This design comes from an exercise in tuning for small area and a short achievable clock period on the open sky130 flow, not from production work. Where RTL was checked, it was by simulation tests only, not by an equivalence proof against the original. Some runs may be left out. An edit can pass the tests and still lose a function that they never use. Only the layout flow was run in runs 2 to 7; the RTL was not checked for function there. The clock cells of runs 1 to 6 and 8 to 10 come from the design's own scripts or RTL, not from TritonCTS. The clock input has no modelled driver; a real chip could not lean on it and would need a root buffer or a full tree. Power is estimated from default activity; no workload was simulated.

## flow/design.v in outline (module list and top-level ports)
// module adder_top: 31 lines
// module Adder: 688 lines
// module AdderPgN: 4 lines
// module AdderXor: 3 lines
// module AdderXnor: 3 lines
// module AdderBlackP: 4 lines
// module AdderGreyP: 3 lines
// module AdderBlackN: 4 lines
// module AdderGreyN: 3 lines
// module AdderInv: 3 lines
module adder_top (
    input         clk,
    input  [63:0] a,
    input  [63:0] b,
    input         cin,
    output [63:0] sum,
    output        cout
);
  // ...
==> flow/flow/run.sh <==
#!/bin/bash
# Layout: the standard ORFS flow (standard.sh) with two changes:
#  - the input and output ports are buffered by buf_1 (buffer_ports -buffer_cell);
#  - after clock tree synthesis, flow/clocktree.tcl replaces the clock tree with
#    a two-level one (see its header); timing repair then runs after global
#    routing, on the new tree.
# make's full output goes to flow_make.log; each ORFS step logs to orfs/logs/.
set -euo pipefail
here=$(pwd)
bash standard.sh \
  BUFFER_PORTS_ARGS="-buffer_cell sky130_fd_sc_hd__buf_1" \
  SKIP_CTS_REPAIR_TIMING=1 \
  POST_CTS_TCL="$here/flow/clocktree.tcl" \
  finish > flow_make.log 2>&1
==> flow/flow/clocktree.tcl <==
proc ct_env { name default } {
  if { [info exists ::env($name)] && $::env($name) ne "" } { return $::env($name) }
  return $default
}
set in_roots   [ct_env CT_IN_ROOTS 3]
set in_leaves  [ct_env CT_IN_LEAVES 9]
set in_cell    [ct_env CT_IN_CELL sky130_fd_sc_hd__clkbuf_16]
set in_leaf_cell [ct_env CT_IN_LEAF_CELL sky130_fd_sc_hd__clkbuf_16]
set mid_cell   [ct_env CT_MID_CELL sky130_fd_sc_hd__clkbuf_8]
set out_leaves [ct_env CT_OUT_LEAVES 4]
set out_cell   [ct_env CT_OUT_CELL sky130_fd_sc_hd__clkbuf_16]

# signal (or clock) input and output pins, leaving out the supply pins
proc ct_in { it } {
  set mt [$it getMTerm]
  return [expr { [$mt getSigType] in {SIGNAL CLOCK} && [$mt getIoType] eq "INPUT" }]
}
proc ct_out { it } {
  set mt [$it getMTerm]
  return [expr { [$mt getSigType] in {SIGNAL CLOCK} && [$mt getIoType] eq "OUTPUT" }]
}

set db [ord::get_db]
set block [ord::get_db_block]
set clk_net [[$block findBTerm clk] getNet]

# Walk the clock network: registers' clock pins are sinks; everything else on
# it (CTS buffers and its dummy loads) is removed.
set sinks {}
set old_insts {}
set old_nets {}
set todo [list $clk_net]
while { [llength $todo] } {
  set net [lindex $todo 0]
  set todo [lrange $todo 1 end]
  foreach it [$net getITerms] {
    if { ![ct_in $it] } { continue }
    set inst [$it getInst]
    set m [[$inst getMaster] getName]
    if { [string match "*df*" $m] } {
      lappend sinks $it
      continue
    }
    if { ![string match "*buf*" $m] && ![string match "*inv*" $m] } {
      error "unexpected cell $m ([$inst getName]) on the clock network"
    }
    if { [lsearch -exact $old_insts $inst] >= 0 } { continue }
    lappend old_insts $inst
    foreach ot [$inst getITerms] {
      if { [ct_out $ot] && [$ot getNet] ne "NULL" } {
        if { [string match "*inv*" $m] && [llength [[$ot getNet] getITerms]] > 1 } {
          error "inverter [$inst getName] drives a clock net"
        }
        lappend todo [$ot getNet]
        lappend old_nets [$ot getNet]
      }
    }
  }
}
puts "clocktree: [llength $sinks] register clock pins, removing [llength $old_insts] cells and [llength $old_nets] nets"
foreach it $sinks { $it disconnect }
foreach inst $old_insts { odb::dbInst_destroy $inst }
foreach net $old_nets { odb::dbNet_destroy $net }

proc ct_center { it } {
  set b [[$it getInst] getBBox]
  return [list [expr { ([$b xMin] + [$b xMax]) / 2 }] [expr { ([$b yMin] + [$b yMax]) / 2 }]]
}

# k-means clustering of clock pins by position, into k groups of similar size
proc ct_cluster { iterms k } {
  set pts {}
  foreach it $iterms { lappend pts [ct_center $it] }
  set n [llength $pts]
  # start from points spread along a sort by angle around the centroid
  set cx 0; set cy 0
  foreach p $pts { set cx [expr { $cx + [lindex $p 0] }]; set cy [expr { $cy + [lindex $p 1] }] }
  set cx [expr { double($cx) / $n }]; set cy [expr { double($cy) / $n }]
  set order {}
  set i 0
  foreach p $pts {
    lappend order [list $i [expr { atan2([lindex $p 1] - $cy, [lindex $p 0] - $cx) }]]
    incr i
  }
  set order [lsort -real -index 1 $order]
  set cap [expr { int(ceil(double($n) / $k)) }]
  set assign [lrepeat $n 0]
  set i 0
  foreach o $order {
    lset assign [lindex $o 0] [expr { $i / $cap }]
    incr i
  }
  for { set iter 0 } { $iter < 20 } { incr iter } {
    set sx [lrepeat $k 0.0]; set sy [lrepeat $k 0.0]; set sn [lrepeat $k 0]
    for { set i 0 } { $i < $n } { incr i } {
      set c [lindex $assign $i]
      lset sx $c [expr { [lindex $sx $c] + [lindex $pts $i 0] }]
      lset sy $c [expr { [lindex $sy $c] + [lindex $pts $i 1] }]
      lset sn $c [expr { [lindex $sn $c] + 1 }]
    }
    set cent {}
    for { set c 0 } { $c < $k } { incr c } {
      set m [expr { max(1, [lindex $sn $c]) }]
      lappend cent [list [expr { [lindex $sx $c] / $m }] [expr { [lindex $sy $c] / $m }]]
    }
    # balanced assignment: points in order of their best distance, capped per cluster
    set cand {}
    for { set i 0 } { $i < $n } { incr i } {
      for { set c 0 } { $c < $k } { incr c } {
        set d [expr { abs([lindex $pts $i 0] - [lindex $cent $c 0]) + abs([lindex $pts $i 1] - [lindex $cent $c 1]) }]
        lappend cand [list $i $c $d]
      }
    }
    set cand [lsort -real -index 2 $cand]
    set done [lrepeat $n 0]
    set cnt [lrepeat $k 0]
    foreach e $cand {
      lassign $e i c d
      if { [lindex $done $i] || [lindex $cnt $c] >= $cap } { continue }
      lset assign $i $c
      lset done $i 1
      lset cnt $c [expr { [lindex $cnt $c] + 1 }]
    }
  }
  set groups {}
  for { set c 0 } { $c < $k } { incr c } { lappend groups {} }
  for { set i 0 } { $i < $n } { incr i } {
    set c [lindex $assign $i]
    lset groups $c [concat [lindex $groups $c] [list [lindex $iterms $i]]]
  }
  return $groups
}

set ::ct_count 0
# a buffer of master cell driving a new net, placed at (x, y), input on net in_net
proc ct_buffer { cell in_net x y } {
  set db [ord::get_db]
  set block [ord::get_db_block]
  set master [$db findMaster $cell]
  if { $master eq "NULL" } { error "no cell $cell" }
  set inst [odb::dbInst_create $block $master "clktree_buf_$::ct_count"]
  set ::ct_last_inst $inst
  set net [odb::dbNet_create $block "clktree_net_$::ct_count"]
  incr ::ct_count
  $net setSigType CLOCK
  set w [$master getWidth]
  set h [$master getHeight]
  $inst setLocation [expr { int($x - $w / 2) }] [expr { int($y - $h / 2) }]
  $inst setPlacementStatus PLACED
  foreach it [$inst getITerms] {
    if { [ct_in $it] } { $it connect $in_net }
    if { [ct_out $it] } { $it connect $net }
  }
  return $net
}

proc ct_centroid { iterms } {
  set sx 0; set sy 0
  foreach it $iterms {
    lassign [ct_center $it] x y
    set sx [expr { $sx + $x }]; set sy [expr { $sy + $y }]
  }
  set n [llength $iterms]
  return [list [expr { $sx / $n }] [expr { $sy / $n }]]
}

set in_sinks {}
set out_sinks {}
foreach it $sinks {
  set n [[$it getInst] getName]
  if { [string match "sum_q*" $n] || [string match "cout_q*" $n] } {
    lappend out_sinks $it
  } else {
    lappend in_sinks $it
  }
}

# leaf buffers on clusters of registers; their input pins, clustered again, go
# to the root buffers.  Returns the leaf buffers' input pins.
proc ct_leaves { regs nleaves cell what } {
  set pins {}
  foreach g [ct_cluster $regs $nleaves] {
    lassign [ct_centroid $g] x y
    set net [odb::dbNet_create [ord::get_db_block] "clktree_tmp_$::ct_count"]
    set leafnet [ct_buffer $cell $net $x $y]
    foreach it $g { $it connect $leafnet }
    set inst $::ct_last_inst
    foreach it [$inst getITerms] {
      if { [ct_in $it] } { lappend pins $it }
    }
    puts "clocktree: $cell at ([expr {$x/1000.0}], [expr {$y/1000.0}]) drives [llength $g] $what registers"
  }
  return $pins
}
proc ct_drive { pins cell in_net } {
  lassign [ct_centroid $pins] x y
  set net [ct_buffer $cell $in_net $x $y]
  foreach it $pins {
    set old [$it getNet]
    $it disconnect
    if { $old ne "NULL" && [llength [$old getITerms]] == 0 } { odb::dbNet_destroy $old }
    $it connect $net
  }
  puts "clocktree: $cell at ([expr {$x/1000.0}], [expr {$y/1000.0}]) drives [llength $pins] buffers"
  return $net
}

set in_leaf_pins [ct_leaves $in_sinks $in_leaves $in_leaf_cell operand]
foreach g [ct_cluster $in_leaf_pins $in_roots] {
  ct_drive $g $in_cell $clk_net
}
set out_leaf_pins [ct_leaves $out_sinks $out_leaves $out_cell result]
ct_drive $out_leaf_pins $mid_cell $clk_net

global_connect
detailed_placement
check_placement -verbose
estimate_parasitics -placement
report_clock_skew
report_clock_latency
report_checks -path_delay max -digits 3
report_checks -path_delay max -to [all_outputs] -digits 3
report_worst_slack -max
report_worst_slack -min
==> flow/standard.sh <==
#!/bin/bash
# synth_recipe.tcl (not shown) runs the flow's synth.tcl, then flattens the netlist and writes it again
# the make line also repeats each setting of config.mk as NAME=value (left out here)
make -C /OpenROAD-flow-scripts/flow DESIGN_CONFIG=/design/flow/config.mk WORK_HOME=/design/flow/orfs CLKGATE_MAP_FILE= SYNTH_SCRIPT=/design/flow/synth_recipe.tcl "${@:-finish}"
==> flow/config.mk <==
export PLATFORM = sky130hd
export DESIGN_NAME = adder_top
export DESIGN_NICKNAME = adder_top
export VERILOG_FILES = /design/flow/design.v
export SDC_FILE = /design/flow/constraint.sdc
export NUM_CORES = 4
export LEC_CHECK = 0
export ABC_CLOCK_PERIOD_IN_PS = 1500
export CAP_MARGIN = 20
export CORE_MARGIN = 2
export CORE_UTILIZATION = 40
export PLACE_DENSITY = 0.6
export SETUP_SLACK_MARGIN = 1.5
export SLEW_MARGIN = 20
export SYNTH_HIERARCHICAL = 1
==> flow/constraint.sdc <==
create_clock -name core_clock -period 3.1 [get_ports {clk}]
set_input_delay 0.6200 -clock core_clock [delete_from_list [all_inputs] [get_ports {clk}]]
set_output_delay 0.6200 -clock core_clock [all_outputs]
set_load 0.01 [all_outputs]
==> run_1/pdn.png <==
Bar = 50 µm. Pins as bars on the die edge. Tap cells in grey.
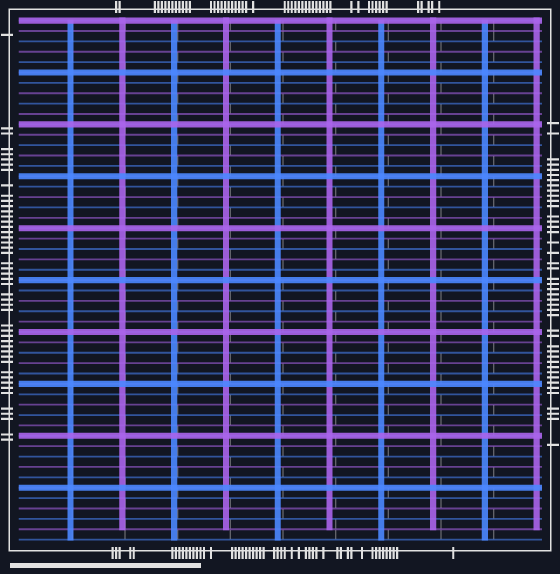
legend:
  VDD:
    colour: purple
  VSS:
    colour: blue
signal pins: 195
met4 straps: 10
met5 straps: 10
met1 rails: 51
tap cells: 234

==> run_1/cell_classes.png <==
Fill, decap, tap and diode cells in grey.
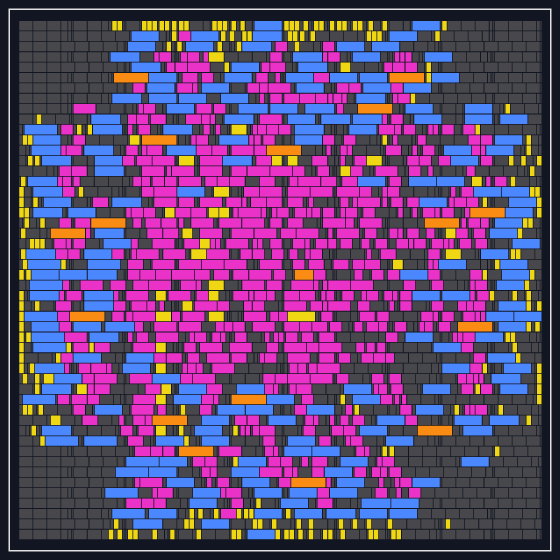
legend:
  cells driving clock nets:
    colour: orange
    cells: 17
    share_of_their_area: 3.9%
  flip-flops:
    colour: blue
    cells: 194
    share_of_their_area: 38%
  all other logic:
    colour: magenta
    cells: 595
    share_of_their_area: 49%
  other buffers and delay cells:
    colour: yellow
    cells: 229
    share_of_their_area: 9.8%

==> run_1/clock_map.png <==
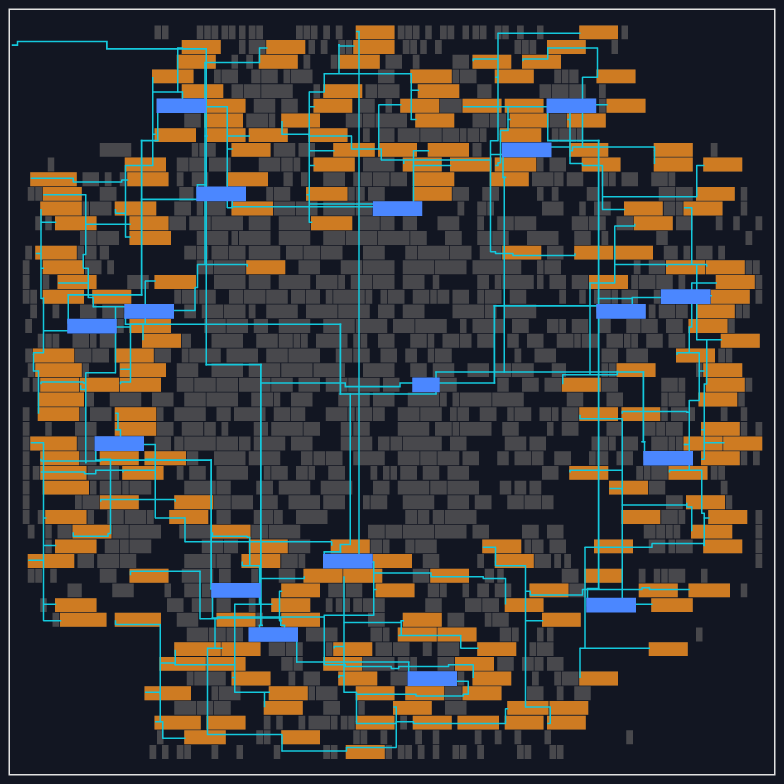
legend:
  flip-flops:
    colour: orange
    count: 194
  cells driving clock nets:
    colour: blue
    count: 17
  clock wires:
    colour: cyan
    length: 2,720 µm
routed clock nets: 18

==> impl_metrics.tcl, run 1 <==
set metrics [dict create \
    startpoint_type "flop" \
    combPwrFrac_pct 24.2 \
    clkSinkCount 194 \
    placed_cells 1217 \
    tightest_slew_ns 0.2853 \
    rsz0062_at_grt "yes" \
    io_buffer_count 194 \
    clkTransAtPathRegs_ns 0.09 \
    seq_area_mm2 0.003993 \
    synthFlopType "dfxtp_1" \
    synth_edf_count 0 \
    p_sw_mw 1.943 \
    max_cap_viol_count 0 \
    clock_skew_ns 0.1015 \
    fill_cells 1604 \
    seqPwrFrac_pct 47.1 \
    via_per_inst 4.686 \
    wl_um 19110 \
    yosysMostFrequentCell "dfxtp_1" \
    slew_violations 0 \
    antenna_cells 0 \
    gp_congestion 0.8485 \
    critical_path_class "reg2reg" \
    power_mw 6.286 \
    synth_commonest_cells "dfxtp_1, nor2_1, nand2_1, xor2_1" \
    top_layer "met4" \
    worstSkewPairLatency_ns 0.37 \
    seq_area_frac_synth_pct 51.36 \
    synth.largest_area_cell "dfxtp_1" \
    overflow 0 \
    fin_tns_setup_ns 0 \
    io_pins 195 \
    layout_min_cycle_time_ns 1.783 \
    leakagePower_nw 3.957 \
    groute.usage.overall_pct 17.26 \
    synthArstFlopShare_pct 0 \
    vias 5947 \
    wl_met1_um 7711 \
    netlist_top_cells_area "dfxtp_1, xor2_1, a21oi_2" \
    die_area_mm2 0.02002 \
    die_h_um 141.5 \
    die_w_um 141.5 \
    core-area_mm2 0.01864 \
    grt_pass1_wl_um 26880 \
    netlist.area_leader.share_pct 51.36 \
    hpwl_um 13690 \
    antenna_left 0 \
    switching_share_pct 30.91 \
    drc 0 \
    synth_area_per_cell_um2 9.585 \
    power_density_mw_per_mm2 574.9 \
    hold_depth 1 \
    clkPwrFrac_pct 28.8 \
    yosysUniqueCellTypes 9 \
    area_delta_synth_final_pct 44.59 \
    hold_viol 0 \
    syn_inst 789 \
    grt_antenna_before_repair 0 \
    maxSlewHeadroom_pct 80.98 \
    synthesis.nets 919 \
    status "finished clean" \
    arrival_ns 2.02 \
    period_share_pct 57.51 \
    critPathRequiredTime_ns 3.34 \
    r2r_cells 9 \
    fmaxAchievable_mhz 561.0 \
    ff2ff_setup_slack_ns 1.32 \
    intPower_mw 4.343 \
    wl_met2_um 9892 \
    ir_drop_mv 0.4403 \
    fin_nets 1167 \
    synth_area_mm2 0.007562 \
    drtIter0Drc 106 \
    ys_ff_latch 194 \
    start_util_pct 40.56 \
    path_max_fanout 3 \
    hold_ws_ns 0.3345 \
    setup_violations 0 \
    grt_pass1_vias 5542 \
    first_pass_iters 4 \
    min_path_type "reg2reg" \
    wl_met3_um 915 \
    drive_gt1_share_pct 42.22 \
    num_rows 50 \
    yosysWarnings 7 \
    multi_input_area_mm2 0.005125 \
    post_drt_wl_per_cell_um 15.06 \
    instances_no_fill 1269 \
    grt_max_degree 18 \
    endpoint_kind "flop" \
]
## run 1: cell families after synthesis
kind of cell / Yosys count / share of synthesized area [%]
AOI/OAI and AO/OA: 193 / 20.22
xor gates and xnor gates: 128 / 14.82
buffers and inverters: 17 / 0.8438
DFF: 194 / 51.36
and+or+nand+nor: 257 / 12.76
## run 1: power by group through the flow
stage / Combinational [mW] / Sequential (mW) / Clock (mW)
after floorplan: 0.679 / 3.07 / 0
after global placement: 1.14 / 2.99 / 0
after detailed placement: 1.15 / 2.99 / 0
after global routing: 1.64 / 2.99 / 1.97
final: 1.52 / 2.96 / 1.81
## run 1: routing by layer
| layer | global-route usage (%) | vias up |
|---|---|---|
| met3 | 3.341 | 38 |
| met4 | 6.211 | 0 |
| met2 | 30.79 | 135 |
| li1 | - | 3076 |
| met1 | 20.69 | 2698 |
| met5 | 0 | - |
## run 1: critical path, cell delays in order, from the launching register on
cell and delay, ns:
dfxtp_4 0.36, nor2_4 0.17, o21ai_4 0.11, a21oi_4 0.24, o21ai_4 0.12, a21oi_4 0.22
o21ai_4 0.11, a21oi_4 0.21, o21ai_2 0.08, xor2_1 0.14
## run 1: stage by stage
step	utilization, %	area, µm²	worst slack [ns]
final	58.65	10930	1.317
after global routing	58.65	10930	1.246
after detailed placement	47.09	8778	1.048
after floorplan	-	7757	1.451
after global placement	47.09	8778	1.001
## run 1: placed cells by master, fill, tap and decap left out, types with 24 or more instances in the layout
master and n:
dfxtp_2 45, o21ai_2 53, a21oi_4 40, nor2_2 44
dfxtp_1 135, nand2_1 86, o21ai_4 43, a21oi_2 35
xor2_1 106, buf_4 24, nor2_4 70, buf_1 194
nor2_1 25
## run 1: layout make-up
type	instances	area share [%]
Buffer	17	3.788
Tap cell	234	2.678
Timing Repair Buffer	229	9.521
Multi-Input combinational cell	578	46.87
Sequential cell	194	36.51
Inverter	17	0.6294
==> run_1/final_congestion.png <==
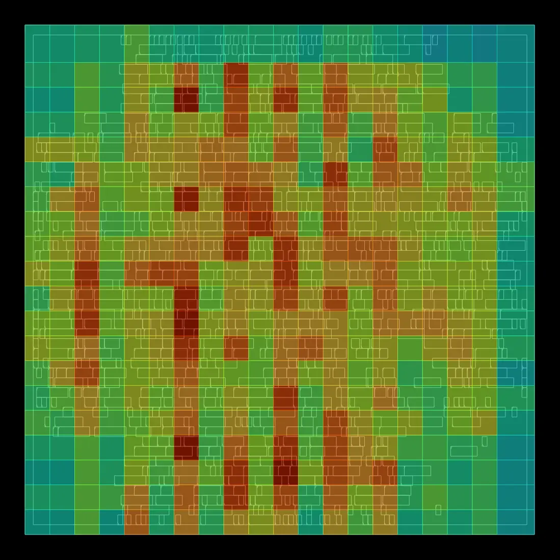

==> inputs of run 2 (changes only) <==
--- a/flow/design.v
+++ b/flow/design.v
@@ -588,133 +588,133 @@
 wire g7_64;
 AdderGreyN gn274 (.gin(gn0_63), .pin(pn0_63), .gjn(g6_63), .g(g7_64));
 wire [WIDTH-1:0] x;
-AdderXor hx275 (.a(io_a[0]), .b(io_b[0]), .y(x[0]));
+AdderHalf hx275 (.gn(gn0_0), .pn(pn0_0), .x(x[0]));
 AdderXor sx276 (.a(x[0]), .b(io_cin), .y(io_sum[0]));
-AdderXor hx277 (.a(io_a[1]), .b(io_b[1]), .y(x[1]));
+AdderHalf hx277 (.gn(gn0_1), .pn(pn0_1), .x(x[1]));
 AdderXor sx278 (.a(x[1]), .b(g1_1), .y(io_sum[1]));
-AdderXor hx279 (.a(io_a[2]), .b(io_b[2]), .y(x[2]));
+AdderHalf hx279 (.gn(gn0_2), .pn(pn0_2), .x(x[2]));
 AdderXor sx280 (.a(x[2]), .b(g7_2), .y(io_sum[2]));
-AdderXnor hx281 (.a(io_a[3]), .b(io_b[3]), .y(x[3]));
+AdderHalfN hx281 (.gn(gn0_3), .pn(pn0_3), .xn(x[3]));
 AdderXor sx282 (.a(x[3]), .b(g2_3), .y(io_sum[3]));
-AdderXor hx283 (.a(io_a[4]), .b(io_b[4]), .y(x[4]));
+AdderHalf hx283 (.gn(gn0_4), .pn(pn0_4), .x(x[4]));
 AdderXor sx284 (.a(x[4]), .b(g7_4), .y(io_sum[4]));
-AdderXor hx285 (.a(io_a[5]), .b(io_b[5]), .y(x[5]));
+AdderHalf hx285 (.gn(gn0_5), .pn(pn0_5), .x(x[5]));
 AdderXor sx286 (.a(x[5]), .b(g3_5), .y(io_sum[5]));
-AdderXor hx287 (.a(io_a[6]), .b(io_b[6]), .y(x[6]));
+AdderHalf hx287 (.gn(gn0_6), .pn(pn0_6), .x(x[6]));
 AdderXor sx288 (.a(x[6]), .b(g7_6), .y(io_sum[6]));
-AdderXor hx289 (.a(io_a[7]), .b(io_b[7]), .y(x[7]));
+AdderHalf hx289 (.gn(gn0_7), .pn(pn0_7), .x(x[7]));
 AdderXor sx290 (.a(x[7]), .b(g3_7), .y(io_sum[7]));
-AdderXor hx291 (.a(io_a[8]), .b(io_b[8]), .y(x[8]));
+AdderHalf hx291 (.gn(gn0_8), .pn(pn0_8), .x(x[8]));
 AdderXor sx292 (.a(x[8]), .b(g7_8), .y(io_sum[8]));
-AdderXnor hx293 (.a(io_a[9]), .b(io_b[9]), .y(x[9]));
+AdderHalfN hx293 (.gn(gn0_9), .pn(pn0_9), .xn(x[9]));
 AdderXor sx294 (.a(x[9]), .b(g4_9), .y(io_sum[9]));
-AdderXor hx295 (.a(io_a[10]), .b(io_b[10]), .y(x[10]));
+AdderHalf hx295 (.gn(gn0_10), .pn(pn0_10), .x(x[10]));
 AdderXor sx296 (.a(x[10]), .b(g7_10), .y(io_sum[10]));
-AdderXnor hx297 (.a(io_a[11]), .b(io_b[11]), .y(x[11]));
+AdderHalfN hx297 (.gn(gn0_11), .pn(pn0_11), .xn(x[11]));
 AdderXor sx298 (.a(x[11]), .b(g4_11), .y(io_sum[11]));
-AdderXor hx299 (.a(io_a[12]), .b(io_b[12]), .y(x[12]));
+AdderHalf hx299 (.gn(gn0_12), .pn(pn0_12), .x(x[12]));
 AdderXor sx300 (.a(x[12]), .b(g7_12), .y(io_sum[12]));
-AdderXnor hx301 (.a(io_a[13]), .b(io_b[13]), .y(x[13]));
+AdderHalfN hx301 (.gn(gn0_13), .pn(pn0_13), .xn(x[13]));
 AdderXor sx302 (.a(x[13]), .b(g4_13), .y(io_sum[13]));
-AdderXor hx303 (.a(io_a[14]), .b(io_b[14]), .y(x[14]));
+AdderHalf hx303 (.gn(gn0_14), .pn(pn0_14), .x(x[14]));
 AdderXor sx304 (.a(x[14]), .b(g7_14), .y(io_sum[14]));
-AdderXnor hx305 (.a(io_a[15]), .b(io_b[15]), .y(x[15]));
+AdderHalfN hx305 (.gn(gn0_15), .pn(pn0_15), .xn(x[15]));
 AdderXor sx306 (.a(x[15]), .b(g4_15), .y(io_sum[15]));
-AdderXor hx307 (.a(io_a[16]), .b(io_b[16]), .y(x[16]));
+AdderHalf hx307 (.gn(gn0_16), .pn(pn0_16), .x(x[16]));
 AdderXor sx308 (.a(x[16]), .b(g7_16), .y(io_sum[16]));
-AdderXor hx309 (.a(io_a[17]), .b(io_b[17]), .y(x[17]));
+AdderHalf hx309 (.gn(gn0_17), .pn(pn0_17), .x(x[17]));
 AdderXor sx310 (.a(x[17]), .b(g5_17), .y(io_sum[17]));
-AdderXor hx311 (.a(io_a[18]), .b(io_b[18]), .y(x[18]));
+AdderHalf hx311 (.gn(gn0_18), .pn(pn0_18), .x(x[18]));
 AdderXor sx312 (.a(x[18]), .b(g7_18), .y(io_sum[18]));
-AdderXor hx313 (.a(io_a[19]), .b(io_b[19]), .y(x[19]));
+AdderHalf hx313 (.gn(gn0_19), .pn(pn0_19), .x(x[19]));
 AdderXor sx314 (.a(x[19]), .b(g5_19), .y(io_sum[19]));
-AdderXor hx315 (.a(io_a[20]), .b(io_b[20]), .y(x[20]));
+AdderHalf hx315 (.gn(gn0_20), .pn(pn0_20), .x(x[20]));
 AdderXor sx316 (.a(x[20]), .b(g7_20), .y(io_sum[20]));
-AdderXor hx317 (.a(io_a[21]), .b(io_b[21]), .y(x[21]));
+AdderHalf hx317 (.gn(gn0_21), .pn(pn0_21), .x(x[21]));
 AdderXor sx318 (.a(x[21]), .b(g5_21), .y(io_sum[21]));
-AdderXor hx319 (.a(io_a[22]), .b(io_b[22]), .y(x[22]));
+AdderHalf hx319 (.gn(gn0_22), .pn(pn0_22), .x(x[22]));
 AdderXor sx320 (.a(x[22]), .b(g7_22), .y(io_sum[22]));
-AdderXor hx321 (.a(io_a[23]), .b(io_b[23]), .y(x[23]));
+AdderHalf hx321 (.gn(gn0_23), .pn(pn0_23), .x(x[23]));
 AdderXor sx322 (.a(x[23]), .b(g5_23), .y(io_sum[23]));
-AdderXor hx323 (.a(io_a[24]), .b(io_b[24]), .y(x[24]));
+AdderHalf hx323 (.gn(gn0_24), .pn(pn0_24), .x(x[24]));
 AdderXor sx324 (.a(x[24]), .b(g7_24), .y(io_sum[24]));
-AdderXor hx325 (.a(io_a[25]), .b(io_b[25]), .y(x[25]));
+AdderHalf hx325 (.gn(gn0_25), .pn(pn0_25), .x(x[25]));
 AdderXor sx326 (.a(x[25]), .b(g5_25), .y(io_sum[25]));
-AdderXor hx327 (.a(io_a[26]), .b(io_b[26]), .y(x[26]));
+AdderHalf hx327 (.gn(gn0_26), .pn(pn0_26), .x(x[26]));
 AdderXor sx328 (.a(x[26]), .b(g7_26), .y(io_sum[26]));
-AdderXor hx329 (.a(io_a[27]), .b(io_b[27]), .y(x[27]));
+AdderHalf hx329 (.gn(gn0_27), .pn(pn0_27), .x(x[27]));
 AdderXor sx330 (.a(x[27]), .b(g5_27), .y(io_sum[27]));
-AdderXor hx331 (.a(io_a[28]), .b(io_b[28]), .y(x[28]));
+AdderHalf hx331 (.gn(gn0_28), .pn(pn0_28), .x(x[28]));
 AdderXor sx332 (.a(x[28]), .b(g7_28), .y(io_sum[28]));
-AdderXor hx333 (.a(io_a[29]), .b(io_b[29]), .y(x[29]));
+AdderHalf hx333 (.gn(gn0_29), .pn(pn0_29), .x(x[29]));
 AdderXor sx334 (.a(x[29]), .b(g5_29), .y(io_sum[29]));
-AdderXor hx335 (.a(io_a[30]), .b(io_b[30]), .y(x[30]));
+AdderHalf hx335 (.gn(gn0_30), .pn(pn0_30), .x(x[30]));
 AdderXor sx336 (.a(x[30]), .b(g7_30), .y(io_sum[30]));
-AdderXor hx337 (.a(io_a[31]), .b(io_b[31]), .y(x[31]));
+AdderHalf hx337 (.gn(gn0_31), .pn(pn0_31), .x(x[31]));
 AdderXor sx338 (.a(x[31]), .b(g5_31), .y(io_sum[31]));
-AdderXor hx339 (.a(io_a[32]), .b(io_b[32]), .y(x[32]));
+AdderHalf hx339 (.gn(gn0_32), .pn(pn0_32), .x(x[32]));
 AdderXor sx340 (.a(x[32]), .b(g7_32), .y(io_sum[32]));
-AdderXnor hx341 (.a(io_a[33]), .b(io_b[33]), .y(x[33]));
+AdderHalfN hx341 (.gn(gn0_33), .pn(pn0_33), .xn(x[33]));
 AdderXor sx342 (.a(x[33]), .b(g6_33), .y(io_sum[33]));
-AdderXor hx343 (.a(io_a[34]), .b(io_b[34]), .y(x[34]));
+AdderHalf hx343 (.gn(gn0_34), .pn(pn0_34), .x(x[34]));
 AdderXor sx344 (.a(x[34]), .b(g7_34), .y(io_sum[34]));
-AdderXnor hx345 (.a(io_a[35]), .b(io_b[35]), .y(x[35]));
+AdderHalfN hx345 (.gn(gn0_35), .pn(pn0_35), .xn(x[35]));
 AdderXor sx346 (.a(x[35]), .b(g6_35), .y(io_sum[35]));
-AdderXor hx347 (.a(io_a[36]), .b(io_b[36]), .y(x[36]));
+AdderHalf hx347 (.gn(gn0_36), .pn(pn0_36), .x(x[36]));
 AdderXor sx348 (.a(x[36]), .b(g7_36), .y(io_sum[36]));
-AdderXnor hx349 (.a(io_a[37]), .b(io_b[37]), .y(x[37]));
+AdderHalfN hx349 (.gn(gn0_37), .pn(pn0_37), .xn(x[37]));
 AdderXor sx350 (.a(x[37]), .b(g6_37), .y(io_sum[37]));
-AdderXor hx351 (.a(io_a[38]), .b(io_b[38]), .y(x[38]));
+AdderHalf hx351 (.gn(gn0_38), .pn(pn0_38), .x(x[38]));
 AdderXor sx352 (.a(x[38]), .b(g7_38), .y(io_sum[38]));
-AdderXnor hx353 (.a(io_a[39]), .b(io_b[39]), .y(x[39]));
+AdderHalfN hx353 (.gn(gn0_39), .pn(pn0_39), .xn(x[39]));
 AdderXor sx354 (.a(x[39]), .b(g6_39), .y(io_sum[39]));
-AdderXor hx355 (.a(io_a[40]), .b(io_b[40]), .y(x[40]));
+AdderHalf hx355 (.gn(gn0_40), .pn(pn0_40), .x(x[40]));
 AdderXor sx356 (.a(x[40]), .b(g7_40), .y(io_sum[40]));
-AdderXnor hx357 (.a(io_a[41]), .b(io_b[41]), .y(x[41]));
+AdderHalfN hx357 (.gn(gn0_41), .pn(pn0_41), .xn(x[41]));
 AdderXor sx358 (.a(x[41]), .b(g6_41), .y(io_sum[41]));
-AdderXor hx359 (.a(io_a[42]), .b(io_b[42]), .y(x[42]));
+AdderHalf hx359 (.gn(gn0_42), .pn(pn0_42), .x(x[42]));
 AdderXor sx360 (.a(x[42]), .b(g7_42), .y(io_sum[42]));
-AdderXnor hx361 (.a(io_a[43]), .b(io_b[43]), .y(x[43]));
+AdderHalfN hx361 (.gn(gn0_43), .pn(pn0_43), .xn(x[43]));
 AdderXor sx362 (.a(x[43]), .b(g6_43), .y(io_sum[43]));
-AdderXor hx363 (.a(io_a[44]), .b(io_b[44]), .y(x[44]));
+AdderHalf hx363 (.gn(gn0_44), .pn(pn0_44), .x(x[44]));
 AdderXor sx364 (.a(x[44]), .b(g7_44), .y(io_sum[44]));
-AdderXnor hx365 (.a(io_a[45]), .b(io_b[45]), .y(x[45]));
+AdderHalfN hx365 (.gn(gn0_45), .pn(pn0_45), .xn(x[45]));
 AdderXor sx366 (.a(x[45]), .b(g6_45), .y(io_sum[45]));
-AdderXor hx367 (.a(io_a[46]), .b(io_b[46]), .y(x[46]));
+AdderHalf hx367 (.gn(gn0_46), .pn(pn0_46), .x(x[46]));
 AdderXor sx368 (.a(x[46]), .b(g7_46), .y(io_sum[46]));
-AdderXnor hx369 (.a(io_a[47]), .b(io_b[47]), .y(x[47]));
+AdderHalfN hx369 (.gn(gn0_47), .pn(pn0_47), .xn(x[47]));
 AdderXor sx370 (.a(x[47]), .b(g6_47), .y(io_sum[47]));
-AdderXor hx371 (.a(io_a[48]), .b(io_b[48]), .y(x[48]));
+AdderHalf hx371 (.gn(gn0_48), .pn(pn0_48), .x(x[48]));
 AdderXor sx372 (.a(x[48]), .b(g7_48), .y(io_sum[48]));
-AdderXnor hx373 (.a(io_a[49]), .b(io_b[49]), .y(x[49]));
+AdderHalfN hx373 (.gn(gn0_49), .pn(pn0_49), .xn(x[49]));
 AdderXor sx374 (.a(x[49]), .b(g6_49), .y(io_sum[49]));
-AdderXor hx375 (.a(io_a[50]), .b(io_b[50]), .y(x[50]));
+AdderHalf hx375 (.gn(gn0_50), .pn(pn0_50), .x(x[50]));
 AdderXor sx376 (.a(x[50]), .b(g7_50), .y(io_sum[50]));
-AdderXnor hx377 (.a(io_a[51]), .b(io_b[51]), .y(x[51]));
+AdderHalfN hx377 (.gn(gn0_51), .pn(pn0_51), .xn(x[51]));
 AdderXor sx378 (.a(x[51]), .b(g6_51), .y(io_sum[51]));
-AdderXor hx379 (.a(io_a[52]), .b(io_b[52]), .y(x[52]));
+AdderHalf hx379 (.gn(gn0_52), .pn(pn0_52), .x(x[52]));
 AdderXor sx380 (.a(x[52]), .b(g7_52), .y(io_sum[52]));
-AdderXnor hx381 (.a(io_a[53]), .b(io_b[53]), .y(x[53]));
+AdderHalfN hx381 (.gn(gn0_53), .pn(pn0_53), .xn(x[53]));
 AdderXor sx382 (.a(x[53]), .b(g6_53), .y(io_sum[53]));
-AdderXor hx383 (.a(io_a[54]), .b(io_b[54]), .y(x[54]));
+AdderHalf hx383 (.gn(gn0_54), .pn(pn0_54), .x(x[54]));
 AdderXor sx384 (.a(x[54]), .b(g7_54), .y(io_sum[54]));
-AdderXnor hx385 (.a(io_a[55]), .b(io_b[55]), .y(x[55]));
+AdderHalfN hx385 (.gn(gn0_55), .pn(pn0_55), .xn(x[55]));
 AdderXor sx386 (.a(x[55]), .b(g6_55), .y(io_sum[55]));
-AdderXor hx387 (.a(io_a[56]), .b(io_b[56]), .y(x[56]));
+AdderHalf hx387 (.gn(gn0_56), .pn(pn0_56), .x(x[56]));
 AdderXor sx388 (.a(x[56]), .b(g7_56), .y(io_sum[56]));
-AdderXnor hx389 (.a(io_a[57]), .b(io_b[57]), .y(x[57]));
+AdderHalfN hx389 (.gn(gn0_57), .pn(pn0_57), .xn(x[57]));
 AdderXor sx390 (.a(x[57]), .b(g6_57), .y(io_sum[57]));
-AdderXor hx391 (.a(io_a[58]), .b(io_b[58]), .y(x[58]));
+AdderHalf hx391 (.gn(gn0_58), .pn(pn0_58), .x(x[58]));
 AdderXor sx392 (.a(x[58]), .b(g7_58), .y(io_sum[58]));
-AdderXnor hx393 (.a(io_a[59]), .b(io_b[59]), .y(x[59]));
+AdderHalfN hx393 (.gn(gn0_59), .pn(pn0_59), .xn(x[59]));
 AdderXor sx394 (.a(x[59]), .b(g6_59), .y(io_sum[59]));
-AdderXor hx395 (.a(io_a[60]), .b(io_b[60]), .y(x[60]));
+AdderHalf hx395 (.gn(gn0_60), .pn(pn0_60), .x(x[60]));
 AdderXor sx396 (.a(x[60]), .b(g7_60), .y(io_sum[60]));
-AdderXnor hx397 (.a(io_a[61]), .b(io_b[61]), .y(x[61]));
+AdderHalfN hx397 (.gn(gn0_61), .pn(pn0_61), .xn(x[61]));
 AdderXor sx398 (.a(x[61]), .b(g6_61), .y(io_sum[61]));
-AdderXor hx399 (.a(io_a[62]), .b(io_b[62]), .y(x[62]));
+AdderHalf hx399 (.gn(gn0_62), .pn(pn0_62), .x(x[62]));
 AdderXor sx400 (.a(x[62]), .b(g7_62), .y(io_sum[62]));
-AdderXnor hx401 (.a(io_a[63]), .b(io_b[63]), .y(x[63]));
+AdderHalfN hx401 (.gn(gn0_63), .pn(pn0_63), .xn(x[63]));
 AdderXor sx402 (.a(x[63]), .b(g6_63), .y(io_sum[63]));
 assign io_cout = g7_64;
 endmodule
@@ -722,12 +722,15 @@
   assign gn = ~(a & b);
   assign pn = ~(a | b);
 endmodule
+module AdderHalf (input gn, input pn, output x);
+  assign x = gn & ~pn;
+endmodule
+module AdderHalfN (input gn, input pn, output xn);
+  assign xn = ~(gn & ~pn);
+endmodule
 module AdderXor (input a, input b, output y);
   assign y = a ^ b;
 endmodule
-module AdderXnor (input a, input b, output y);
-  assign y = ~(a ^ b);
-endmodule
 module AdderBlackP (input gi, input pi, input gj, input pj, output gn, output pn);
   assign gn = ~(gi | (pi & gj));
   assign pn = ~(pi & pj);
==> run_2/final_congestion.png <==
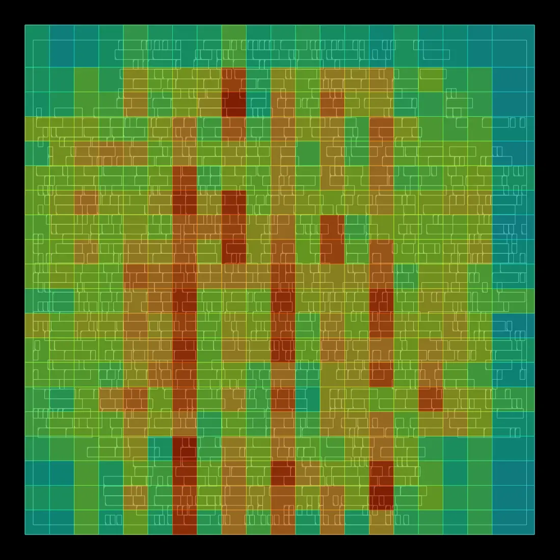
met3 GRT Util: 3.353%
Global Route met2 Usage: 29.54%
WL per Instance: 14.56 µm
gr usage total: 16.84%

==> run_2/metal_stack.png <==
Two of the layers only.
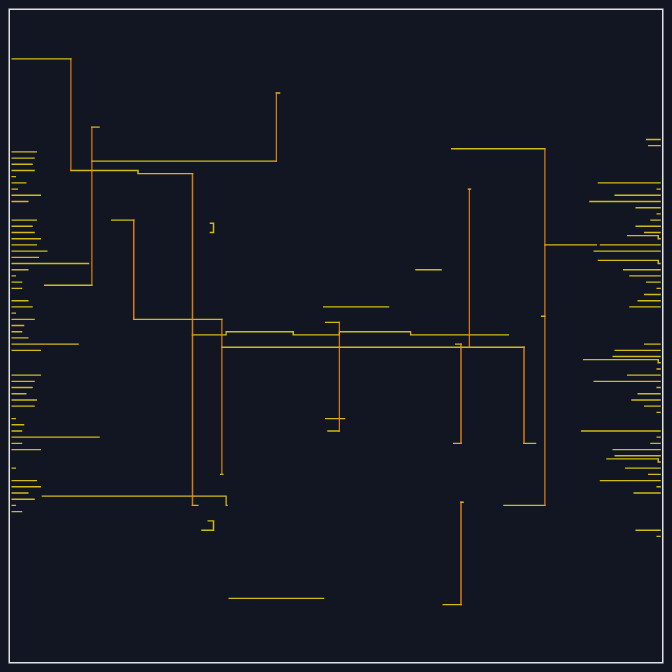
legend:
  met3:
    colour: yellow
    wire_length: 946 µm
  met4:
    colour: orange
    wire_length: 405 µm

==> run 2 against run 1 <==
Effect of this change: register-to-register slack about the same; clock power about the same; sequential power shrank 2%; clock skew is 0.00092 ns higher; still clean; setup slack worse by 0.00079 ns; global-route usage is 0.42 points lower; worst hold slack improved by 0.021 ns; synthesized cell count stayed put.
==> impl_metrics.tcl, run 2 <==
set metrics [dict create \
    layout_min_cycle_time_ns 1.783 \
    synthArstFlopShare_pct 0 \
    synthesis.nets 919 \
    power_mw 6.180 \
    antenna_cells 0 \
    arrival_ns 2.03 \
    final_cell_mix "buf_1, dfxtp_1, nand2_1" \
    max_cap_viol_count 0 \
    leakagePower_nw 4.219 \
    ff2ff_setup_slack_ns 1.32 \
    endpoint_kind "flop" \
    clock_skew_ns 0.1025 \
    drive_gt1_share_pct 43.47 \
    fin_nets 1174 \
    hold_ws_ns 0.3553 \
    rsz0062_at_grt "yes" \
    first_pass_iters 4 \
    area_delta_synth_final_pct 41.72 \
    io_buffer_count 194 \
    yosysMostFrequentCell "dfxtp_1" \
    die_area_mm2 0.02044 \
    grt_max_degree 18 \
    fill_cells 1656 \
    intPower_mw 4.314 \
    drtIter0Drc 186 \
    tightest_slew_ns 0.3751 \
    drc 0 \
    synth_area_per_cell_um2 9.791 \
    critPathRequiredTime_ns 3.35 \
    core-area_mm2 0.01883 \
    grt_pass1_vias 5529 \
    vias 5968 \
    place_area_mm2 0.009040 \
    period_share_pct 57.53 \
    clkPwrFrac_pct 29.1 \
    synth_area_mm2 0.007725 \
    hold_depth 1 \
    startpoint_type "flop" \
    clkSinkCount 194 \
    seqPwrFrac_pct 47.0 \
    num_rows 50 \
    seq_area_frac_synth_pct 50.28 \
    slew_violations 0 \
    start_util_pct 41.02 \
    final_common_cell "buf_1" \
    maxSlewHeadroom_pct 74.90 \
    hold_viol 0 \
    fin_tns_setup_ns 0 \
    die_w_um 143.0 \
    wl_um 18960 \
    power_density_mw_per_mm2 564.5 \
    path_max_fanout 3 \
    syn_inst 789 \
    fin_util_pct 58.14 \
    combPwrFrac_pct 23.9 \
    critical_path_class "reg2reg" \
    io_pins 195 \
    worstSkewPairLatency_ns 0.37 \
    yosysUniqueCellTypes 10 \
    fmaxAchievable_mhz 560.7 \
    yosysWarnings 7 \
    switching_share_pct 30.20 \
    synthFlopType "dfxtp_1" \
    grt_pass1_wl_um 26910 \
    grt_antenna_before_repair 0 \
    clkTransAtPathRegs_ns 0.08 \
    min_path_type "reg2reg" \
    gp_congestion 0.8427 \
    finalInstanceArea_mm2 0.01095 \
    die_h_um 143.0 \
    status "finished clean" \
    synth_commonest_cells "dfxtp_1, nor2_1, nand2_1, a21oi_2, o21ai_2" \
    ir_drop_mv 0.4405 \
    p_sw_mw 1.866 \
    antenna_left 0 \
    via_per_inst 4.584 \
    netlist.area_leader.share_pct 50.28 \
    r2r_cells 9 \
    ys_ff_latch 194 \
    overflow 0 \
    synth_edf_count 0 \
    synth.largest_area_cell "dfxtp_1" \
    netlist_top_cells_area "dfxtp_1, a21oi_2, o21ai_2" \
    hpwl_um 14070 \
    setup_violations 0 \
]
[run 2: metal layers]
layer | part of all wire, % | GRT usage [%] | vias up | wire [µm]
met5 | 0 | 0 | - | 0
met3 | 5.0 | 3.353 | 29 | 945
met1 | 42 | 20.76 | 2710 | 8033
li1 | - | - | 3095 | -
met4 | 2.1 | 5.263 | 0 | 404
met2 | 51 | 29.54 | 134 | 9579
[run 2: power by group through the flow]
| stage | Sequential [mW] | Clock, mW | Combinational (mW) |
|---|---|---|---|
| final | 2.91 | 1.80 | 1.47 |
| after detailed placement | 2.94 | 0 | 1.15 |
| after floorplan | 3.01 | 0 | 0.710 |
| after global routing | 2.93 | 1.95 | 1.59 |
| after global placement | 2.94 | 0 | 1.15 |
[run 2: cell type report]
cell class              count  area, µm²  share of cell area [%]
multi-input cells         578       5146                   47.01
well taps                 260      325.3                   2.971
inverters                  17      66.31                  0.6057
flip-flops and latches    194       3914                   35.75
repair buffers            236       1082                   9.886
plain buffers              17      414.1                   3.783
[run 2: critical path: stages (launching register included)]
cell	delay [ns]
dfxtp_2	0.34
nor2_4	0.20
o21ai_4	0.11
a21oi_4	0.24
o21ai_4	0.13
a21oi_4	0.18
o21ai_4	0.11
a21oi_4	0.23
o21ai_2	0.08
xor2_1	0.14
[run 2: cell families (layout without fill, tap and decap cells)]
group,after synthesis,count (layout),share of synthesized area (%)
XOR/XNOR,64,64,7.256
AND/OR/NAND/NOR,321,321,21.85
AO/OA/AOI/OAI,193,193,19.79
flip-flops,194,194,50.28
buffers and inverters,17,270,0.8260
[run 2: through the flow]
| step | setup slack [ns] | std cells |
|---|---|---|
| final | 1.317 | 1302 |
| after detailed placement | 0.9194 | 1243 |
| after global placement | 0.9261 | 1243 |
| after global routing | 1.235 | 1302 |
| after floorplan | 1.413 | 789 |
==> run_2/clock_map.png <==
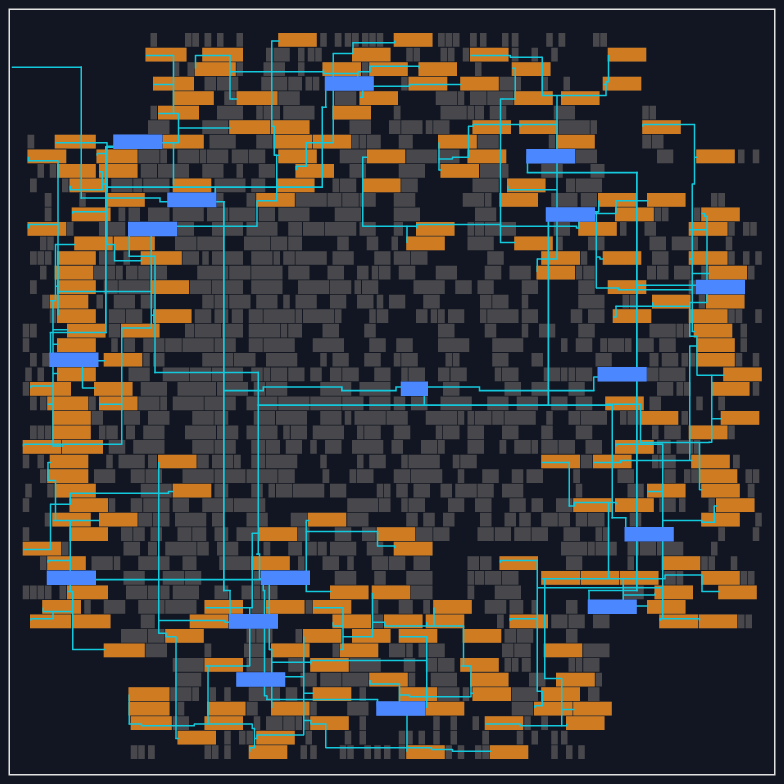

==> inputs of run 3 (changes only) <==
--- a/flow/config.mk
+++ b/flow/config.mk
@@ -9,7 +9,7 @@
 export CAP_MARGIN = 20
 export CORE_MARGIN = 2
 export CORE_UTILIZATION = 40
-export PLACE_DENSITY = 0.6
-export SETUP_SLACK_MARGIN = 1.5
+export PLACE_DENSITY = 0.85
+export SETUP_SLACK_MARGIN = 1.4
 export SLEW_MARGIN = 20
 export SYNTH_HIERARCHICAL = 1
==> run_3/clock_map.png <==
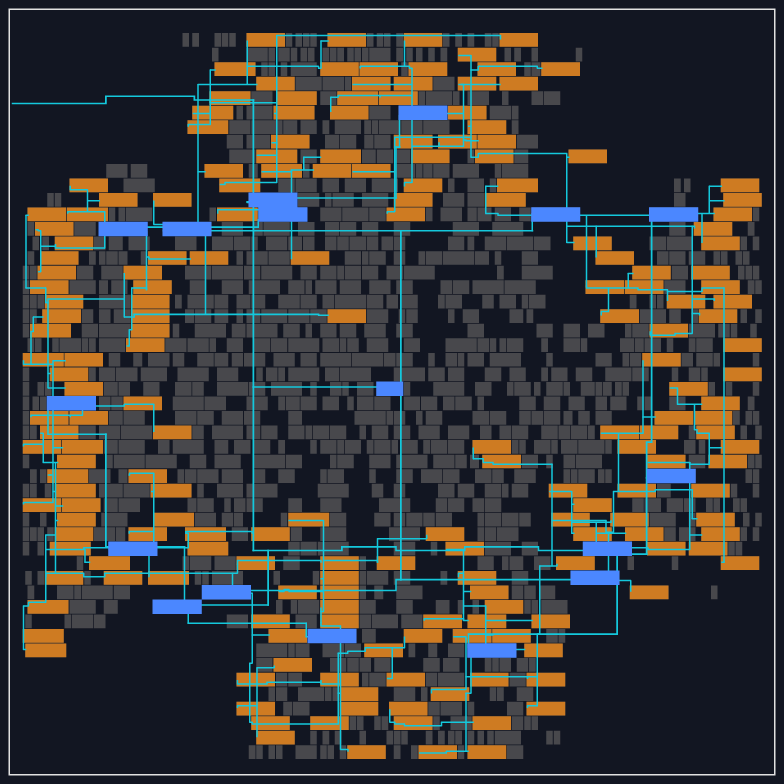
legend:
  cells driving clock nets:
    colour: blue
    count: 17
  clock wires:
    colour: cyan
    length: 2,550 µm
  flip-flops:
    colour: orange
    count: 194
flops lie: all over the die

==> run 3 against run 2 <==
Effect of this change: via count grew 3.0%; final cell count down 0.31%; die area did not move; highest routed layer unchanged; synthesized cell count stayed put; wire length is 6.9% higher; worst hold slack lost 0.0058 ns; setup slack got worse by 0.023 ns; maximum frequency fell by 1.3%; sequential power about the same; combinational power is essentially flat; largest power group unchanged; sequential share of layout area rose by 0.87 points; still clean; area after synthesis stayed put; critical endpoint is now sum_q[56]$_DFF_P_.
==> impl_metrics.tcl, run 3 <==
set metrics [dict create \
    min_path_type "reg2reg" \
    clkTransAtPathRegs_ns 0.08 \
    seqPwrFrac_pct 47.3 \
    power_mw 6.138 \
    timing.final.ws_setup_ns 1.293 \
    yosysUniqueCellTypes 10 \
    ff2ff_setup_slack_ns 1.29 \
    area_delta_synth_final_pct 38.68 \
    startpoint_type "flop" \
    use_met3_pct 3.890 \
    critPathRequiredTime_ns 3.35 \
    worstSkewPairLatency_ns 0.36 \
    clkPwrFrac_pct 29.2 \
    post_drt_wl_per_cell_um 15.61 \
    seq_area_frac_synth_pct 50.28 \
    netlist_top_cells_area "dfxtp_1, a21oi_2, o21ai_2" \
    hold_viol 0 \
    synthesis.nets 919 \
    critical_path_class "reg2reg" \
    core-area_mm2 0.01883 \
    layout_min_cycle_time_ns 1.807 \
    antenna_cells 0 \
    clkSinkCount 194 \
    combPwrFrac_pct 23.5 \
    synth_area_per_cell_um2 9.791 \
    io_pins 195 \
    tightest_slew_ns 0.3734 \
    start_util_pct 41.02 \
    yosysWarnings 7 \
    grt_pass1_vias 5760 \
    die_area_mm2 0.02044 \
    final_cell_mix "buf_1, dfxtp_1, nand2_1" \
    hold_depth 1 \
    slew_violations 0 \
    antenna_left 0 \
    grt_pass1_wl_um 27990 \
    syn_inst 789 \
    hpwl_um 14730 \
    rsz0062_at_grt "yes" \
    ir_drop_mv 0.5386 \
    arrival_ns 2.06 \
    seq_area_mm2 0.003923 \
    grt_antenna_before_repair 0 \
    netlist.area_leader.share_pct 50.28 \
    maxSlewHeadroom_pct 75.02 \
    first_pass_iters 4 \
    final_common_cell "buf_1" \
    num_rows 50 \
    leakagePower_nw 4.152 \
    status "finished clean" \
    wl_um 20260 \
    endpoint_kind "flop" \
    via_per_inst 4.738 \
    synth_commonest_cells "dfxtp_1, nor2_1, nand2_1, a21oi_2, o21ai_2" \
    grt.busiest_layer "met2" \
    vias 6150 \
    max_cap_viol_count 0 \
    fmaxAchievable_mhz 553.5 \
    fin_tns_setup_ns 0 \
    overflow 0 \
    ys_ff_latch 194 \
    synthArstFlopShare_pct 0 \
    drtIter0Drc 211 \
    intPower_mw 4.285 \
    die_w_um 143.0 \
    synth_edf_count 0 \
    yosysMostFrequentCell "dfxtp_1" \
    fill_cells 1537 \
    path_max_fanout 3 \
    r2r_cells 9 \
    synth_area_mm2 0.007725 \
    clock_skew_ns 0.09399 \
    switching_share_pct 30.19 \
    grt_max_degree 18 \
    fin_nets 1170 \
    period_share_pct 58.28 \
    drc 0 \
    die_h_um 143.0 \
    synthFlopType "dfxtp_1" \
    setup_violations 0 \
    p_sw_mw 1.853 \
    io_buffer_count 194 \
    fin_util_pct 56.89 \
    multi_input_area_mm2 0.004964 \
    dp_slack_ns 0.8492 \
    drive_gt1_share_pct 43.64 \
    power_density_mw_per_mm2 572.9 \
    gp_congestion 0.8609 \
    synth.largest_area_cell "dfxtp_1" \
]
==> run_3/final_congestion.png <==
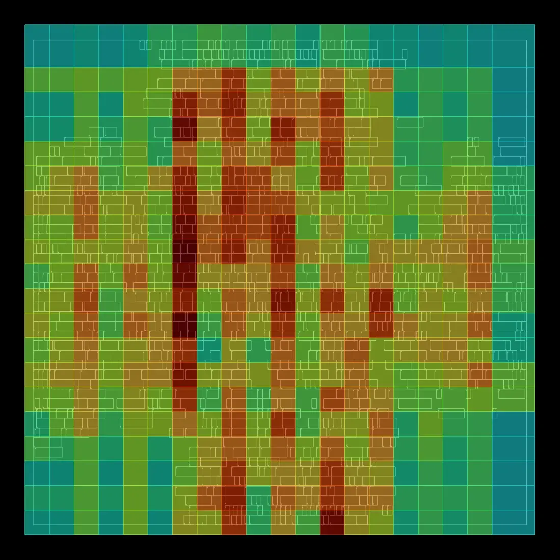
Global Route met2 Usage: 32.49%
met1 Track Usage GR: 20.84%
gr usage total: 17.80%

==> run 3: metrics by stage <==
| step | hold WS, ns | cell area [µm²] | std cells |
|---|---|---|---|
| final | 0.3495 | 10710 | 1298 |
| after global routing | 0.3546 | 10710 | 1298 |
| after detailed placement | 0.4520 | 8911 | 1243 |
| after global placement | 0.4494 | 8911 | 1243 |
| after floorplan | 0.4308 | 7858 | 789 |
==> run 3: routing by layer <==
layer | vias up | wire (µm)
li1 | 3085 | -
met2 | 185 | 10400
met1 | 2836 | 8172
met3 | 44 | 1099
met5 | - | 0
met4 | 0 | 587
==> run 3: cells by family (layout without fill, tap and decap cells) <==
| group | count (synthesis) | count (layout) | share of synthesized area [%] |
|---|---|---|---|
| AND/OR/NAND/NOR | 321 | 321 | 21.85 |
| flip-flops | 194 | 194 | 50.28 |
| AO/OA/AOI/OAI | 193 | 193 | 19.79 |
| XOR/XNOR | 64 | 64 | 7.256 |
| buffers and inverters | 17 | 266 | 0.8260 |
==> run 3: critical path, cell delays in order, from the launching register on <==
cell and delay, ns:
dfxtp_2 0.33, nor2_4 0.21, o21ai_4 0.10, a21oi_2 0.19
o21ai_2 0.12, a21oi_2 0.26, o21ai_4 0.14, a21oi_4 0.22
o21ai_2 0.07, xor2_1 0.14
==> run 3: cell type report <==
cell class / count / share of cell area, %
repair buffers: 232 / 9.530
well taps: 260 / 3.037
multi-input cells: 578 / 46.33
plain buffers: 17 / 3.866
inverters: 17 / 0.6190
flip-flops and latches: 194 / 36.62
==> run 3: power groups by stage <==
stage	registers (mW)	clock network, mW	logic [mW]
floorplan	3.01	0	0.694
global placement	2.92	0	1.14
detailed placement	2.93	0	1.15
global route	2.93	1.94	1.55
finish	2.90	1.79	1.44
==> run_3/metal_stack.png <==
Two of the layers only.
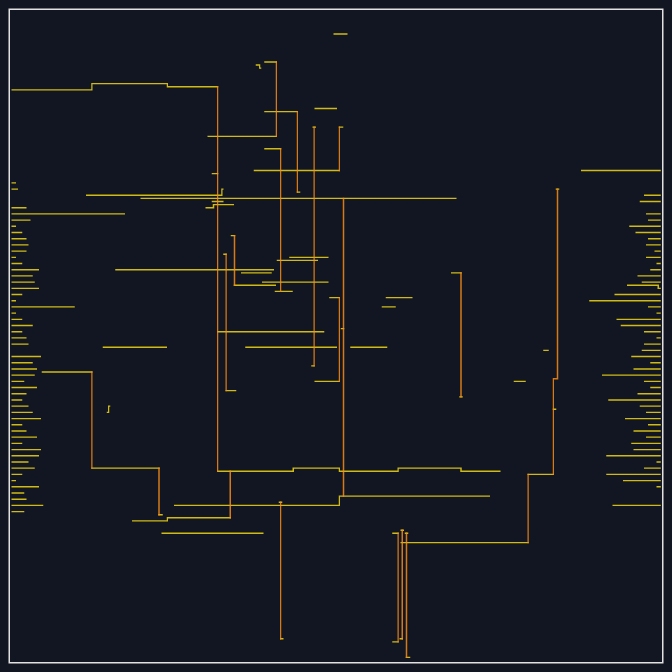

==> inputs of run 4 (changes only) <==
--- a/flow/config.mk
+++ b/flow/config.mk
@@ -8,8 +8,8 @@
 export ABC_CLOCK_PERIOD_IN_PS = 1500
 export CAP_MARGIN = 20
 export CORE_MARGIN = 2
-export CORE_UTILIZATION = 40
-export PLACE_DENSITY = 0.85
+export CORE_UTILIZATION = 55
+export PLACE_DENSITY = 0.8
 export SETUP_SLACK_MARGIN = 1.4
 export SLEW_MARGIN = 20
 export SYNTH_HIERARCHICAL = 1
==> run_4/metal_stack.png <==
Two of the layers only.
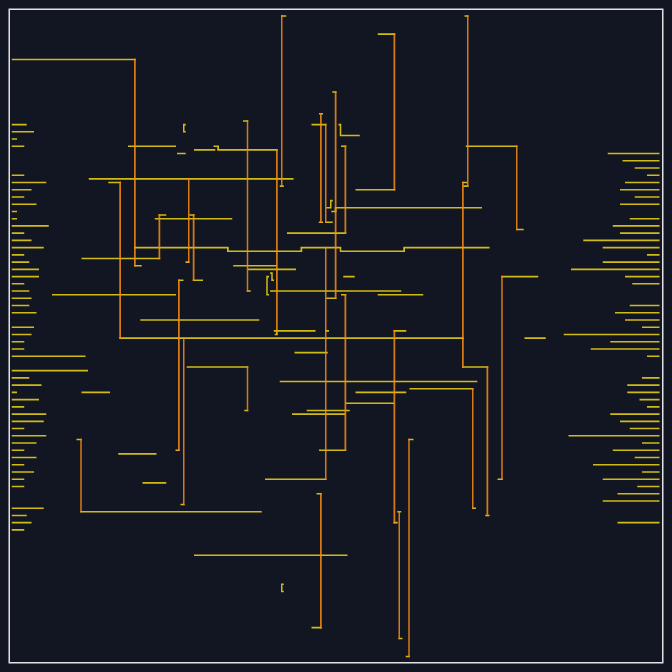
legend:
  met3:
    colour: yellow
    wire_length: 1,180 µm
  met4:
    colour: orange
    wire_length: 779 µm

==> run 4 against run 3 <==
Effect of this change: still clean on timing, DRC and antenna; area after synthesis is the same; sequential share of layout area is 0.098 points higher; final area fell by 0.36%; worst hold slack better by 0.014 ns; clock skew grew 0.0089 ns; critical path type unchanged.
==> impl_metrics.tcl, run 4 <==
set metrics [dict create \
    netlist_top_cells_area "dfxtp_1, a21oi_2, o21ai_2" \
    crit_path_cell_trace "nor2_4, nor2_4, nand2_2, nor2_4, nand2_1, o21ai_4, inv_1, o21ai_1, xor2_1" \
    power_density_mw_per_mm2 577.9 \
    gp_congestion 0.8862 \
    min_path_type "reg2reg" \
    hold_ws_ns 0.3633 \
    overflow 0 \
    critPathRequiredTime_ns 3.38 \
    clkPwrFrac_pct 29.1 \
    yosysMostFrequentCell "dfxtp_1" \
    drtIter0Drc 222 \
    yosysWarnings 7 \
    synthArstFlopShare_pct 0 \
    critical_path_class "reg2reg" \
    synthesis.nets 919 \
    switching_share_pct 30.36 \
    maxSlewHeadroom_pct 73.48 \
    vias 6330 \
    finalInstanceArea_mm2 0.01067 \
    hold_depth 1 \
    place_area_mm2 0.008811 \
    final_cell_mix "buf_1, dfxtp_1, nand2_1" \
    grt_pass1_vias 5810 \
    clkSinkCount 194 \
    clkTransAtPathRegs_ns 0.08 \
    ys_ff_latch 194 \
    yosysUniqueCellTypes 10 \
    fin_nets 1173 \
    drive_gt1_share_pct 43.04 \
    die_h_um 122.5 \
    synth_edf_count 0 \
    arrival_ns 2.16 \
    r2r_cells 9 \
    io_buffer_count 194 \
    endpoint_kind "flop" \
    path_max_fanout 3 \
    hpwl_um 13070 \
    synthFlopType "dfxtp_1" \
    leakagePower_nw 4.163 \
    worstSkewPairLatency_ns 0.37 \
    synth_area_mm2 0.007725 \
    grt_pass1_wl_um 26420 \
    path_depth 9 \
    core-area_mm2 0.01377 \
    io_pins 195 \
    synth.largest_area_cell "dfxtp_1" \
    wl_um 20460 \
    hold_viol 0 \
    layout_min_cycle_time_ns 1.875 \
    max_cap_viol_count 0 \
    crit_path_frequent_cell "nor2_4" \
    power_mw 6.169 \
    grt_antenna_before_repair 0 \
    tightest_slew_ns 0.3963 \
    num_rows 43 \
    final_common_cell "buf_1" \
    grt_max_degree 18 \
    setup_violations 0 \
    post_drt_wl_per_cell_um 16.76 \
    slew_violations 0 \
    startpoint_type "flop" \
    area_delta_synth_final_pct 38.18 \
    seq_area_frac_synth_pct 50.28 \
    intPower_mw 4.296 \
    combPwrFrac_pct 23.7 \
    die_w_um 122.5 \
    clock_skew_ns 0.1029 \
    groute.usage.overall_pct 22.59 \
    slowest_delay_ns 0.39 \
    drc 0 \
    status "finished clean" \
    start_util_pct 56.09 \
    synth_commonest_cells "dfxtp_1, nor2_1, nand2_1, a21oi_2, o21ai_2" \
    first_pass_iters 5 \
    antenna_left 0 \
    synth_area_per_cell_um2 9.791 \
    rsz0062_at_grt "yes" \
    ff2ff_setup_slack_ns 1.22 \
    fin_tns_setup_ns 0 \
    period_share_pct 60.50 \
    p_sw_mw 1.873 \
]
==> run_4/cell_classes.png <==
Fill, decap, tap and diode cells in grey.
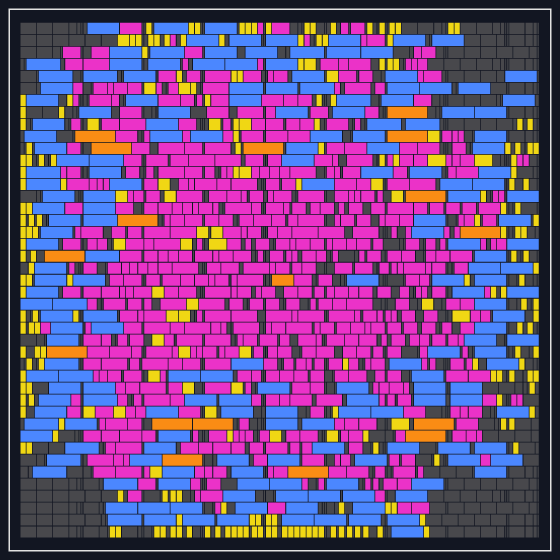
legend:
  flip-flops:
    colour: blue
    cells: 194
    share_of_their_area: 38%
  all other logic:
    colour: magenta
    cells: 595
    share_of_their_area: 48%
  other buffers and delay cells:
    colour: yellow
    cells: 235
    share_of_their_area: 10%
  cells driving clock nets:
    colour: orange
    cells: 17
    share_of_their_area: 4.0%

run 4: per-layer routing:
layer  share of wire (%)  vias up  wire length, µm  global-route usage (%)
met5                   0        -                0                       0
met4                 3.8        0              779                   8.908
met3                 5.8       61             1181                   4.275
met2                  53      218            10840                   41.53
met1                  37     2951             7658                   25.66
li1                    -     3100                -                       -
run 4: cells by family (layout without fill, tap and decap cells):
logic type | count (synthesis) | count (layout) | synth area share [%]
simple gates | 321 | 321 | 21.85
buf+inv | 17 | 269 | 0.8260
compound gates | 193 | 193 | 19.79
flops | 194 | 194 | 50.28
xor+xnor | 64 | 64 | 7.256
run 4: worst reg2reg max path, stage by stage (launching register included):
cell,delay (ns)
dfxtp_1,0.39
nor2_4,0.08
nor2_4,0.22
nand2_2,0.15
nor2_4,0.14
nand2_1,0.14
o21ai_4,0.29
inv_1,0.10
o21ai_1,0.18
xor2_1,0.19
run 4: power groups by stage:
stage	Combinational, mW	Clock [mW]	Sequential (mW)
2_1_floorplan	0.694	0	3.01
3_3_place_gp	1.11	0	2.92
3_5_place_dp	1.12	0	2.93
5_1_grt	1.56	1.93	2.93
6_report	1.46	1.80	2.91
run 4: layout make-up:
class	instances	area, µm²
Fill cell	859	3099
Tap cell	180	225.2
Buffer	17	414.1
Inverter	17	63.81
Timing Repair Buffer	235	1055
Sequential cell	194	3919
Multi-Input combinational cell	578	4997
run 4: metrics by stage:
stage                     cells  worst slack [ns]
after global routing       1221             1.172
after detailed placement   1163            0.9310
final                      1221             1.225
after global placement     1163            0.9582
after floorplan             789             1.374
==> run_4/pdn.png <==
Bar = 20 µm. Pins as bars on the die edge. Tap cells in grey.
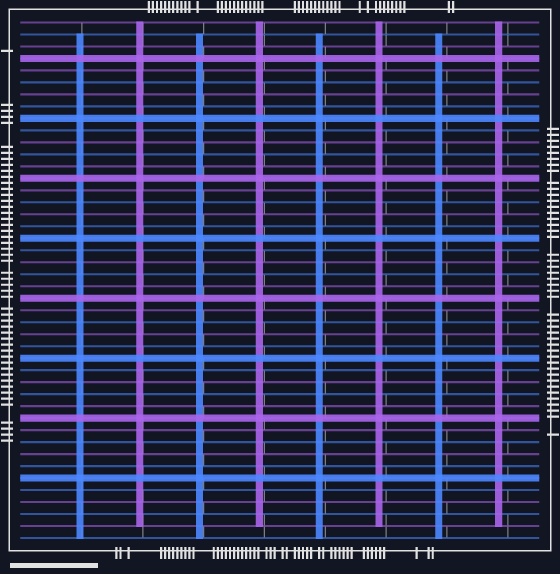

==> inputs of run 5 (changes only) <==
==> flow/flow/run.sh (replaced) <==
#!/bin/bash
# Layout: the standard ORFS flow (standard.sh) with three changes:
#  - flow/pins.tcl places the ports as a bit-sliced datapath (operands on the
#    bottom edge, results on the top edge, both in bit order);
#  - the input and output ports are buffered by buf_1 (buffer_ports -buffer_cell);
#  - after clock tree synthesis, flow/clocktree.tcl replaces the clock tree with
#    a two-level one (see its header); timing repair then runs after global
#    routing, on the new tree.
# make's full output goes to flow_make.log; each ORFS step logs to orfs/logs/.
set -euo pipefail
here=$(pwd)
bash standard.sh \
  BUFFER_PORTS_ARGS="-buffer_cell sky130_fd_sc_hd__buf_1" \
  PRE_IO_PLACEMENT_TCL="$here/flow/pins.tcl" \
  SKIP_CTS_REPAIR_TIMING=1 \
  POST_CTS_TCL="$here/flow/clocktree.tcl" \
  finish > flow_make.log 2>&1
==> flow/flow/pins.tcl (new file) <==
# PRE_IO_PLACEMENT hook: lay the ports out as a bit-sliced datapath.  The die
# width is cut into 66 equal slots; slot 0 holds cin, slot i+1 holds a[i] and
# b[i] on the bottom edge and sum[i] on the top edge, slot 65 holds cout on
# the top edge.  The clock goes on the left edge.  place_pins then picks the
# exact legal positions inside each slot.
set die [[ord::get_db_block] getDieArea]
set x0 [expr { [$die xMin] / 1000.0 + 3.0 }]
set x1 [expr { [$die xMax] / 1000.0 - 3.0 }]
set step [expr { ($x1 - $x0) / 66.0 }]
proc pins_slot { x0 step k } {
  set a [expr { $x0 + $k * $step }]
  return [format "%.3f-%.3f" $a [expr { $a + $step }]]
}
set_io_pin_constraint -pin_names {cin} -region bottom:[pins_slot $x0 $step 0]
for { set i 0 } { $i < 64 } { incr i } {
  set r [pins_slot $x0 $step [expr { $i + 1 }]]
  set_io_pin_constraint -pin_names [list "a\[$i\]" "b\[$i\]"] -region bottom:$r
  set_io_pin_constraint -pin_names [list "sum\[$i\]"] -region top:$r
}
set_io_pin_constraint -pin_names {cout} -region top:[pins_slot $x0 $step 65]
set_io_pin_constraint -pin_names {clk} -region left:*
--- a/flow/config.mk
+++ b/flow/config.mk
@@ -8,8 +8,8 @@
 export ABC_CLOCK_PERIOD_IN_PS = 1500
 export CAP_MARGIN = 20
 export CORE_MARGIN = 2
-export CORE_UTILIZATION = 55
-export PLACE_DENSITY = 0.8
+export CORE_UTILIZATION = 40
+export PLACE_DENSITY = 0.6
 export SETUP_SLACK_MARGIN = 1.4
 export SLEW_MARGIN = 20
 export SYNTH_HIERARCHICAL = 1
==> run_5/pdn.png <==
Bar = 50 µm. Pins as bars on the die edge. Tap cells in grey.
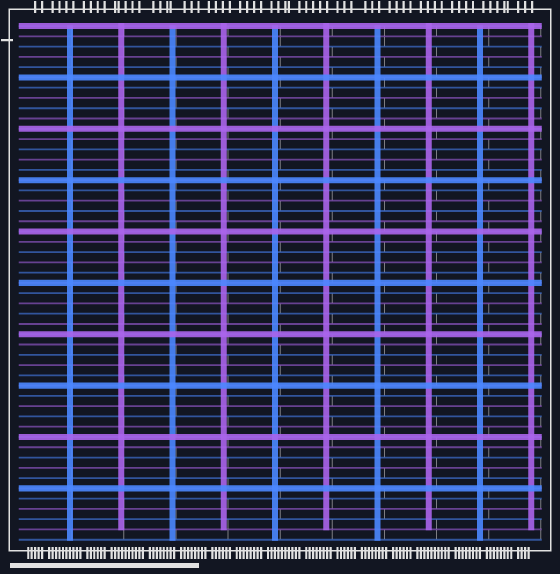
legend:
  VSS:
    colour: blue
  VDD:
    colour: purple
met1 rails: 51
rows: 50

==> run_5/cell_classes.png <==
Fill, decap, tap and diode cells in grey.
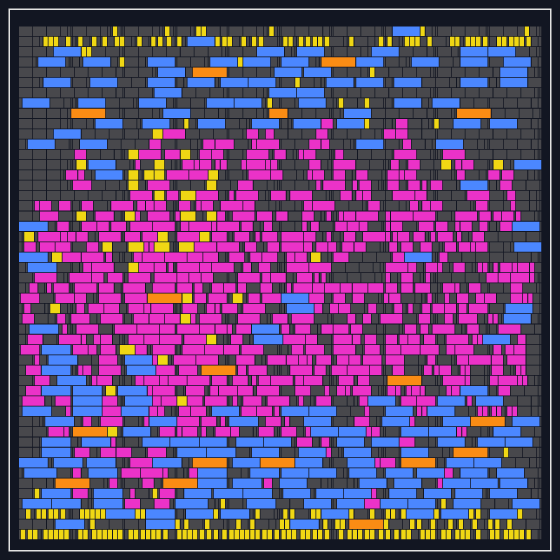
legend:
  all other logic:
    colour: magenta
    cells: 595
    share_of_their_area: 51%
  flip-flops:
    colour: blue
    cells: 194
    share_of_their_area: 36%
  other buffers and delay cells:
    colour: yellow
    cells: 233
    share_of_their_area: 9.5%
  cells driving clock nets:
    colour: orange
    cells: 17
    share_of_their_area: 3.8%
register fraction of the total cell area: 34.99%
Rows: 50
Core Region: 0.01883 mm²
final cell area excluding filler cells: 0.01129 mm²
fin util: 59.95%

==> run 5 against run 4 <==
Effect of this change: still clean; largest cell class unchanged; area after synthesis did not move; maximum frequency fell by 2.0%; worst hold slack improved by 0.061 ns; sequential share of layout area fell by 1.7 points; synthesized cell count did not move; largest power group unchanged; wire length rose by 31%; first-iteration DRC count fell by 31%; critical path type unchanged.
==> impl_metrics.tcl, run 5 <==
set metrics [dict create \
    status "finished clean" \
    start_util_pct 41.02 \
    die_h_um 143.0 \
    yosysUniqueCellTypes 10 \
    first_pass_iters 4 \
    path_max_fanout 3 \
    synth_area_per_cell_um2 9.791 \
    seq_area_frac_synth_pct 50.28 \
    rsz0062_at_grt "yes" \
    hold_depth 1 \
    period_share_pct 61.70 \
    area_delta_synth_final_pct 46.13 \
    grt_pass1_vias 6526 \
    switching_share_pct 31.35 \
    tightest_slew_ns 0.3991 \
    endpoint_kind "flop" \
    ff2ff_setup_slack_ns 1.19 \
    critPathRequiredTime_ns 3.33 \
    groute.usage.overall_pct 25.19 \
    synth.largest_area_cell "dfxtp_1" \
    max_cap_viol_count 0 \
    wl_um 26840 \
    synth_commonest_cells "dfxtp_1, nor2_1, nand2_1, a21oi_2, o21ai_2" \
    synth_area_mm2 0.007725 \
    synthesis.nets 919 \
    overflow 0 \
    netlist.area_leader.share_pct 50.28 \
    power_density_mw_per_mm2 560.0 \
    fin_nets 1171 \
    drc 0 \
    vias 6299 \
    yosysWarnings 7 \
    instances_no_fill 1299 \
    die_w_um 143.0 \
    clkTransAtPathRegs_ns 0.06 \
    worstSkewPairLatency_ns 0.33 \
    syn_inst 789 \
    critical_path_class "reg2reg" \
    grt_pass1_wl_um 36010 \
    netlist_top_cells_area "dfxtp_1, a21oi_2, o21ai_2" \
    synthFlopType "dfxtp_1" \
    fmaxAchievable_mhz 522.8 \
    gp_congestion 0.9417 \
    synth_edf_count 0 \
    seqPwrFrac_pct 46.2 \
    clock_skew_ns 0.06618 \
    leakagePower_nw 4.300 \
    grt_antenna_before_repair 0 \
    fill_cells 1625 \
    arrival_ns 2.15 \
    ys_ff_latch 194 \
    r2r_cells 9 \
    slew_violations 0 \
    hold_viol 0 \
    placed_cells 1243 \
    yosysMostFrequentCell "dfxtp_1" \
    min_path_type "in2reg" \
    io_pins 195 \
    die_area_mm2 0.02044 \
    final_common_cell "buf_1" \
    combPwrFrac_pct 26.4 \
    drtIter0Drc 154 \
    clkSinkCount 194 \
    hpwl_um 21880 \
    grt_max_degree 18 \
    setup_violations 0 \
    final_cell_mix "buf_1, dfxtp_1, nor2_4" \
    maxSlewHeadroom_pct 73.29 \
    post_drt_wl_per_cell_um 20.66 \
    antenna_cells 0 \
    p_sw_mw 1.982 \
    fin_tns_setup_ns 0 \
    drive_gt1_share_pct 49.86 \
    intPower_mw 4.340 \
    ir_drop_mv 0.4729 \
    layout_min_cycle_time_ns 1.913 \
    startpoint_type "flop" \
    clkPwrFrac_pct 27.4 \
    synthArstFlopShare_pct 0 \
    io_buffer_count 194 \
    antenna_left 0 \
    via_per_inst 4.849 \
]
## run 5: cell counts after synthesis
No cell type changed its count.
## run 5: stage by stage
stage          hold slack [ns]  power, mW  setup slack (ns)  util, %  area (µm²)
6_report                0.4240      6.322             1.187    59.95       11290
3_3_place_gp            0.4854      4.218            0.7851    47.32        8911
3_5_place_dp            0.4891      4.212            0.7954    47.32        8911
2_1_floorplan           0.4308      3.700             1.374        -        7858
5_1_grt                 0.4244      6.601             1.156    59.95       11290
## run 5: cell families (layout without fill, tap and decap cells)
| logic type | after synthesis | in the layout | synth area share [%] |
|---|---|---|---|
| buffers and inverters | 17 | 267 | 0.8260 |
| AND/OR/NAND/NOR | 321 | 321 | 21.85 |
| XOR/XNOR | 64 | 64 | 7.256 |
| AO/OA/AOI/OAI | 193 | 193 | 19.79 |
| flip-flops | 194 | 194 | 50.28 |
## run 5: cell type report
class / instances / area, µm² / area share [%]
Tap cell: 260 / 325.3 / 2.882
Inverter: 17 / 66.31 / 0.5875
Buffer: 17 / 414.1 / 3.669
Sequential cell: 194 / 3950 / 34.99
Timing Repair Buffer: 233 / 1044 / 9.244
Multi-Input combinational cell: 578 / 5489 / 48.63
## run 5: per-layer routing
| layer | GRT usage [%] | routed length [µm] | vias to the layer above |
|---|---|---|---|
| li1 | - | - | 3059 |
| met1 | 18.24 | 7319 | 3044 |
| met2 | 58.17 | 17170 | 122 |
| met3 | 3.890 | 770 | 74 |
| met4 | 12.61 | 1575 | 0 |
| met5 | 0 | 0 | - |
## run 5: worst max-delay path: stages, from the launching register on
cell and delay (ns):
dfxtp_2 0.35, nor2_4 0.06, nor2_4 0.24, nand2_4 0.13, nor2_4 0.15, nand2_1 0.16
o21ai_4 0.26, inv_1 0.12, o21ai_2 0.16, xor2_2 0.22
## run 5: power groups by stage
stage / Combinational [mW] / Sequential [mW] / Clock, mW
floorplan: 0.694 / 3.01 / 0
global placement: 1.27 / 2.95 / 0
detailed placement: 1.26 / 2.95 / 0
global route: 1.77 / 2.95 / 1.88
finish: 1.67 / 2.92 / 1.73
==> run_5/clock_map.png <==
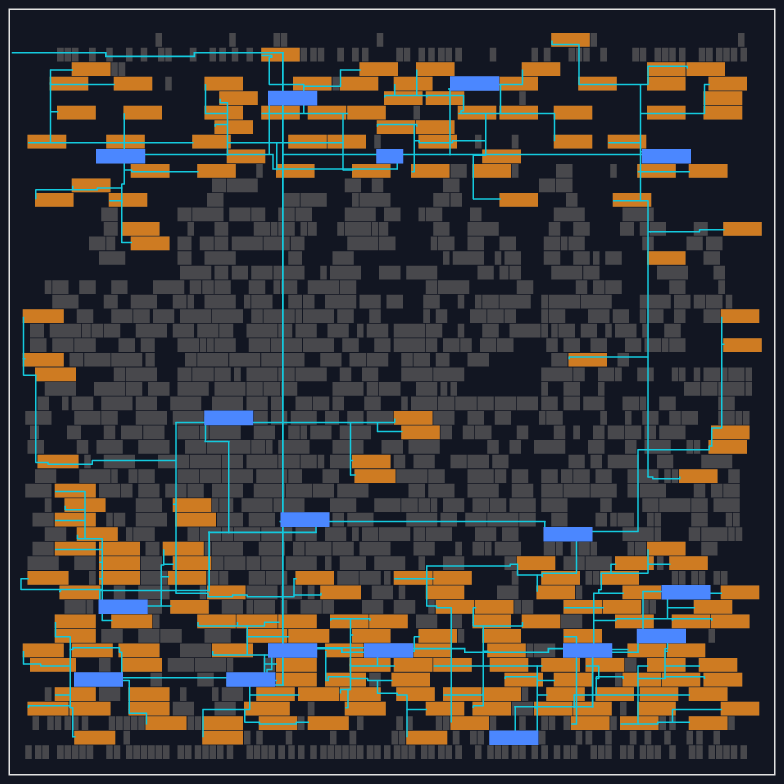

==> inputs of run 6 (changes only) <==
--- a/flow/config.mk
+++ b/flow/config.mk
@@ -7,6 +7,7 @@
 export LEC_CHECK = 0
 export ABC_CLOCK_PERIOD_IN_PS = 1500
 export CAP_MARGIN = 20
+export CORE_ASPECT_RATIO = 0.5
 export CORE_MARGIN = 2
 export CORE_UTILIZATION = 40
 export PLACE_DENSITY = 0.6
==> run_6/clock_map.png <==
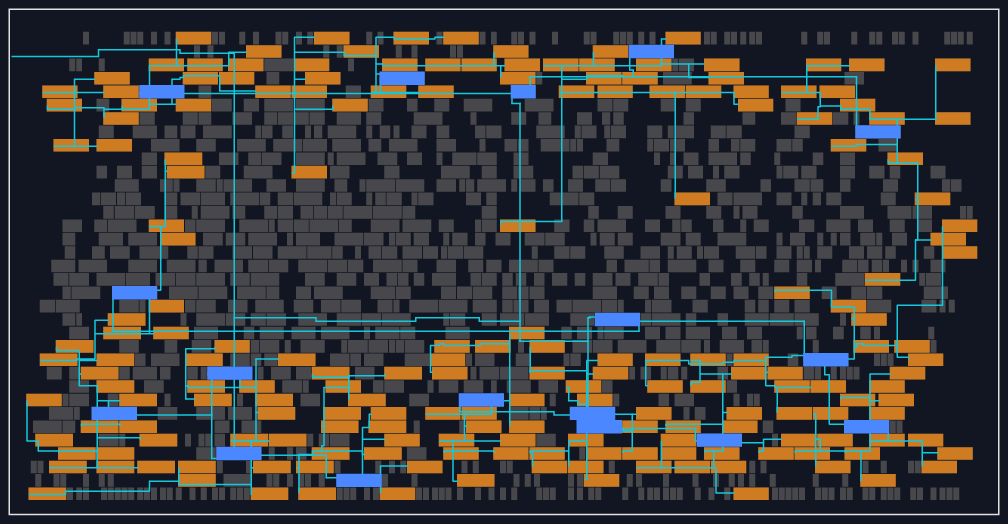
legend:
  cells driving clock nets:
    colour: blue
    count: 17
  flip-flops:
    colour: orange
    count: 194
  clock wires:
    colour: cyan
    length: 2,250 µm
routed clock nets: 18
flops lie: all over the die
Worst Clk Skew: 0.07564 ns
Clk Latency, worst-skew pair: 0.34 ns

==> run_6/metal_stack.png <==
Two of the layers only.
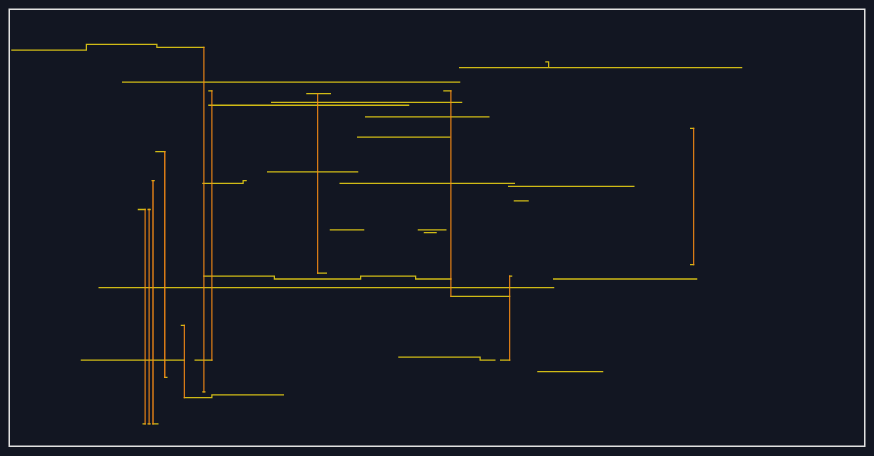
legend:
  met4:
    colour: orange
    wire_length: 514 µm
  met3:
    colour: yellow
    wire_length: 784 µm
WL per Instance: 18.06 µm
Vias: 6,240
gr usage total: 21.92%
Routed Wire Length: 23,570 µm

==> run 6 against run 5 <==
Effect of this change: via count fell by 0.94%; clock power barely moved; sequential power about the same; area after synthesis stayed put; synthesized cell count unchanged; maximum frequency fell by 1.1%; combinational power fell by 4%; first-iteration DRC count increased by 28%; largest cell class unchanged; highest routed layer unchanged.
==> impl_metrics.tcl, run 6 <==
set metrics [dict create \
    synth-adder-area-share_pct 0 \
    p_sw_mw 1.890 \
    multi_input_area_mm2 0.005284 \
    fill_cells 1683 \
    yosysWarnings 7 \
    die_w_um 200.5 \
    drtIter0Drc 197 \
    intPower_mw 4.348 \
    first_pass_iters 4 \
    die_area_mm2 0.02051 \
    synth_top_family_by_area "simple AND/OR/NAND/NOR gates" \
    timing.final.ws_setup_ns 1.167 \
    gp_congestion 0.9047 \
    ir_drop_mv 0.3702 \
    antenna_cells 0 \
    netlist_top_cells_area "dfxtp_1, a21oi_2, o21ai_2" \
    clkTransAtPathRegs_ns 0.07 \
    setup_violations 0 \
    path_max_fanout 5 \
    via_per_inst 4.782 \
    ys_ff_latch 194 \
    synth_xor_area_share_pct 7.256 \
    seqPwrFrac_pct 46.6 \
    power_density_mw_per_mm2 559.3 \
    critPathRequiredTime_ns 3.35 \
    max_cap_viol_count 0 \
    synth_edf_count 0 \
    fin_nets 1178 \
    hold_depth 1 \
    yosysUniqueCellTypes 10 \
    io_buffer_count 194 \
    yosysMostFrequentCell "dfxtp_1" \
    slew_violations 0 \
    drc 0 \
    io_pins 195 \
    finalInstanceArea_mm2 0.01115 \
    switching_share_pct 30.30 \
    min_path_type "in2reg" \
    seq_area_mm2 0.003938 \
    hpwl_um 18910 \
    tightest_slew_ns 0.3957 \
    ff2ff_setup_slack_ns 1.17 \
    syn_inst 789 \
    period_share_pct 62.36 \
    grt.busiest_layer "met2" \
    leakagePower_nw 4.273 \
    grtUsageMet1_pct 20.95 \
    synth_area_mm2 0.007725 \
    status "finished clean" \
    synth_compound_area_share_pct 19.79 \
    hold_viol 0 \
    critical_path_class "reg2reg" \
    startpoint_type "flop" \
    synthesis.nets 919 \
    hold_ws_ns 0.4197 \
    power_mw 6.238 \
    endpoint_kind "flop" \
    use_met3_pct 3.444 \
    rsz0062_at_grt "yes" \
    grt_max_degree 18 \
    antenna_left 0 \
    r2r_cells 9 \
    grt_antenna_before_repair 0 \
    grt_pass1_wl_um 32800 \
    combPwrFrac_pct 25.9 \
    final_common_cell "buf_1" \
    synth_area_per_cell_um2 9.791 \
    fmaxAchievable_mhz 517.3 \
    die_h_um 102.3 \
    area_delta_synth_final_pct 44.38 \
    grt_pass1_vias 6212 \
    drive_gt1_share_pct 48.66 \
    seq_area_frac_synth_pct 50.28 \
    layout_min_cycle_time_ns 1.933 \
    synthFlopType "dfxtp_1" \
    overflow 0 \
    synth_commonest_cells "dfxtp_1, nor2_1, nand2_1, a21oi_2, o21ai_2" \
    num_rows 35 \
    muxShareOfSynthArea_pct 0 \
    synth.largest_area_cell "dfxtp_1" \
    start_util_pct 41.41 \
    place_area_mm2 0.008910 \
    core-area_mm2 0.01866 \
    synthArstFlopShare_pct 0 \
    synth_simple_gate_area_share_pct 21.85 \
    maxSlewHeadroom_pct 73.52 \
    clkPwrFrac_pct 27.6 \
]
## run 6: cell counts after synthesis
Identical to the previous run, type by type.
## run 6: cell families (layout without fill, tap and decap cells)
family,Yosys count,after routing
simple gates,321,321
xor+xnor,64,64
compound gates,193,193
flops,194,194
buf+inv,17,274
## run 6: per-stage QoR
stage / util, % / std cells
floorplan: - / 789
global placement: 47.76 / 1242
detailed placement: 47.76 / 1242
global route: 59.79 / 1305
finish: 59.79 / 1305
## run 6: layout make-up
cell class,instances,share of cell area [%]
Timing Repair Buffer,240,10.06
Buffer,17,3.713
Sequential cell,194,35.30
Inverter,17,0.6394
Multi-Input combinational cell,578,47.37
Tap cell,259,2.906
## run 6: critical path, stage by stage (launching register included)
cell,delay [ns]
dfxtp_2,0.36
nor2_4,0.05
o21ai_4,0.23
a21oi_4,0.14
o21ai_4,0.25
a21oi_4,0.14
o21ai_4,0.22
inv_1,0.10
o21ai_2,0.19
xor2_2,0.21
## run 6: power by group through the flow
stage	Clock, mW	Sequential [mW]	Combinational (mW)
2_1_floorplan	0	3.01	0.694
3_3_place_gp	0	2.93	1.21
3_5_place_dp	0	2.94	1.21
5_1_grt	1.89	2.93	1.74
6_report	1.72	2.90	1.61
## run 6: routing by layer
metal,wire length (µm),up-vias
li1,-,3083
met1,8210,3070
met2,14060,61
met3,784,26
met4,514,0
met5,0,-
==> inputs of run 7 (changes only) <==
==> flow/flow/run.sh (replaced) <==
#!/bin/bash
# Layout: the standard ORFS flow (standard.sh) with two changes:
#  - the input and output ports are buffered by buf_1 (buffer_ports -buffer_cell);
#  - after clock tree synthesis, flow/clocktree.tcl replaces the clock tree with
#    a shallow one: the clock port drives four buffers; three drive the operand
#    registers, the fourth drives the leaf buffers of the result registers.
#    Timing repair then runs after global routing, on the new tree.
# make's full output goes to flow_make.log; each ORFS step logs to orfs/logs/.
set -euo pipefail
here=$(pwd)
bash standard.sh \
  BUFFER_PORTS_ARGS="-buffer_cell sky130_fd_sc_hd__buf_1" \
  SKIP_CTS_REPAIR_TIMING=1 \
  POST_CTS_TCL="$here/flow/clocktree.tcl" \
  finish > flow_make.log 2>&1
--- a/flow/flow/clocktree.tcl
+++ b/flow/flow/clocktree.tcl
@@ -3,22 +3,10 @@
   return $default
 }
 set in_roots   [ct_env CT_IN_ROOTS 3]
-set in_leaves  [ct_env CT_IN_LEAVES 9]
 set in_cell    [ct_env CT_IN_CELL sky130_fd_sc_hd__clkbuf_16]
-set in_leaf_cell [ct_env CT_IN_LEAF_CELL sky130_fd_sc_hd__clkbuf_16]
 set mid_cell   [ct_env CT_MID_CELL sky130_fd_sc_hd__clkbuf_8]
-set out_leaves [ct_env CT_OUT_LEAVES 4]
+set out_leaves [ct_env CT_OUT_LEAVES 2]
 set out_cell   [ct_env CT_OUT_CELL sky130_fd_sc_hd__clkbuf_16]
-
-# signal (or clock) input and output pins, leaving out the supply pins
-proc ct_in { it } {
-  set mt [$it getMTerm]
-  return [expr { [$mt getSigType] in {SIGNAL CLOCK} && [$mt getIoType] eq "INPUT" }]
-}
-proc ct_out { it } {
-  set mt [$it getMTerm]
-  return [expr { [$mt getSigType] in {SIGNAL CLOCK} && [$mt getIoType] eq "OUTPUT" }]
-}
 
 set db [ord::get_db]
 set block [ord::get_db_block]
@@ -34,7 +22,7 @@
   set net [lindex $todo 0]
   set todo [lrange $todo 1 end]
   foreach it [$net getITerms] {
-    if { ![ct_in $it] } { continue }
+    if { ![$it isInputSignal] } { continue }
     set inst [$it getInst]
     set m [[$inst getMaster] getName]
     if { [string match "*df*" $m] } {
@@ -47,7 +35,7 @@
     if { [lsearch -exact $old_insts $inst] >= 0 } { continue }
     lappend old_insts $inst
     foreach ot [$inst getITerms] {
-      if { [ct_out $ot] && [$ot getNet] ne "NULL" } {
+      if { [$ot isOutputSignal] && [$ot getNet] ne "NULL" } {
         if { [string match "*inv*" $m] && [llength [[$ot getNet] getITerms]] > 1 } {
           error "inverter [$inst getName] drives a clock net"
         }
@@ -131,25 +119,23 @@
   return $groups
 }
 
-set ::ct_count 0
+set ct_count 0
 # a buffer of master cell driving a new net, placed at (x, y), input on net in_net
 proc ct_buffer { cell in_net x y } {
-  set db [ord::get_db]
-  set block [ord::get_db_block]
+  global db block ct_count
   set master [$db findMaster $cell]
   if { $master eq "NULL" } { error "no cell $cell" }
-  set inst [odb::dbInst_create $block $master "clktree_buf_$::ct_count"]
-  set ::ct_last_inst $inst
-  set net [odb::dbNet_create $block "clktree_net_$::ct_count"]
-  incr ::ct_count
+  set inst [odb::dbInst_create $block $master "clktree_buf_$ct_count"]
+  set net [odb::dbNet_create $block "clktree_net_$ct_count"]
+  incr ct_count
   $net setSigType CLOCK
   set w [$master getWidth]
   set h [$master getHeight]
   $inst setLocation [expr { int($x - $w / 2) }] [expr { int($y - $h / 2) }]
   $inst setPlacementStatus PLACED
   foreach it [$inst getITerms] {
-    if { [ct_in $it] } { $it connect $in_net }
-    if { [ct_out $it] } { $it connect $net }
+    if { [$it isInputSignal] } { $it connect $in_net }
+    if { [$it isOutputSignal] } { $it connect $net }
   }
   return $net
 }
@@ -175,42 +161,22 @@
   }
 }
 
-# leaf buffers on clusters of registers; their input pins, clustered again, go
-# to the root buffers.  Returns the leaf buffers' input pins.
-proc ct_leaves { regs nleaves cell what } {
-  set pins {}
-  foreach g [ct_cluster $regs $nleaves] {
-    lassign [ct_centroid $g] x y
-    set net [odb::dbNet_create [ord::get_db_block] "clktree_tmp_$::ct_count"]
-    set leafnet [ct_buffer $cell $net $x $y]
-    foreach it $g { $it connect $leafnet }
-    set inst $::ct_last_inst
-    foreach it [$inst getITerms] {
-      if { [ct_in $it] } { lappend pins $it }
-    }
-    puts "clocktree: $cell at ([expr {$x/1000.0}], [expr {$y/1000.0}]) drives [llength $g] $what registers"
-  }
-  return $pins
+foreach g [ct_cluster $in_sinks $in_roots] {
+  lassign [ct_centroid $g] x y
+  set net [ct_buffer $in_cell $clk_net $x $y]
+  foreach it $g { $it connect $net }
+  puts "clocktree: $in_cell at ([expr {$x/1000.0}], [expr {$y/1000.0}]) drives [llength $g] operand registers"
 }
-proc ct_drive { pins cell in_net } {
-  lassign [ct_centroid $pins] x y
-  set net [ct_buffer $cell $in_net $x $y]
-  foreach it $pins {
-    set old [$it getNet]
-    $it disconnect
-    if { $old ne "NULL" && [llength [$old getITerms]] == 0 } { odb::dbNet_destroy $old }
-    $it connect $net
-  }
-  puts "clocktree: $cell at ([expr {$x/1000.0}], [expr {$y/1000.0}]) drives [llength $pins] buffers"
-  return $net
+set out_groups [ct_cluster $out_sinks $out_leaves]
+lassign [ct_centroid $out_sinks] x y
+set mid_net [ct_buffer $mid_cell $clk_net $x $y]
+puts "clocktree: $mid_cell at ([expr {$x/1000.0}], [expr {$y/1000.0}]) drives $out_leaves leaf buffers"
+foreach g $out_groups {
+  lassign [ct_centroid $g] x y
+  set net [ct_buffer $out_cell $mid_net $x $y]
+  foreach it $g { $it connect $net }
+  puts "clocktree: $out_cell at ([expr {$x/1000.0}], [expr {$y/1000.0}]) drives [llength $g] result registers"
 }
-
-set in_leaf_pins [ct_leaves $in_sinks $in_leaves $in_leaf_cell operand]
-foreach g [ct_cluster $in_leaf_pins $in_roots] {
-  ct_drive $g $in_cell $clk_net
-}
-set out_leaf_pins [ct_leaves $out_sinks $out_leaves $out_cell result]
-ct_drive $out_leaf_pins $mid_cell $clk_net
 
 global_connect
 detailed_placement
--- a/flow/config.mk
+++ b/flow/config.mk
@@ -7,10 +7,9 @@
 export LEC_CHECK = 0
 export ABC_CLOCK_PERIOD_IN_PS = 1500
 export CAP_MARGIN = 20
-export CORE_ASPECT_RATIO = 0.5
 export CORE_MARGIN = 2
 export CORE_UTILIZATION = 40
 export PLACE_DENSITY = 0.6
-export SETUP_SLACK_MARGIN = 1.4
+export SETUP_SLACK_MARGIN = 1.5
 export SLEW_MARGIN = 20
 export SYNTH_HIERARCHICAL = 1
removed: flow/flow/pins.tcl
==> run 7 against run 6 <==
Effect of this change: the flow now stops in clock tree synthesis (4_1_cts); area after synthesis unchanged; synthesized cell count unchanged.
==> impl_metrics.tcl, run 7 <==
set metrics [dict create \
    synth_commonest_cells "dfxtp_1, nor2_1, nand2_1, a21oi_2, o21ai_2" \
    gp_congestion 0.8427 \
    num_rows 50 \
    clkSinkCount 194 \
    hpwl_um 14070 \
    yosysWarnings 7 \
    synthFlopType "dfxtp_1" \
    io_buffer_count 194 \
    synthesis.nets 919 \
    netlist_top_cells_area "dfxtp_1, a21oi_2, o21ai_2" \
    yosysMostFrequentCell "dfxtp_1" \
    die_w_um 143.0 \
    start_util_pct 41.02 \
    placed_cells 1243 \
    synth_area_mm2 0.007725 \
    ys_ff_latch 194 \
    synth_area_per_cell_um2 9.791 \
    synthArstFlopShare_pct 0 \
    status "stopped before the end" \
    haltStage "clock tree synthesis (4_1_cts)" \
    firstError "Error: cts.tcl, 90 can't read \"db\": no such variable" \
    synth_edf_count 0 \
    syn_inst 789 \
    synth.largest_area_cell "dfxtp_1" \
    io_pins 195 \
    netlist.area_leader.share_pct 50.28 \
    seq_area_frac_synth_pct 50.28 \
    yosysUniqueCellTypes 10 \
    die_h_um 143.0 \
]
## run 7: power groups by stage
stage / clock network, mW / logic (mW) / registers, mW
after floorplan: 0 / 0.710 / 3.01
after global placement: 0 / 1.15 / 2.94
after detailed placement: 0 / 1.15 / 2.94
## run 7: cell families after synthesis
| family | count (synthesis) | synth area share, % |
|---|---|---|
| xor gates and xnor gates | 64 | 7.256 |
| DFF | 194 | 50.28 |
| and+or+nand+nor | 321 | 21.85 |
| buffers and inverters | 17 | 0.8260 |
| AOI/OAI and AO/OA | 193 | 19.79 |
## run 7: through the flow
step	instance area, µm²	setup WS [ns]
2_1_floorplan	7986	1.413
3_3_place_gp	9040	0.9261
3_5_place_dp	9040	0.9194
--- run 8: outline of the changes from run 7 ---
flow/design.v: 750 -> 778 lines; modules unchanged: 10
  Adder: edited, 688 -> 716 lines
==> flow/flow/run.sh (replaced) <==
#!/bin/bash
# Layout: the standard ORFS flow (standard.sh) with two changes:
#  - the input and output ports are buffered by buf_1 (buffer_ports -buffer_cell);
#  - after clock tree synthesis, flow/clocktree.tcl replaces the clock tree with
#    a two-level one (see its header); timing repair then runs after global
#    routing, on the new tree.
# make's full output goes to flow_make.log; each ORFS step logs to orfs/logs/.
set -euo pipefail
here=$(pwd)
bash standard.sh \
  BUFFER_PORTS_ARGS="-buffer_cell sky130_fd_sc_hd__buf_1" \
  SKIP_CTS_REPAIR_TIMING=1 \
  POST_CTS_TCL="$here/flow/clocktree.tcl" \
  finish > flow_make.log 2>&1
--- a/flow/flow/clocktree.tcl
+++ b/flow/flow/clocktree.tcl
@@ -4,8 +4,20 @@
 }
 set in_roots   [ct_env CT_IN_ROOTS 3]
+set in_leaves  [ct_env CT_IN_LEAVES 9]
 set in_cell    [ct_env CT_IN_CELL sky130_fd_sc_hd__clkbuf_16]
+set in_leaf_cell [ct_env CT_IN_LEAF_CELL sky130_fd_sc_hd__clkbuf_16]
 set mid_cell   [ct_env CT_MID_CELL sky130_fd_sc_hd__clkbuf_8]
-set out_leaves [ct_env CT_OUT_LEAVES 2]
+set out_leaves [ct_env CT_OUT_LEAVES 4]
 set out_cell   [ct_env CT_OUT_CELL sky130_fd_sc_hd__clkbuf_16]
+
+# signal (or clock) input and output pins, leaving out the supply pins
+proc ct_in { it } {
+  set mt [$it getMTerm]
+  return [expr { [$mt getSigType] in {SIGNAL CLOCK} && [$mt getIoType] eq "INPUT" }]
+}
+proc ct_out { it } {
+  set mt [$it getMTerm]
+  return [expr { [$mt getSigType] in {SIGNAL CLOCK} && [$mt getIoType] eq "OUTPUT" }]
+}
 
 set db [ord::get_db]
@@ -23,5 +35,5 @@
   set todo [lrange $todo 1 end]
   foreach it [$net getITerms] {
-    if { ![$it isInputSignal] } { continue }
+    if { ![ct_in $it] } { continue }
     set inst [$it getInst]
     set m [[$inst getMaster] getName]
@@ -36,5 +48,5 @@
     lappend old_insts $inst
     foreach ot [$inst getITerms] {
-      if { [$ot isOutputSignal] && [$ot getNet] ne "NULL" } {
+      if { [ct_out $ot] && [$ot getNet] ne "NULL" } {
         if { [string match "*inv*" $m] && [llength [[$ot getNet] getITerms]] > 1 } {
           error "inverter [$inst getName] drives a clock net"
@@ -120,13 +132,15 @@
 }
 
-set ct_count 0
+set ::ct_count 0
 # a buffer of master cell driving a new net, placed at (x, y), input on net in_net
 proc ct_buffer { cell in_net x y } {
-  global db block ct_count
+  set db [ord::get_db]
+  set block [ord::get_db_block]
   set master [$db findMaster $cell]
   if { $master eq "NULL" } { error "no cell $cell" }
-  set inst [odb::dbInst_create $block $master "clktree_buf_$ct_count"]
-  set net [odb::dbNet_create $block "clktree_net_$ct_count"]
-  incr ct_count
+  set inst [odb::dbInst_create $block $master "clktree_buf_$::ct_count"]
+  set ::ct_last_inst $inst
+  set net [odb::dbNet_create $block "clktree_net_$::ct_count"]
+  incr ::ct_count
   $net setSigType CLOCK
   set w [$master getWidth]
@@ -135,6 +149,6 @@
   $inst setPlacementStatus PLACED
   foreach it [$inst getITerms] {
-    if { [$it isInputSignal] } { $it connect $in_net }
-    if { [$it isOutputSignal] } { $it connect $net }
+    if { [ct_in $it] } { $it connect $in_net }
+    if { [ct_out $it] } { $it connect $net }
   }
   return $net
@@ -162,20 +176,40 @@
 }
 
-foreach g [ct_cluster $in_sinks $in_roots] {
-  lassign [ct_centroid $g] x y
-  set net [ct_buffer $in_cell $clk_net $x $y]
-  foreach it $g { $it connect $net }
-  puts "clocktree: $in_cell at ([expr {$x/1000.0}], [expr {$y/1000.0}]) drives [llength $g] operand registers"
-}
-set out_groups [ct_cluster $out_sinks $out_leaves]
-lassign [ct_centroid $out_sinks] x y
-set mid_net [ct_buffer $mid_cell $clk_net $x $y]
-puts "clocktree: $mid_cell at ([expr {$x/1000.0}], [expr {$y/1000.0}]) drives $out_leaves leaf buffers"
-foreach g $out_groups {
-  lassign [ct_centroid $g] x y
-  set net [ct_buffer $out_cell $mid_net $x $y]
-  foreach it $g { $it connect $net }
-  puts "clocktree: $out_cell at ([expr {$x/1000.0}], [expr {$y/1000.0}]) drives [llength $g] result registers"
-}
+# leaf buffers on clusters of registers; their input pins, clustered again, go
+# to the root buffers.  Returns the leaf buffers' input pins.
+proc ct_leaves { regs nleaves cell what } {
+  set pins {}
+  foreach g [ct_cluster $regs $nleaves] {
+    lassign [ct_centroid $g] x y
+    set net [odb::dbNet_create [ord::get_db_block] "clktree_tmp_$::ct_count"]
+    set leafnet [ct_buffer $cell $net $x $y]
+    foreach it $g { $it connect $leafnet }
+    set inst $::ct_last_inst
+    foreach it [$inst getITerms] {
+      if { [ct_in $it] } { lappend pins $it }
+    }
+    puts "clocktree: $cell at ([expr {$x/1000.0}], [expr {$y/1000.0}]) drives [llength $g] $what registers"
+  }
+  return $pins
+}
+proc ct_drive { pins cell in_net } {
+  lassign [ct_centroid $pins] x y
+  set net [ct_buffer $cell $in_net $x $y]
+  foreach it $pins {
+    set old [$it getNet]
+    $it disconnect
+    if { $old ne "NULL" && [llength [$old getITerms]] == 0 } { odb::dbNet_destroy $old }
+    $it connect $net
+  }
+  puts "clocktree: $cell at ([expr {$x/1000.0}], [expr {$y/1000.0}]) drives [llength $pins] buffers"
+  return $net
+}
+
+set in_leaf_pins [ct_leaves $in_sinks $in_leaves $in_leaf_cell operand]
+foreach g [ct_cluster $in_leaf_pins $in_roots] {
+  ct_drive $g $in_cell $clk_net
+}
+set out_leaf_pins [ct_leaves $out_sinks $out_leaves $out_cell result]
+ct_drive $out_leaf_pins $mid_cell $clk_net
 
 global_connect
--- a/flow/config.mk
+++ b/flow/config.mk
@@ -6,4 +6,5 @@
 export NUM_CORES = 4
 export LEC_CHECK = 0
+export ABC_AREA = 1
 export ABC_CLOCK_PERIOD_IN_PS = 1500
 export CAP_MARGIN = 20
@@ -11,5 +12,5 @@
 export CORE_UTILIZATION = 40
 export PLACE_DENSITY = 0.6
-export SETUP_SLACK_MARGIN = 1.5
+export SETUP_SLACK_MARGIN = 1.3
 export SLEW_MARGIN = 20
 export SYNTH_HIERARCHICAL = 1
==> run_8/pdn.png <==
Bar = 50 µm. Pins as bars on the die edge. Tap cells in grey.
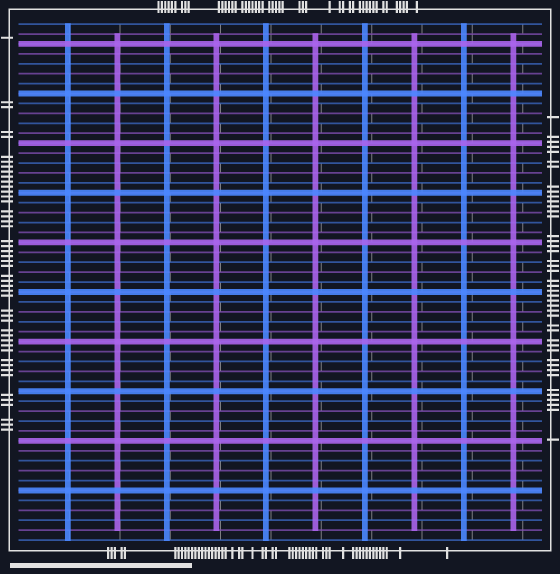
legend:
  VDD:
    colour: purple
  VSS:
    colour: blue
met5 straps: 10
met4 straps: 10
met1 rails: 53
signal pins: 195

==> run_8/metal_stack.png <==
Two of the layers only.
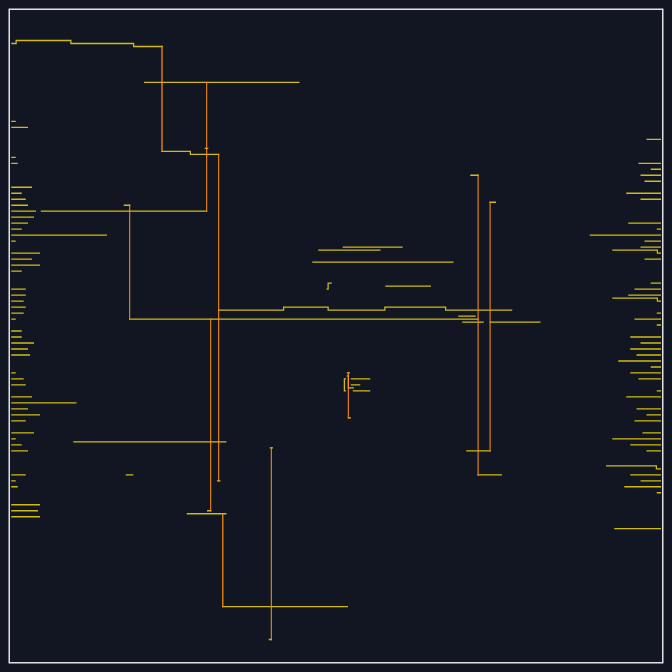
legend:
  met3:
    colour: yellow
    wire_length: 891 µm
  met4:
    colour: orange
    wire_length: 396 µm
Vias: 7,174
Routed Wire Length: 20,260 µm
WL per Instance: 12.46 µm

==> run 8 against run 7 <==
Effect of this change: now clean on timing, DRC and antenna; area after synthesis is 7.4% higher; synthesized cell count grew 42%.
==> impl_metrics.tcl, run 8 <==
set metrics [dict create \
    status "finished clean" \
    critPathRequiredTime_ns 3.37 \
    ir_drop_mv 0.4771 \
    layout_min_cycle_time_ns 1.799 \
    synth_area_per_cell_um2 7.388 \
    arrival_ns 2.07 \
    place_area_mm2 0.009395 \
    power_mw 6.014 \
    fin_nets 1488 \
    min_path_type "reg2reg" \
    grt_pass1_vias 6446 \
    antenna_cells 0 \
    ys_ff_latch 194 \
    leakagePower_nw 5.098 \
    antenna_left 0 \
    clkSinkCount 194 \
    hold_depth 2 \
    synth_area_mm2 0.008297 \
    finalInstanceArea_mm2 0.01095 \
    grt_max_degree 18 \
    fmaxAchievable_mhz 556.0 \
    drtIter0Drc 206 \
    fin_tns_setup_ns 0 \
    synthFlopType "dfxtp_1" \
    critical_path_class "reg2reg" \
    yosysWarnings 7 \
    hold_viol 0 \
    clock_skew_ns 0.09684 \
    synthesis.nets 1253 \
    gp_congestion 0.8602 \
    max_cap_viol_count 0 \
    path_max_fanout 7 \
    netlist.area_leader.share_pct 46.81 \
    core-area_mm2 0.02030 \
    synth_edf_count 0 \
    endpoint_kind "flop" \
    yosysMostFrequentCell "nand2_1" \
    grt_pass1_wl_um 30230 \
    final_common_cell "nand2_1" \
    worstSkewPairLatency_ns 0.37 \
    netlist_top_cells_area "dfxtp_1, nand2_1, inv_1" \
    overflow 0 \
    tightest_slew_ns 0.3427 \
    startpoint_type "flop" \
    drive_gt1_share_pct 29.42 \
    area_delta_synth_final_pct 31.97 \
    r2r_cells 10 \
    syn_inst 1123 \
    power_density_mw_per_mm2 549.2 \
    fin_util_pct 53.94 \
    grt_antenna_before_repair 0 \
    die_area_mm2 0.02191 \
    maxSlewHeadroom_pct 77.07 \
    yosysUniqueCellTypes 8 \
    final_cell_mix "nand2_1, inv_1, buf_1" \
    slew_violations 0 \
    first_pass_iters 5 \
    hpwl_um 15570 \
    synth.largest_area_cell "dfxtp_1" \
    die_w_um 148.0 \
    period_share_pct 58.02 \
    setup_violations 0 \
    seq_area_frac_synth_pct 46.81 \
    num_rows 52 \
]
[run 8: cell types whose count changed after synthesis]
| cell | delta |
|---|---|
| xor2_1 | -64 |
| nand2b_1 | -21 |
| nor2_2 | +32 |
| inv_1 | +206 |
| a21oi_2 | +11 |
| nor2b_4 | -43 |
| o21ai_1 | -11 |
| nand2_1 | +224 |
[run 8: worst max-delay path, cell delays in order (launching register included)]
cell	delay, ns
dfxtp_2	0.34
nor2_4	0.13
o21ai_4	0.13
a21oi_4	0.30
o21ai_4	0.13
a21oi_4	0.27
inv_2	0.08
a21oi_4	0.22
o21ai_2	0.08
nand2_1	0.06
nand2_1	0.06
[run 8: per-stage QoR]
stage / setup WS [ns] / instances / hold slack (ns)
final: 1.301 / 1626 / 0.3715
after global routing: 1.190 / 1626 / 0.4140
after detailed placement: 0.8345 / 1587 / 0.4599
after global placement: 0.8502 / 1587 / 0.4508
after floorplan: 1.273 / 1123 / 0.4425
[run 8: per-layer routing]
metal  track usage (%)  share of wire [%]  vias up
met5                 0                  0        -
met4             4.524                2.0        0
met3             2.901                4.4       24
met2             31.48                 50      143
met1             21.26                 43     3161
li1                  -                  -     3846
[run 8: kinds of logic after synthesis]
family / Yosys count / synth area share, %
compound gates: 193 / 18.93
flops: 194 / 46.81
buf+inv: 223 / 10.09
simple gates: 513 / 24.17
[run 8: layout make-up]
type | count | area, µm²
Buffer | 17 | 414.1
Fill cell | 1924 | 9350
Inverter | 223 | 837.1
Multi-Input combinational cell | 706 | 4574
Sequential cell | 194 | 3889
Tap cell | 270 | 337.8
Timing Repair Buffer | 216 | 897.1
[run 8: report_power, final]
part | switching [mW] | internal (mW)
Combinational | 0.891 | 0.498
Clock | 0.851 | 0.946
Sequential | 0.105 | 2.72
==> run_8/cell_classes.png <==
Fill, decap, tap and diode cells in grey.
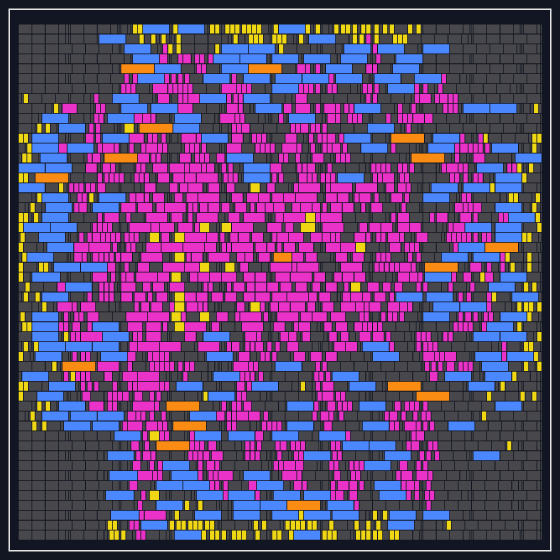

==> inputs of run 9 (changes only) <==
--- a/flow/flow/run.sh
+++ b/flow/flow/run.sh
@@ -7,6 +7,12 @@
 # make's full output goes to flow_make.log; each ORFS step logs to orfs/logs/.
 set -euo pipefail
 here=$(pwd)
+# clock tree cells (read by flow/clocktree.tcl)
+export CT_IN_ROOTS=3 CT_IN_LEAVES=9 CT_OUT_LEAVES=4
+export CT_IN_CELL=sky130_fd_sc_hd__clkbuf_16
+export CT_IN_LEAF_CELL=sky130_fd_sc_hd__clkbuf_8
+export CT_MID_CELL=sky130_fd_sc_hd__clkbuf_2
+export CT_OUT_CELL=sky130_fd_sc_hd__clkbuf_8
 bash standard.sh \
   BUFFER_PORTS_ARGS="-buffer_cell sky130_fd_sc_hd__buf_1" \
   SKIP_CTS_REPAIR_TIMING=1 \
--- a/flow/config.mk
+++ b/flow/config.mk
@@ -5,7 +5,6 @@
 export SDC_FILE = /design/flow/constraint.sdc
 export NUM_CORES = 4
 export LEC_CHECK = 0
-export ABC_AREA = 1
 export ABC_CLOCK_PERIOD_IN_PS = 1500
 export CAP_MARGIN = 20
 export CORE_MARGIN = 2
==> run_9/cell_classes.png <==
Fill, decap, tap and diode cells in grey.
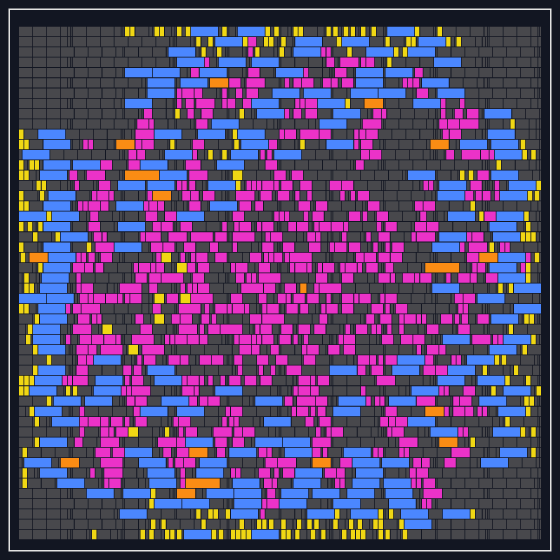
legend:
  cells driving clock nets:
    colour: orange
    cells: 17
    share_of_their_area: 2.8%
  all other logic:
    colour: magenta
    cells: 609
    share_of_their_area: 46%
  flip-flops:
    colour: blue
    cells: 194
    share_of_their_area: 42%
  other buffers and delay cells:
    colour: yellow
    cells: 203
    share_of_their_area: 8.7%

==> run_9/metal_stack.png <==
Two of the layers only.
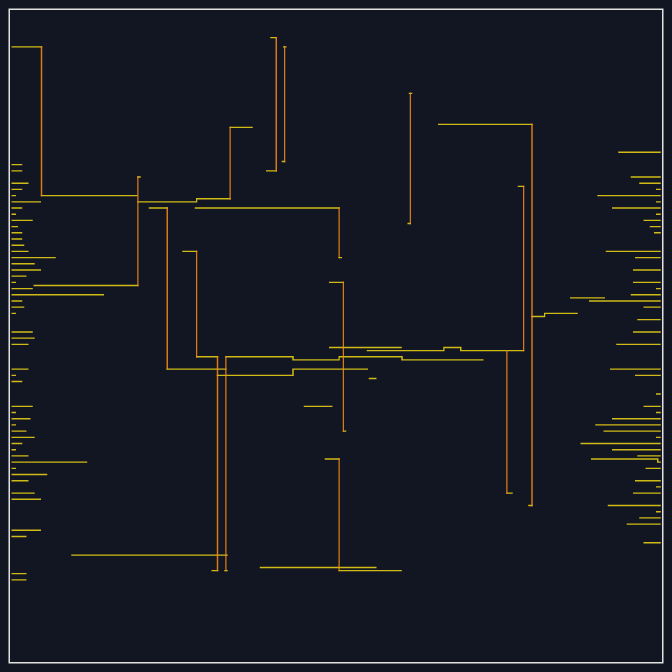
legend:
  met3:
    colour: yellow
    wire_length: 873 µm
  met4:
    colour: orange
    wire_length: 526 µm
Vias: 5,760
WL per Instance: 13.66 µm
gr usage total: 16.55%

==> run 9 against run 8 <==
Effect of this change: setup slack improved by 0.090 ns; sequential share of layout area up 5.5 points; still clean; die area shrank 6.6%; clock skew rose by 0.18 ns; sequential power is 1% higher; first-iteration DRC count is 16% lower.
==> impl_metrics.tcl, run 9 <==
set metrics [dict create \
    max_cap_viol_count 0 \
    crit_path_cell_trace "buf_1" \
    die_h_um 143.1 \
    io_buffer_count 194 \
    arrival_ns 1.09 \
    ys_ff_latch 194 \
    min_path_type "reg2reg" \
    area_delta_synth_final_pct 22.51 \
    clkPwrFrac_pct 24.9 \
    slew_violations 0 \
    final_cell_mix "dfxtp_1, buf_1, nand2_1" \
    synthFlopType "dfxtp_1" \
    yosysMostFrequentCell "dfxtp_1" \
    die_w_um 143.1 \
    intPower_mw 3.776 \
    overflow 0 \
    leakagePower_nw 3.812 \
    netlist.area_leader.share_pct 50.20 \
    setup_violations 0 \
    die_area_mm2 0.02047 \
    grt_pass1_wl_um 26160 \
    finalInstanceArea_mm2 0.009478 \
    ir_drop_mv 0.4184 \
    hpwl_um 13900 \
    fin_nets 1155 \
    p_sw_mw 1.648 \
    via_per_inst 4.486 \
    combPwrFrac_pct 22.1 \
    first_pass_iters 4 \
    worstSkewPairLatency_ns 0.55 \
    seq_area_frac_synth_pct 50.20 \
    clock_skew_ns 0.2763 \
    path_depth 1 \
    critPathRequiredTime_ns 2.48 \
    cp_slowest_cell "dfxtp_1" \
    netlist_top_cells_area "dfxtp_1, a21oi_2, o21ai_2" \
    synth_area_per_cell_um2 9.634 \
    start_util_pct 41.08 \
    fmaxAchievable_mhz 585.2 \
    io_pins 195 \
    hold_viol 0 \
    num_rows 50 \
    use_met3_pct 3.353 \
    layout_min_cycle_time_ns 1.709 \
    slowest_delay_ns 0.37 \
    tightest_slew_ns 0.3802 \
    synthArstFlopShare_pct 0 \
    seqPwrFrac_pct 53.0 \
    clkSinkCount 194 \
    antenna_left 0 \
    critPathBufInv 1 \
    drc 0 \
    place_area_mm2 0.008835 \
    clkTransAtPathRegs_ns 0.12 \
    synth_commonest_cells "dfxtp_1, nor2_1, nand2_1, a21oi_2, o21ai_2" \
    wl_um 17540 \
    drive_gt1_share_pct 29.23 \
    core-area_mm2 0.01883 \
    yosysWarnings 7 \
    maxSlewHeadroom_pct 74.56 \
    ff2ff_setup_slack_ns 1.39 \
    status "finished clean" \
    yosysUniqueCellTypes 10 \
    synthesis.nets 933 \
    endpoint_kind "output pin" \
    use_met2_pct 29.54 \
    gp_congestion 0.8622 \
    switching_share_pct 30.38 \
    path_max_fanout 1 \
    period_share_pct 55.12 \
    grtUsageMet1_pct 19.48 \
    grt_max_degree 18 \
    rsz0062_at_grt "yes" \
    synth_area_mm2 0.007736 \
    critical_path_class "reg2out" \
    synth.largest_area_cell "dfxtp_1" \
    syn_inst 803 \
    synth_edf_count 0 \
    grt_pass1_vias 5474 \
    r2r_cells 9 \
    fin_tns_setup_ns 0 \
    drtIter0Drc 174 \
    hold_depth 1 \
    grt.busiest_layer "met2" \
    cp_top_family "flip-flops" \
    startpoint_type "flop" \
    power_density_mw_per_mm2 572.3 \
    grt_antenna_before_repair 1 \
]
[run 9: layout make-up]
class	instances	area (µm²)
antenna	1	2.502
buffer	17	259.0
fill	1806	9353
inverter	31	116.4
multi-input combinational	578	4095
sequential	194	3884
tap	260	325.3
timing repair buffer	203	795.8
[run 9: power by group through the flow]
stage / registers, mW / logic [mW] / clock network [mW]
floorplan: 3.00 / 0.683 / 0
global placement: 2.92 / 1.12 / 0
detailed placement: 2.92 / 1.13 / 0
global route: 2.90 / 1.31 / 1.49
finish: 2.87 / 1.20 / 1.35
[run 9: stage by stage]
stage                     power (mW)  worst slack (ns)  hold slack [ns]  std cells  util (%)
final                          5.424             1.391           0.1674       1284     50.33
after global routing           5.708             1.274           0.1871       1284     50.33
after detailed placement       4.048            0.8331           0.4451       1257     46.92
after global placement         4.044            0.8678           0.4419       1257     46.92
after floorplan                3.682             1.294           0.4308        803         -
[run 9: logic make-up (layout without fill, tap and decap cells)]
family	after synthesis	count (layout)	synth area share (%)
AOI/OAI and AO/OA	193	193	20.30
xor gates and xnor gates	64	64	7.246
buffers and inverters	31	251	1.504
DFF	194	194	50.20
other	0	1	0
and+or+nand+nor	321	321	20.75
[run 9: metal layers]
layer / up-vias / wire length, µm
li1: 3050 / -
met1: 2535 / 7420
met3: 36 / 872
met5: - / 0
met2: 139 / 8724
met4: 0 / 526
==> run_9/pdn.png <==
Bar = 50 µm. Pins as bars on the die edge. Tap cells in grey.
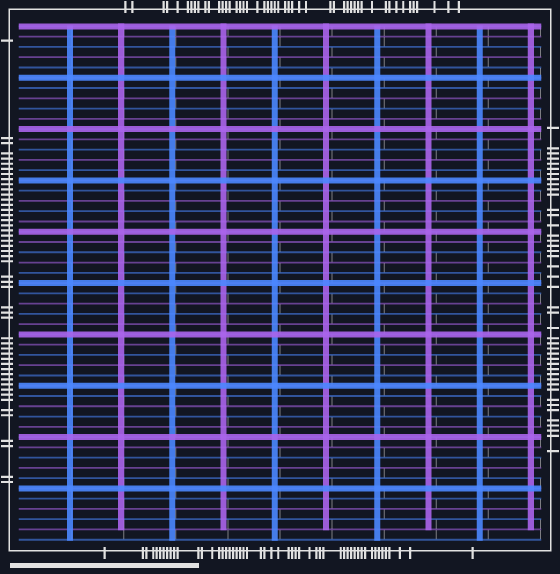

==> inputs of run 10 (changes only) <==
==> flow/flow/run.sh (replaced) <==
#!/bin/bash
# Layout: the standard ORFS flow (standard.sh) with these changes:
#  - the input and output ports are buffered by buf_1 (buffer_ports -buffer_cell),
#    and after clock tree synthesis flow/outbuf.tcl makes the output ones stronger;
#  - after clock tree synthesis, flow/clocktree.tcl replaces the clock tree with
#    a two-level one (see its header); timing repair then runs after global
#    routing, on the new tree.
# make's full output goes to flow_make.log; each ORFS step logs to orfs/logs/.
set -euo pipefail
here=$(pwd)
# clock tree cells (read by flow/clocktree.tcl)
export CT_IN_ROOTS=3 CT_IN_LEAVES=9 CT_OUT_LEAVES=4
export CT_IN_CELL=sky130_fd_sc_hd__clkbuf_16
export CT_IN_LEAF_CELL=sky130_fd_sc_hd__clkbuf_8
export CT_MID_CELL=sky130_fd_sc_hd__clkbuf_2
export CT_OUT_CELL=sky130_fd_sc_hd__clkbuf_16
# output port buffer (read by flow/outbuf.tcl)
export OUT_PORT_BUF=sky130_fd_sc_hd__buf_2
bash standard.sh \
  BUFFER_PORTS_ARGS="-buffer_cell sky130_fd_sc_hd__buf_1" \
  SKIP_CTS_REPAIR_TIMING=1 \
  POST_CTS_TCL="$here/flow/post_cts.tcl" \
  finish > flow_make.log 2>&1
==> flow/flow/outbuf.tcl (new file) <==
# Give the output ports a stronger buffer than the one buffer_ports put on
# every port (OUT_PORT_BUF, default buf_2): the path from the result
# registers to the outputs is one of the critical ones.
set ob_cell [expr { [info exists ::env(OUT_PORT_BUF)] ? $::env(OUT_PORT_BUF) : "sky130_fd_sc_hd__buf_2" }]
set ob_master [[ord::get_db] findMaster $ob_cell]
if { $ob_master eq "NULL" } { error "no cell $ob_cell" }
set ob_count 0
foreach bt [[ord::get_db_block] getBTerms] {
  if { [$bt getIoType] ne "OUTPUT" } { continue }
  set net [$bt getNet]
  foreach it [$net getITerms] {
    if { [[$it getMTerm] getIoType] ne "OUTPUT" } { continue }
    set inst [$it getInst]
    if { [string match "sky130_fd_sc_hd__buf_*" [[$inst getMaster] getName]] } {
      $inst swapMaster $ob_master
      incr ob_count
    }
  }
}
puts "outbuf: $ob_count output port buffers are now $ob_cell"
==> flow/flow/post_cts.tcl (new file) <==
# POST_CTS hook: stronger output port buffers, then the clock tree.
set post_cts_dir [file dirname [info script]]
source [file join $post_cts_dir outbuf.tcl]
source [file join $post_cts_dir clocktree.tcl]
--- a/flow/config.mk
+++ b/flow/config.mk
@@ -10,6 +10,6 @@
 export CORE_MARGIN = 2
 export CORE_UTILIZATION = 40
 export PLACE_DENSITY = 0.6
-export SETUP_SLACK_MARGIN = 1.3
+export SETUP_SLACK_MARGIN = 1.2
 export SLEW_MARGIN = 20
 export SYNTH_HIERARCHICAL = 1
==> run_10/pdn.png <==
Bar = 50 µm. Pins as bars on the die edge. Tap cells in grey.
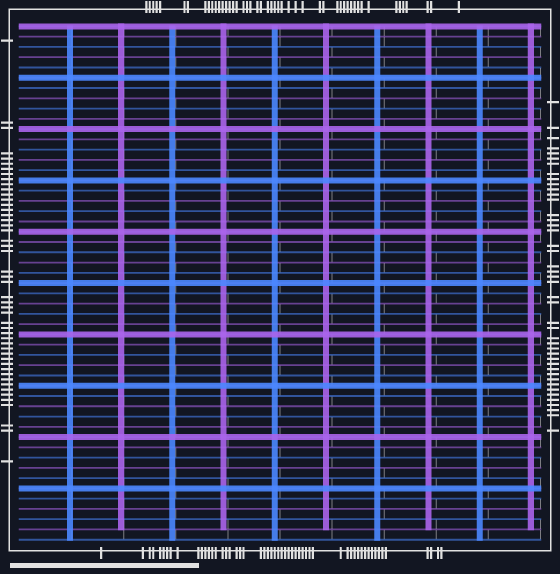
legend:
  VDD:
    colour: purple
  VSS:
    colour: blue
met1 rails: 51
met4 straps: 10
rows: 50
met5 straps: 10

==> run_10/cell_classes.png <==
Fill, decap, tap and diode cells in grey.
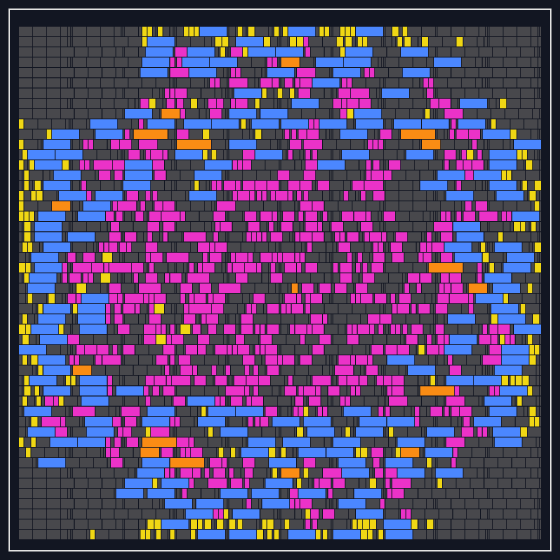
legend:
  all other logic:
    colour: magenta
    cells: 609
    share_of_their_area: 44%
  cells driving clock nets:
    colour: orange
    cells: 17
    share_of_their_area: 3.4%
  other buffers and delay cells:
    colour: yellow
    cells: 200
    share_of_their_area: 9.5%
  flip-flops:
    colour: blue
    cells: 194
    share_of_their_area: 43%
final cell area excluding filler cells: 0.009361 mm²
register fraction of the total cell area: 41.49%
fin util: 49.71%

==> run 10 against run 9 <==
Effect of this change: largest cell class is now flip-flops and latches; maximum frequency shrank 6.9%; combinational power is essentially flat; sequential share of layout area grew 0.51 points; utilization shrank 0.62 points; critical endpoint is now sum_q[54]$_DFF_P_; die area is the same; critical path depth grew 8; clock skew grew 0.022 ns; final area shrank 1.2%; sequential power is essentially flat; still clean; global-route usage grew 0.60 points.
==> impl_metrics.tcl, run 10 <==
set metrics [dict create \
    grt_max_degree 18 \
    area_delta_synth_final_pct 21.01 \
    num_rows 50 \
    worstSkewPairLatency_ns 0.58 \
    leakagePower_nw 3.983 \
    fin_nets 1152 \
    overflow 0 \
    synth_xor_area_share_pct 7.246 \
    gp_congestion 0.8374 \
    final_common_cell "dfxtp_1" \
    status "finished clean" \
    synth.largest_area_cell "dfxtp_1" \
    drive_gt1_share_pct 30.10 \
    min_path_type "reg2reg" \
    critPathRequiredTime_ns 3.57 \
    grt_pass1_vias 5601 \
    final_cell_mix "dfxtp_1, buf_1, nor2_1" \
    synth_commonest_cells "dfxtp_1, nor2_1, nand2_1, a21oi_2, o21ai_2" \
    drc 0 \
    die_h_um 143.1 \
    die_w_um 143.1 \
    synth_top_family_by_area "simple AND/OR/NAND/NOR gates" \
    seq_area_frac_synth_pct 50.20 \
    drtIter0Drc 188 \
    period_share_pct 59.18 \
]
==> run 10: cell count changes in the layout (fill, tap and decap cells not counted), sizes merged <==
cell / before / now
buf: 203 / 200
==> run 10: final cells by class <==
type                    count  area, µm²
well taps                 260      325.3
flip-flops and latches    194       3884
repair buffers            200      854.6
plain buffers              17      304.0
diodes                      1      2.502
multi-input cells         578       3875
fillers                  1799       9469
inverters                  31      116.4
==> run 10: critical path, stage by stage (launching register included) <==
cell and delay (ns):
dfxtp_1 0.32, nor2_1 0.28, nor2_1 0.15, a21oi_2 0.24, o21ai_2 0.12, a21oi_2 0.19
o21ai_2 0.14, a21oi_2 0.28, o21ai_1 0.13, xor2_1 0.17
==> run 10: metrics by stage <==
stage / total power, mW / hold WS [ns] / instances / utilization, %
2_1_floorplan: 3.674 / 0.4308 / 803 / -
3_3_place_gp: 4.039 / 0.4435 / 1257 / 46.75
3_5_place_dp: 4.044 / 0.4500 / 1257 / 46.75
5_1_grt: 5.847 / 0.1787 / 1281 / 49.71
6_report: 5.544 / 0.1702 / 1281 / 49.71
==> run 10: report_power, final <==
group	total, mW	internal [mW]	leakage [nW]	switching [mW]
sequential	2.85	2.76	1.64	0.0895
clock	1.49	0.668	0.155	0.819
combinational	1.21	0.478	2.19	0.727
==> run 10: layer usage <==
layer | track usage [%] | routed length [µm] | vias up
met3 | 3.588 | 880 | 22
met4 | 4.377 | 319 | 0
met5 | 0 | 0 | -
li1 | - | - | 3046
met1 | 20.37 | 7663 | 2530
met2 | 31.35 | 8953 | 128

==> notes/layouts.md <==
Pictures saved along the way, in no particular order.

Floorplan with the power grid.
Bar = 50 µm. Pins as bars on the die edge. Tap cells in grey.
(a)
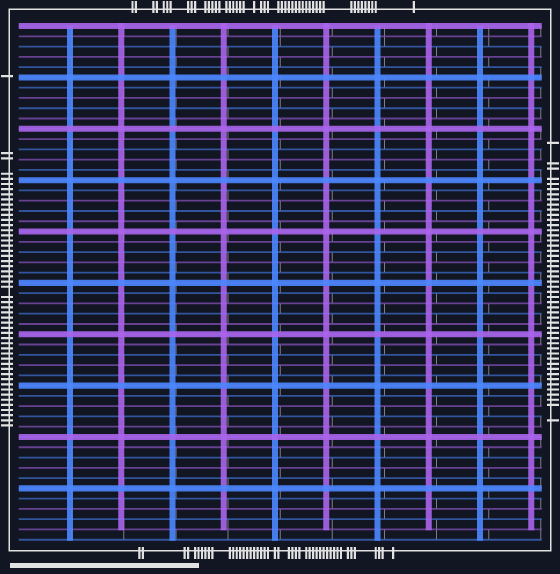
(b)
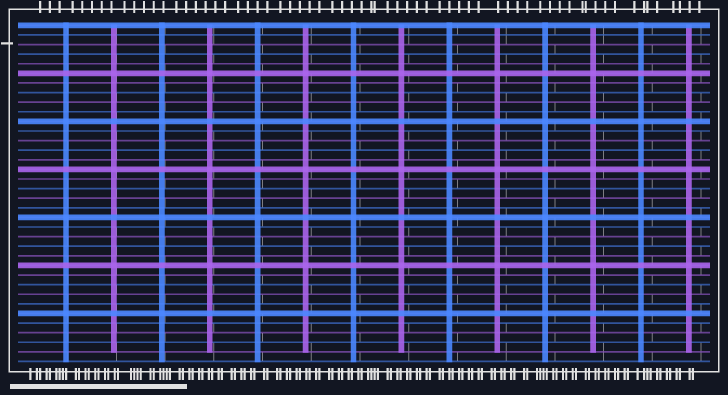
Run 6 is (b).
Run 3 is (a).

Key to (b):
legend:
  VDD:
    colour: purple
  VSS:
    colour: blue
rows: 35
met1 rails: 36
signal pins: 195
met5 straps: 7
met4 straps: 14


==> screenshots <==
Wiring by layer.
Two of the layers only.
image #1
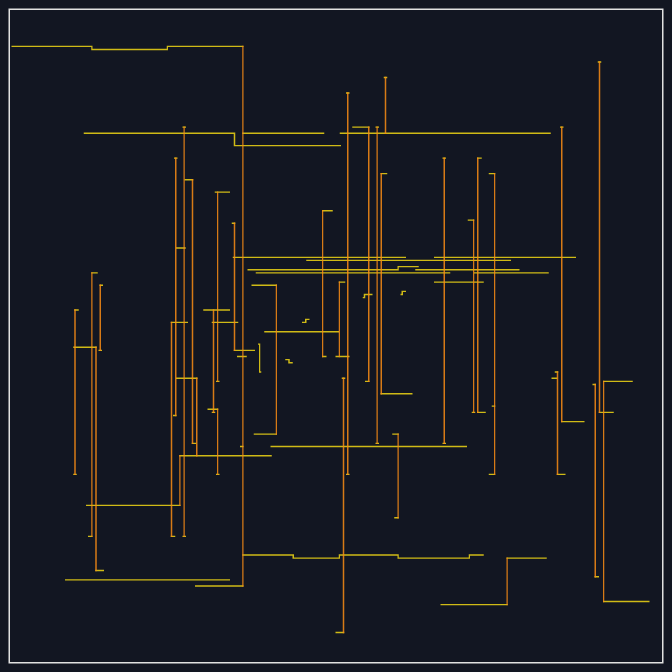
image #2
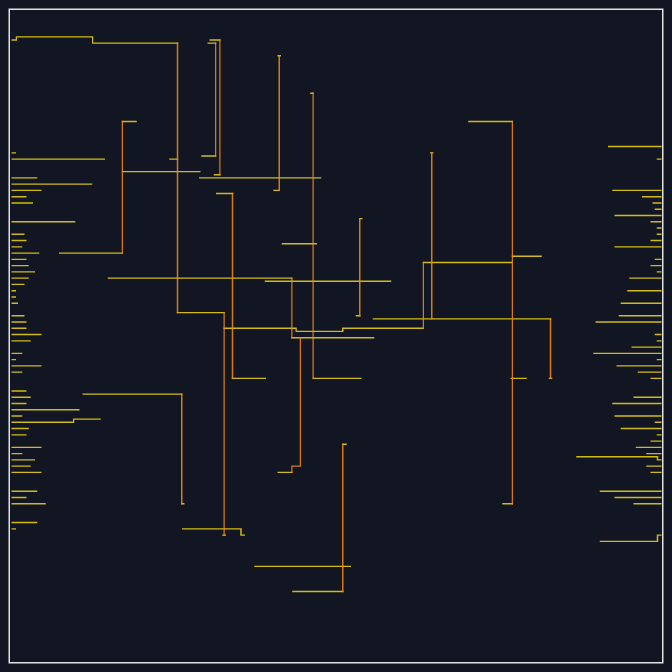
image #3
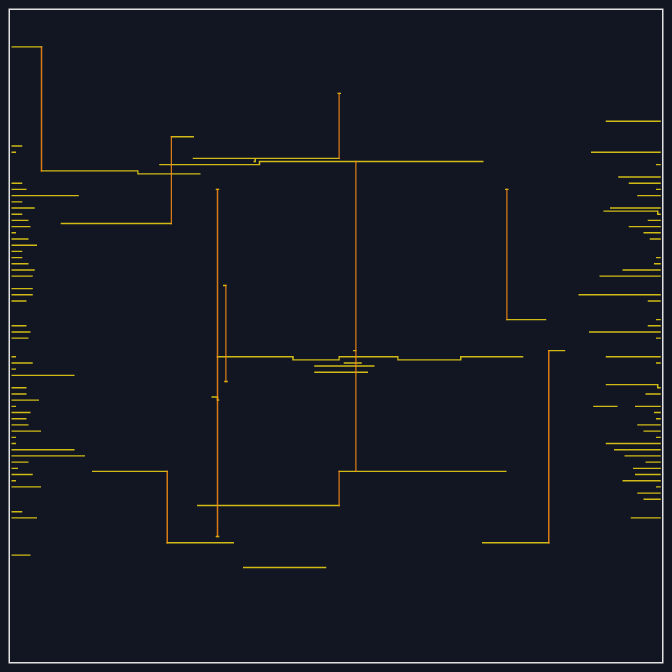
| picture | from |
|---|---|
| image #3 | run 10 |
| image #2 | run 1 |
| image #1 | run 5 |
- most wire: image #1

-- what the ideal ports hide --
In the flow no input, the clock included, has a driving cell. The finished layouts below were timed again as built, in two steps.
Step 1: set_driving_cell puts a clkbuf_16 on clk and a buf_2 on each other input, an assumption about the parent block.
Step 2 moves the port delays by t, midway between the first and last clock arrival at a register: inputs arrive t later, outputs are due t later. That takes back most of the time a late clock gives input paths.
Slacks: no drivers / after step 1 / after step 2; pairs: no drivers / after step 1.
run	shift t [ns]	setup WS [ns]	worst hold slack (ns)
run 1	0.408	1.317 / 1.318 / 1.318	0.335 / 0.334 / 0.334
run 2	0.397	1.317 / 1.317 / 1.317	0.355 / 0.355 / 0.355
run 3	0.404	1.293 / 1.294 / 1.294	0.349 / 0.349 / 0.349
run 4	0.402	1.225 / 1.225 / 1.225	0.363 / 0.363 / 0.363
run 5	0.388	1.187 / 1.188 / 1.188	0.424 / 0.359 / 0.437
run 6	0.398	1.167 / 1.167 / 1.167	0.420 / 0.351 / 0.433
run 8	0.406	1.301 / 1.302 / 1.302	0.372 / 0.368 / 0.371
run 9	0.491	1.391 / 1.309 / 1.391	0.167 / 0.168 / 0.168
run 10	0.510	1.265 / 1.265 / 1.265	0.170 / 0.171 / 0.171
After both steps setup and hold are still met in every run listed.
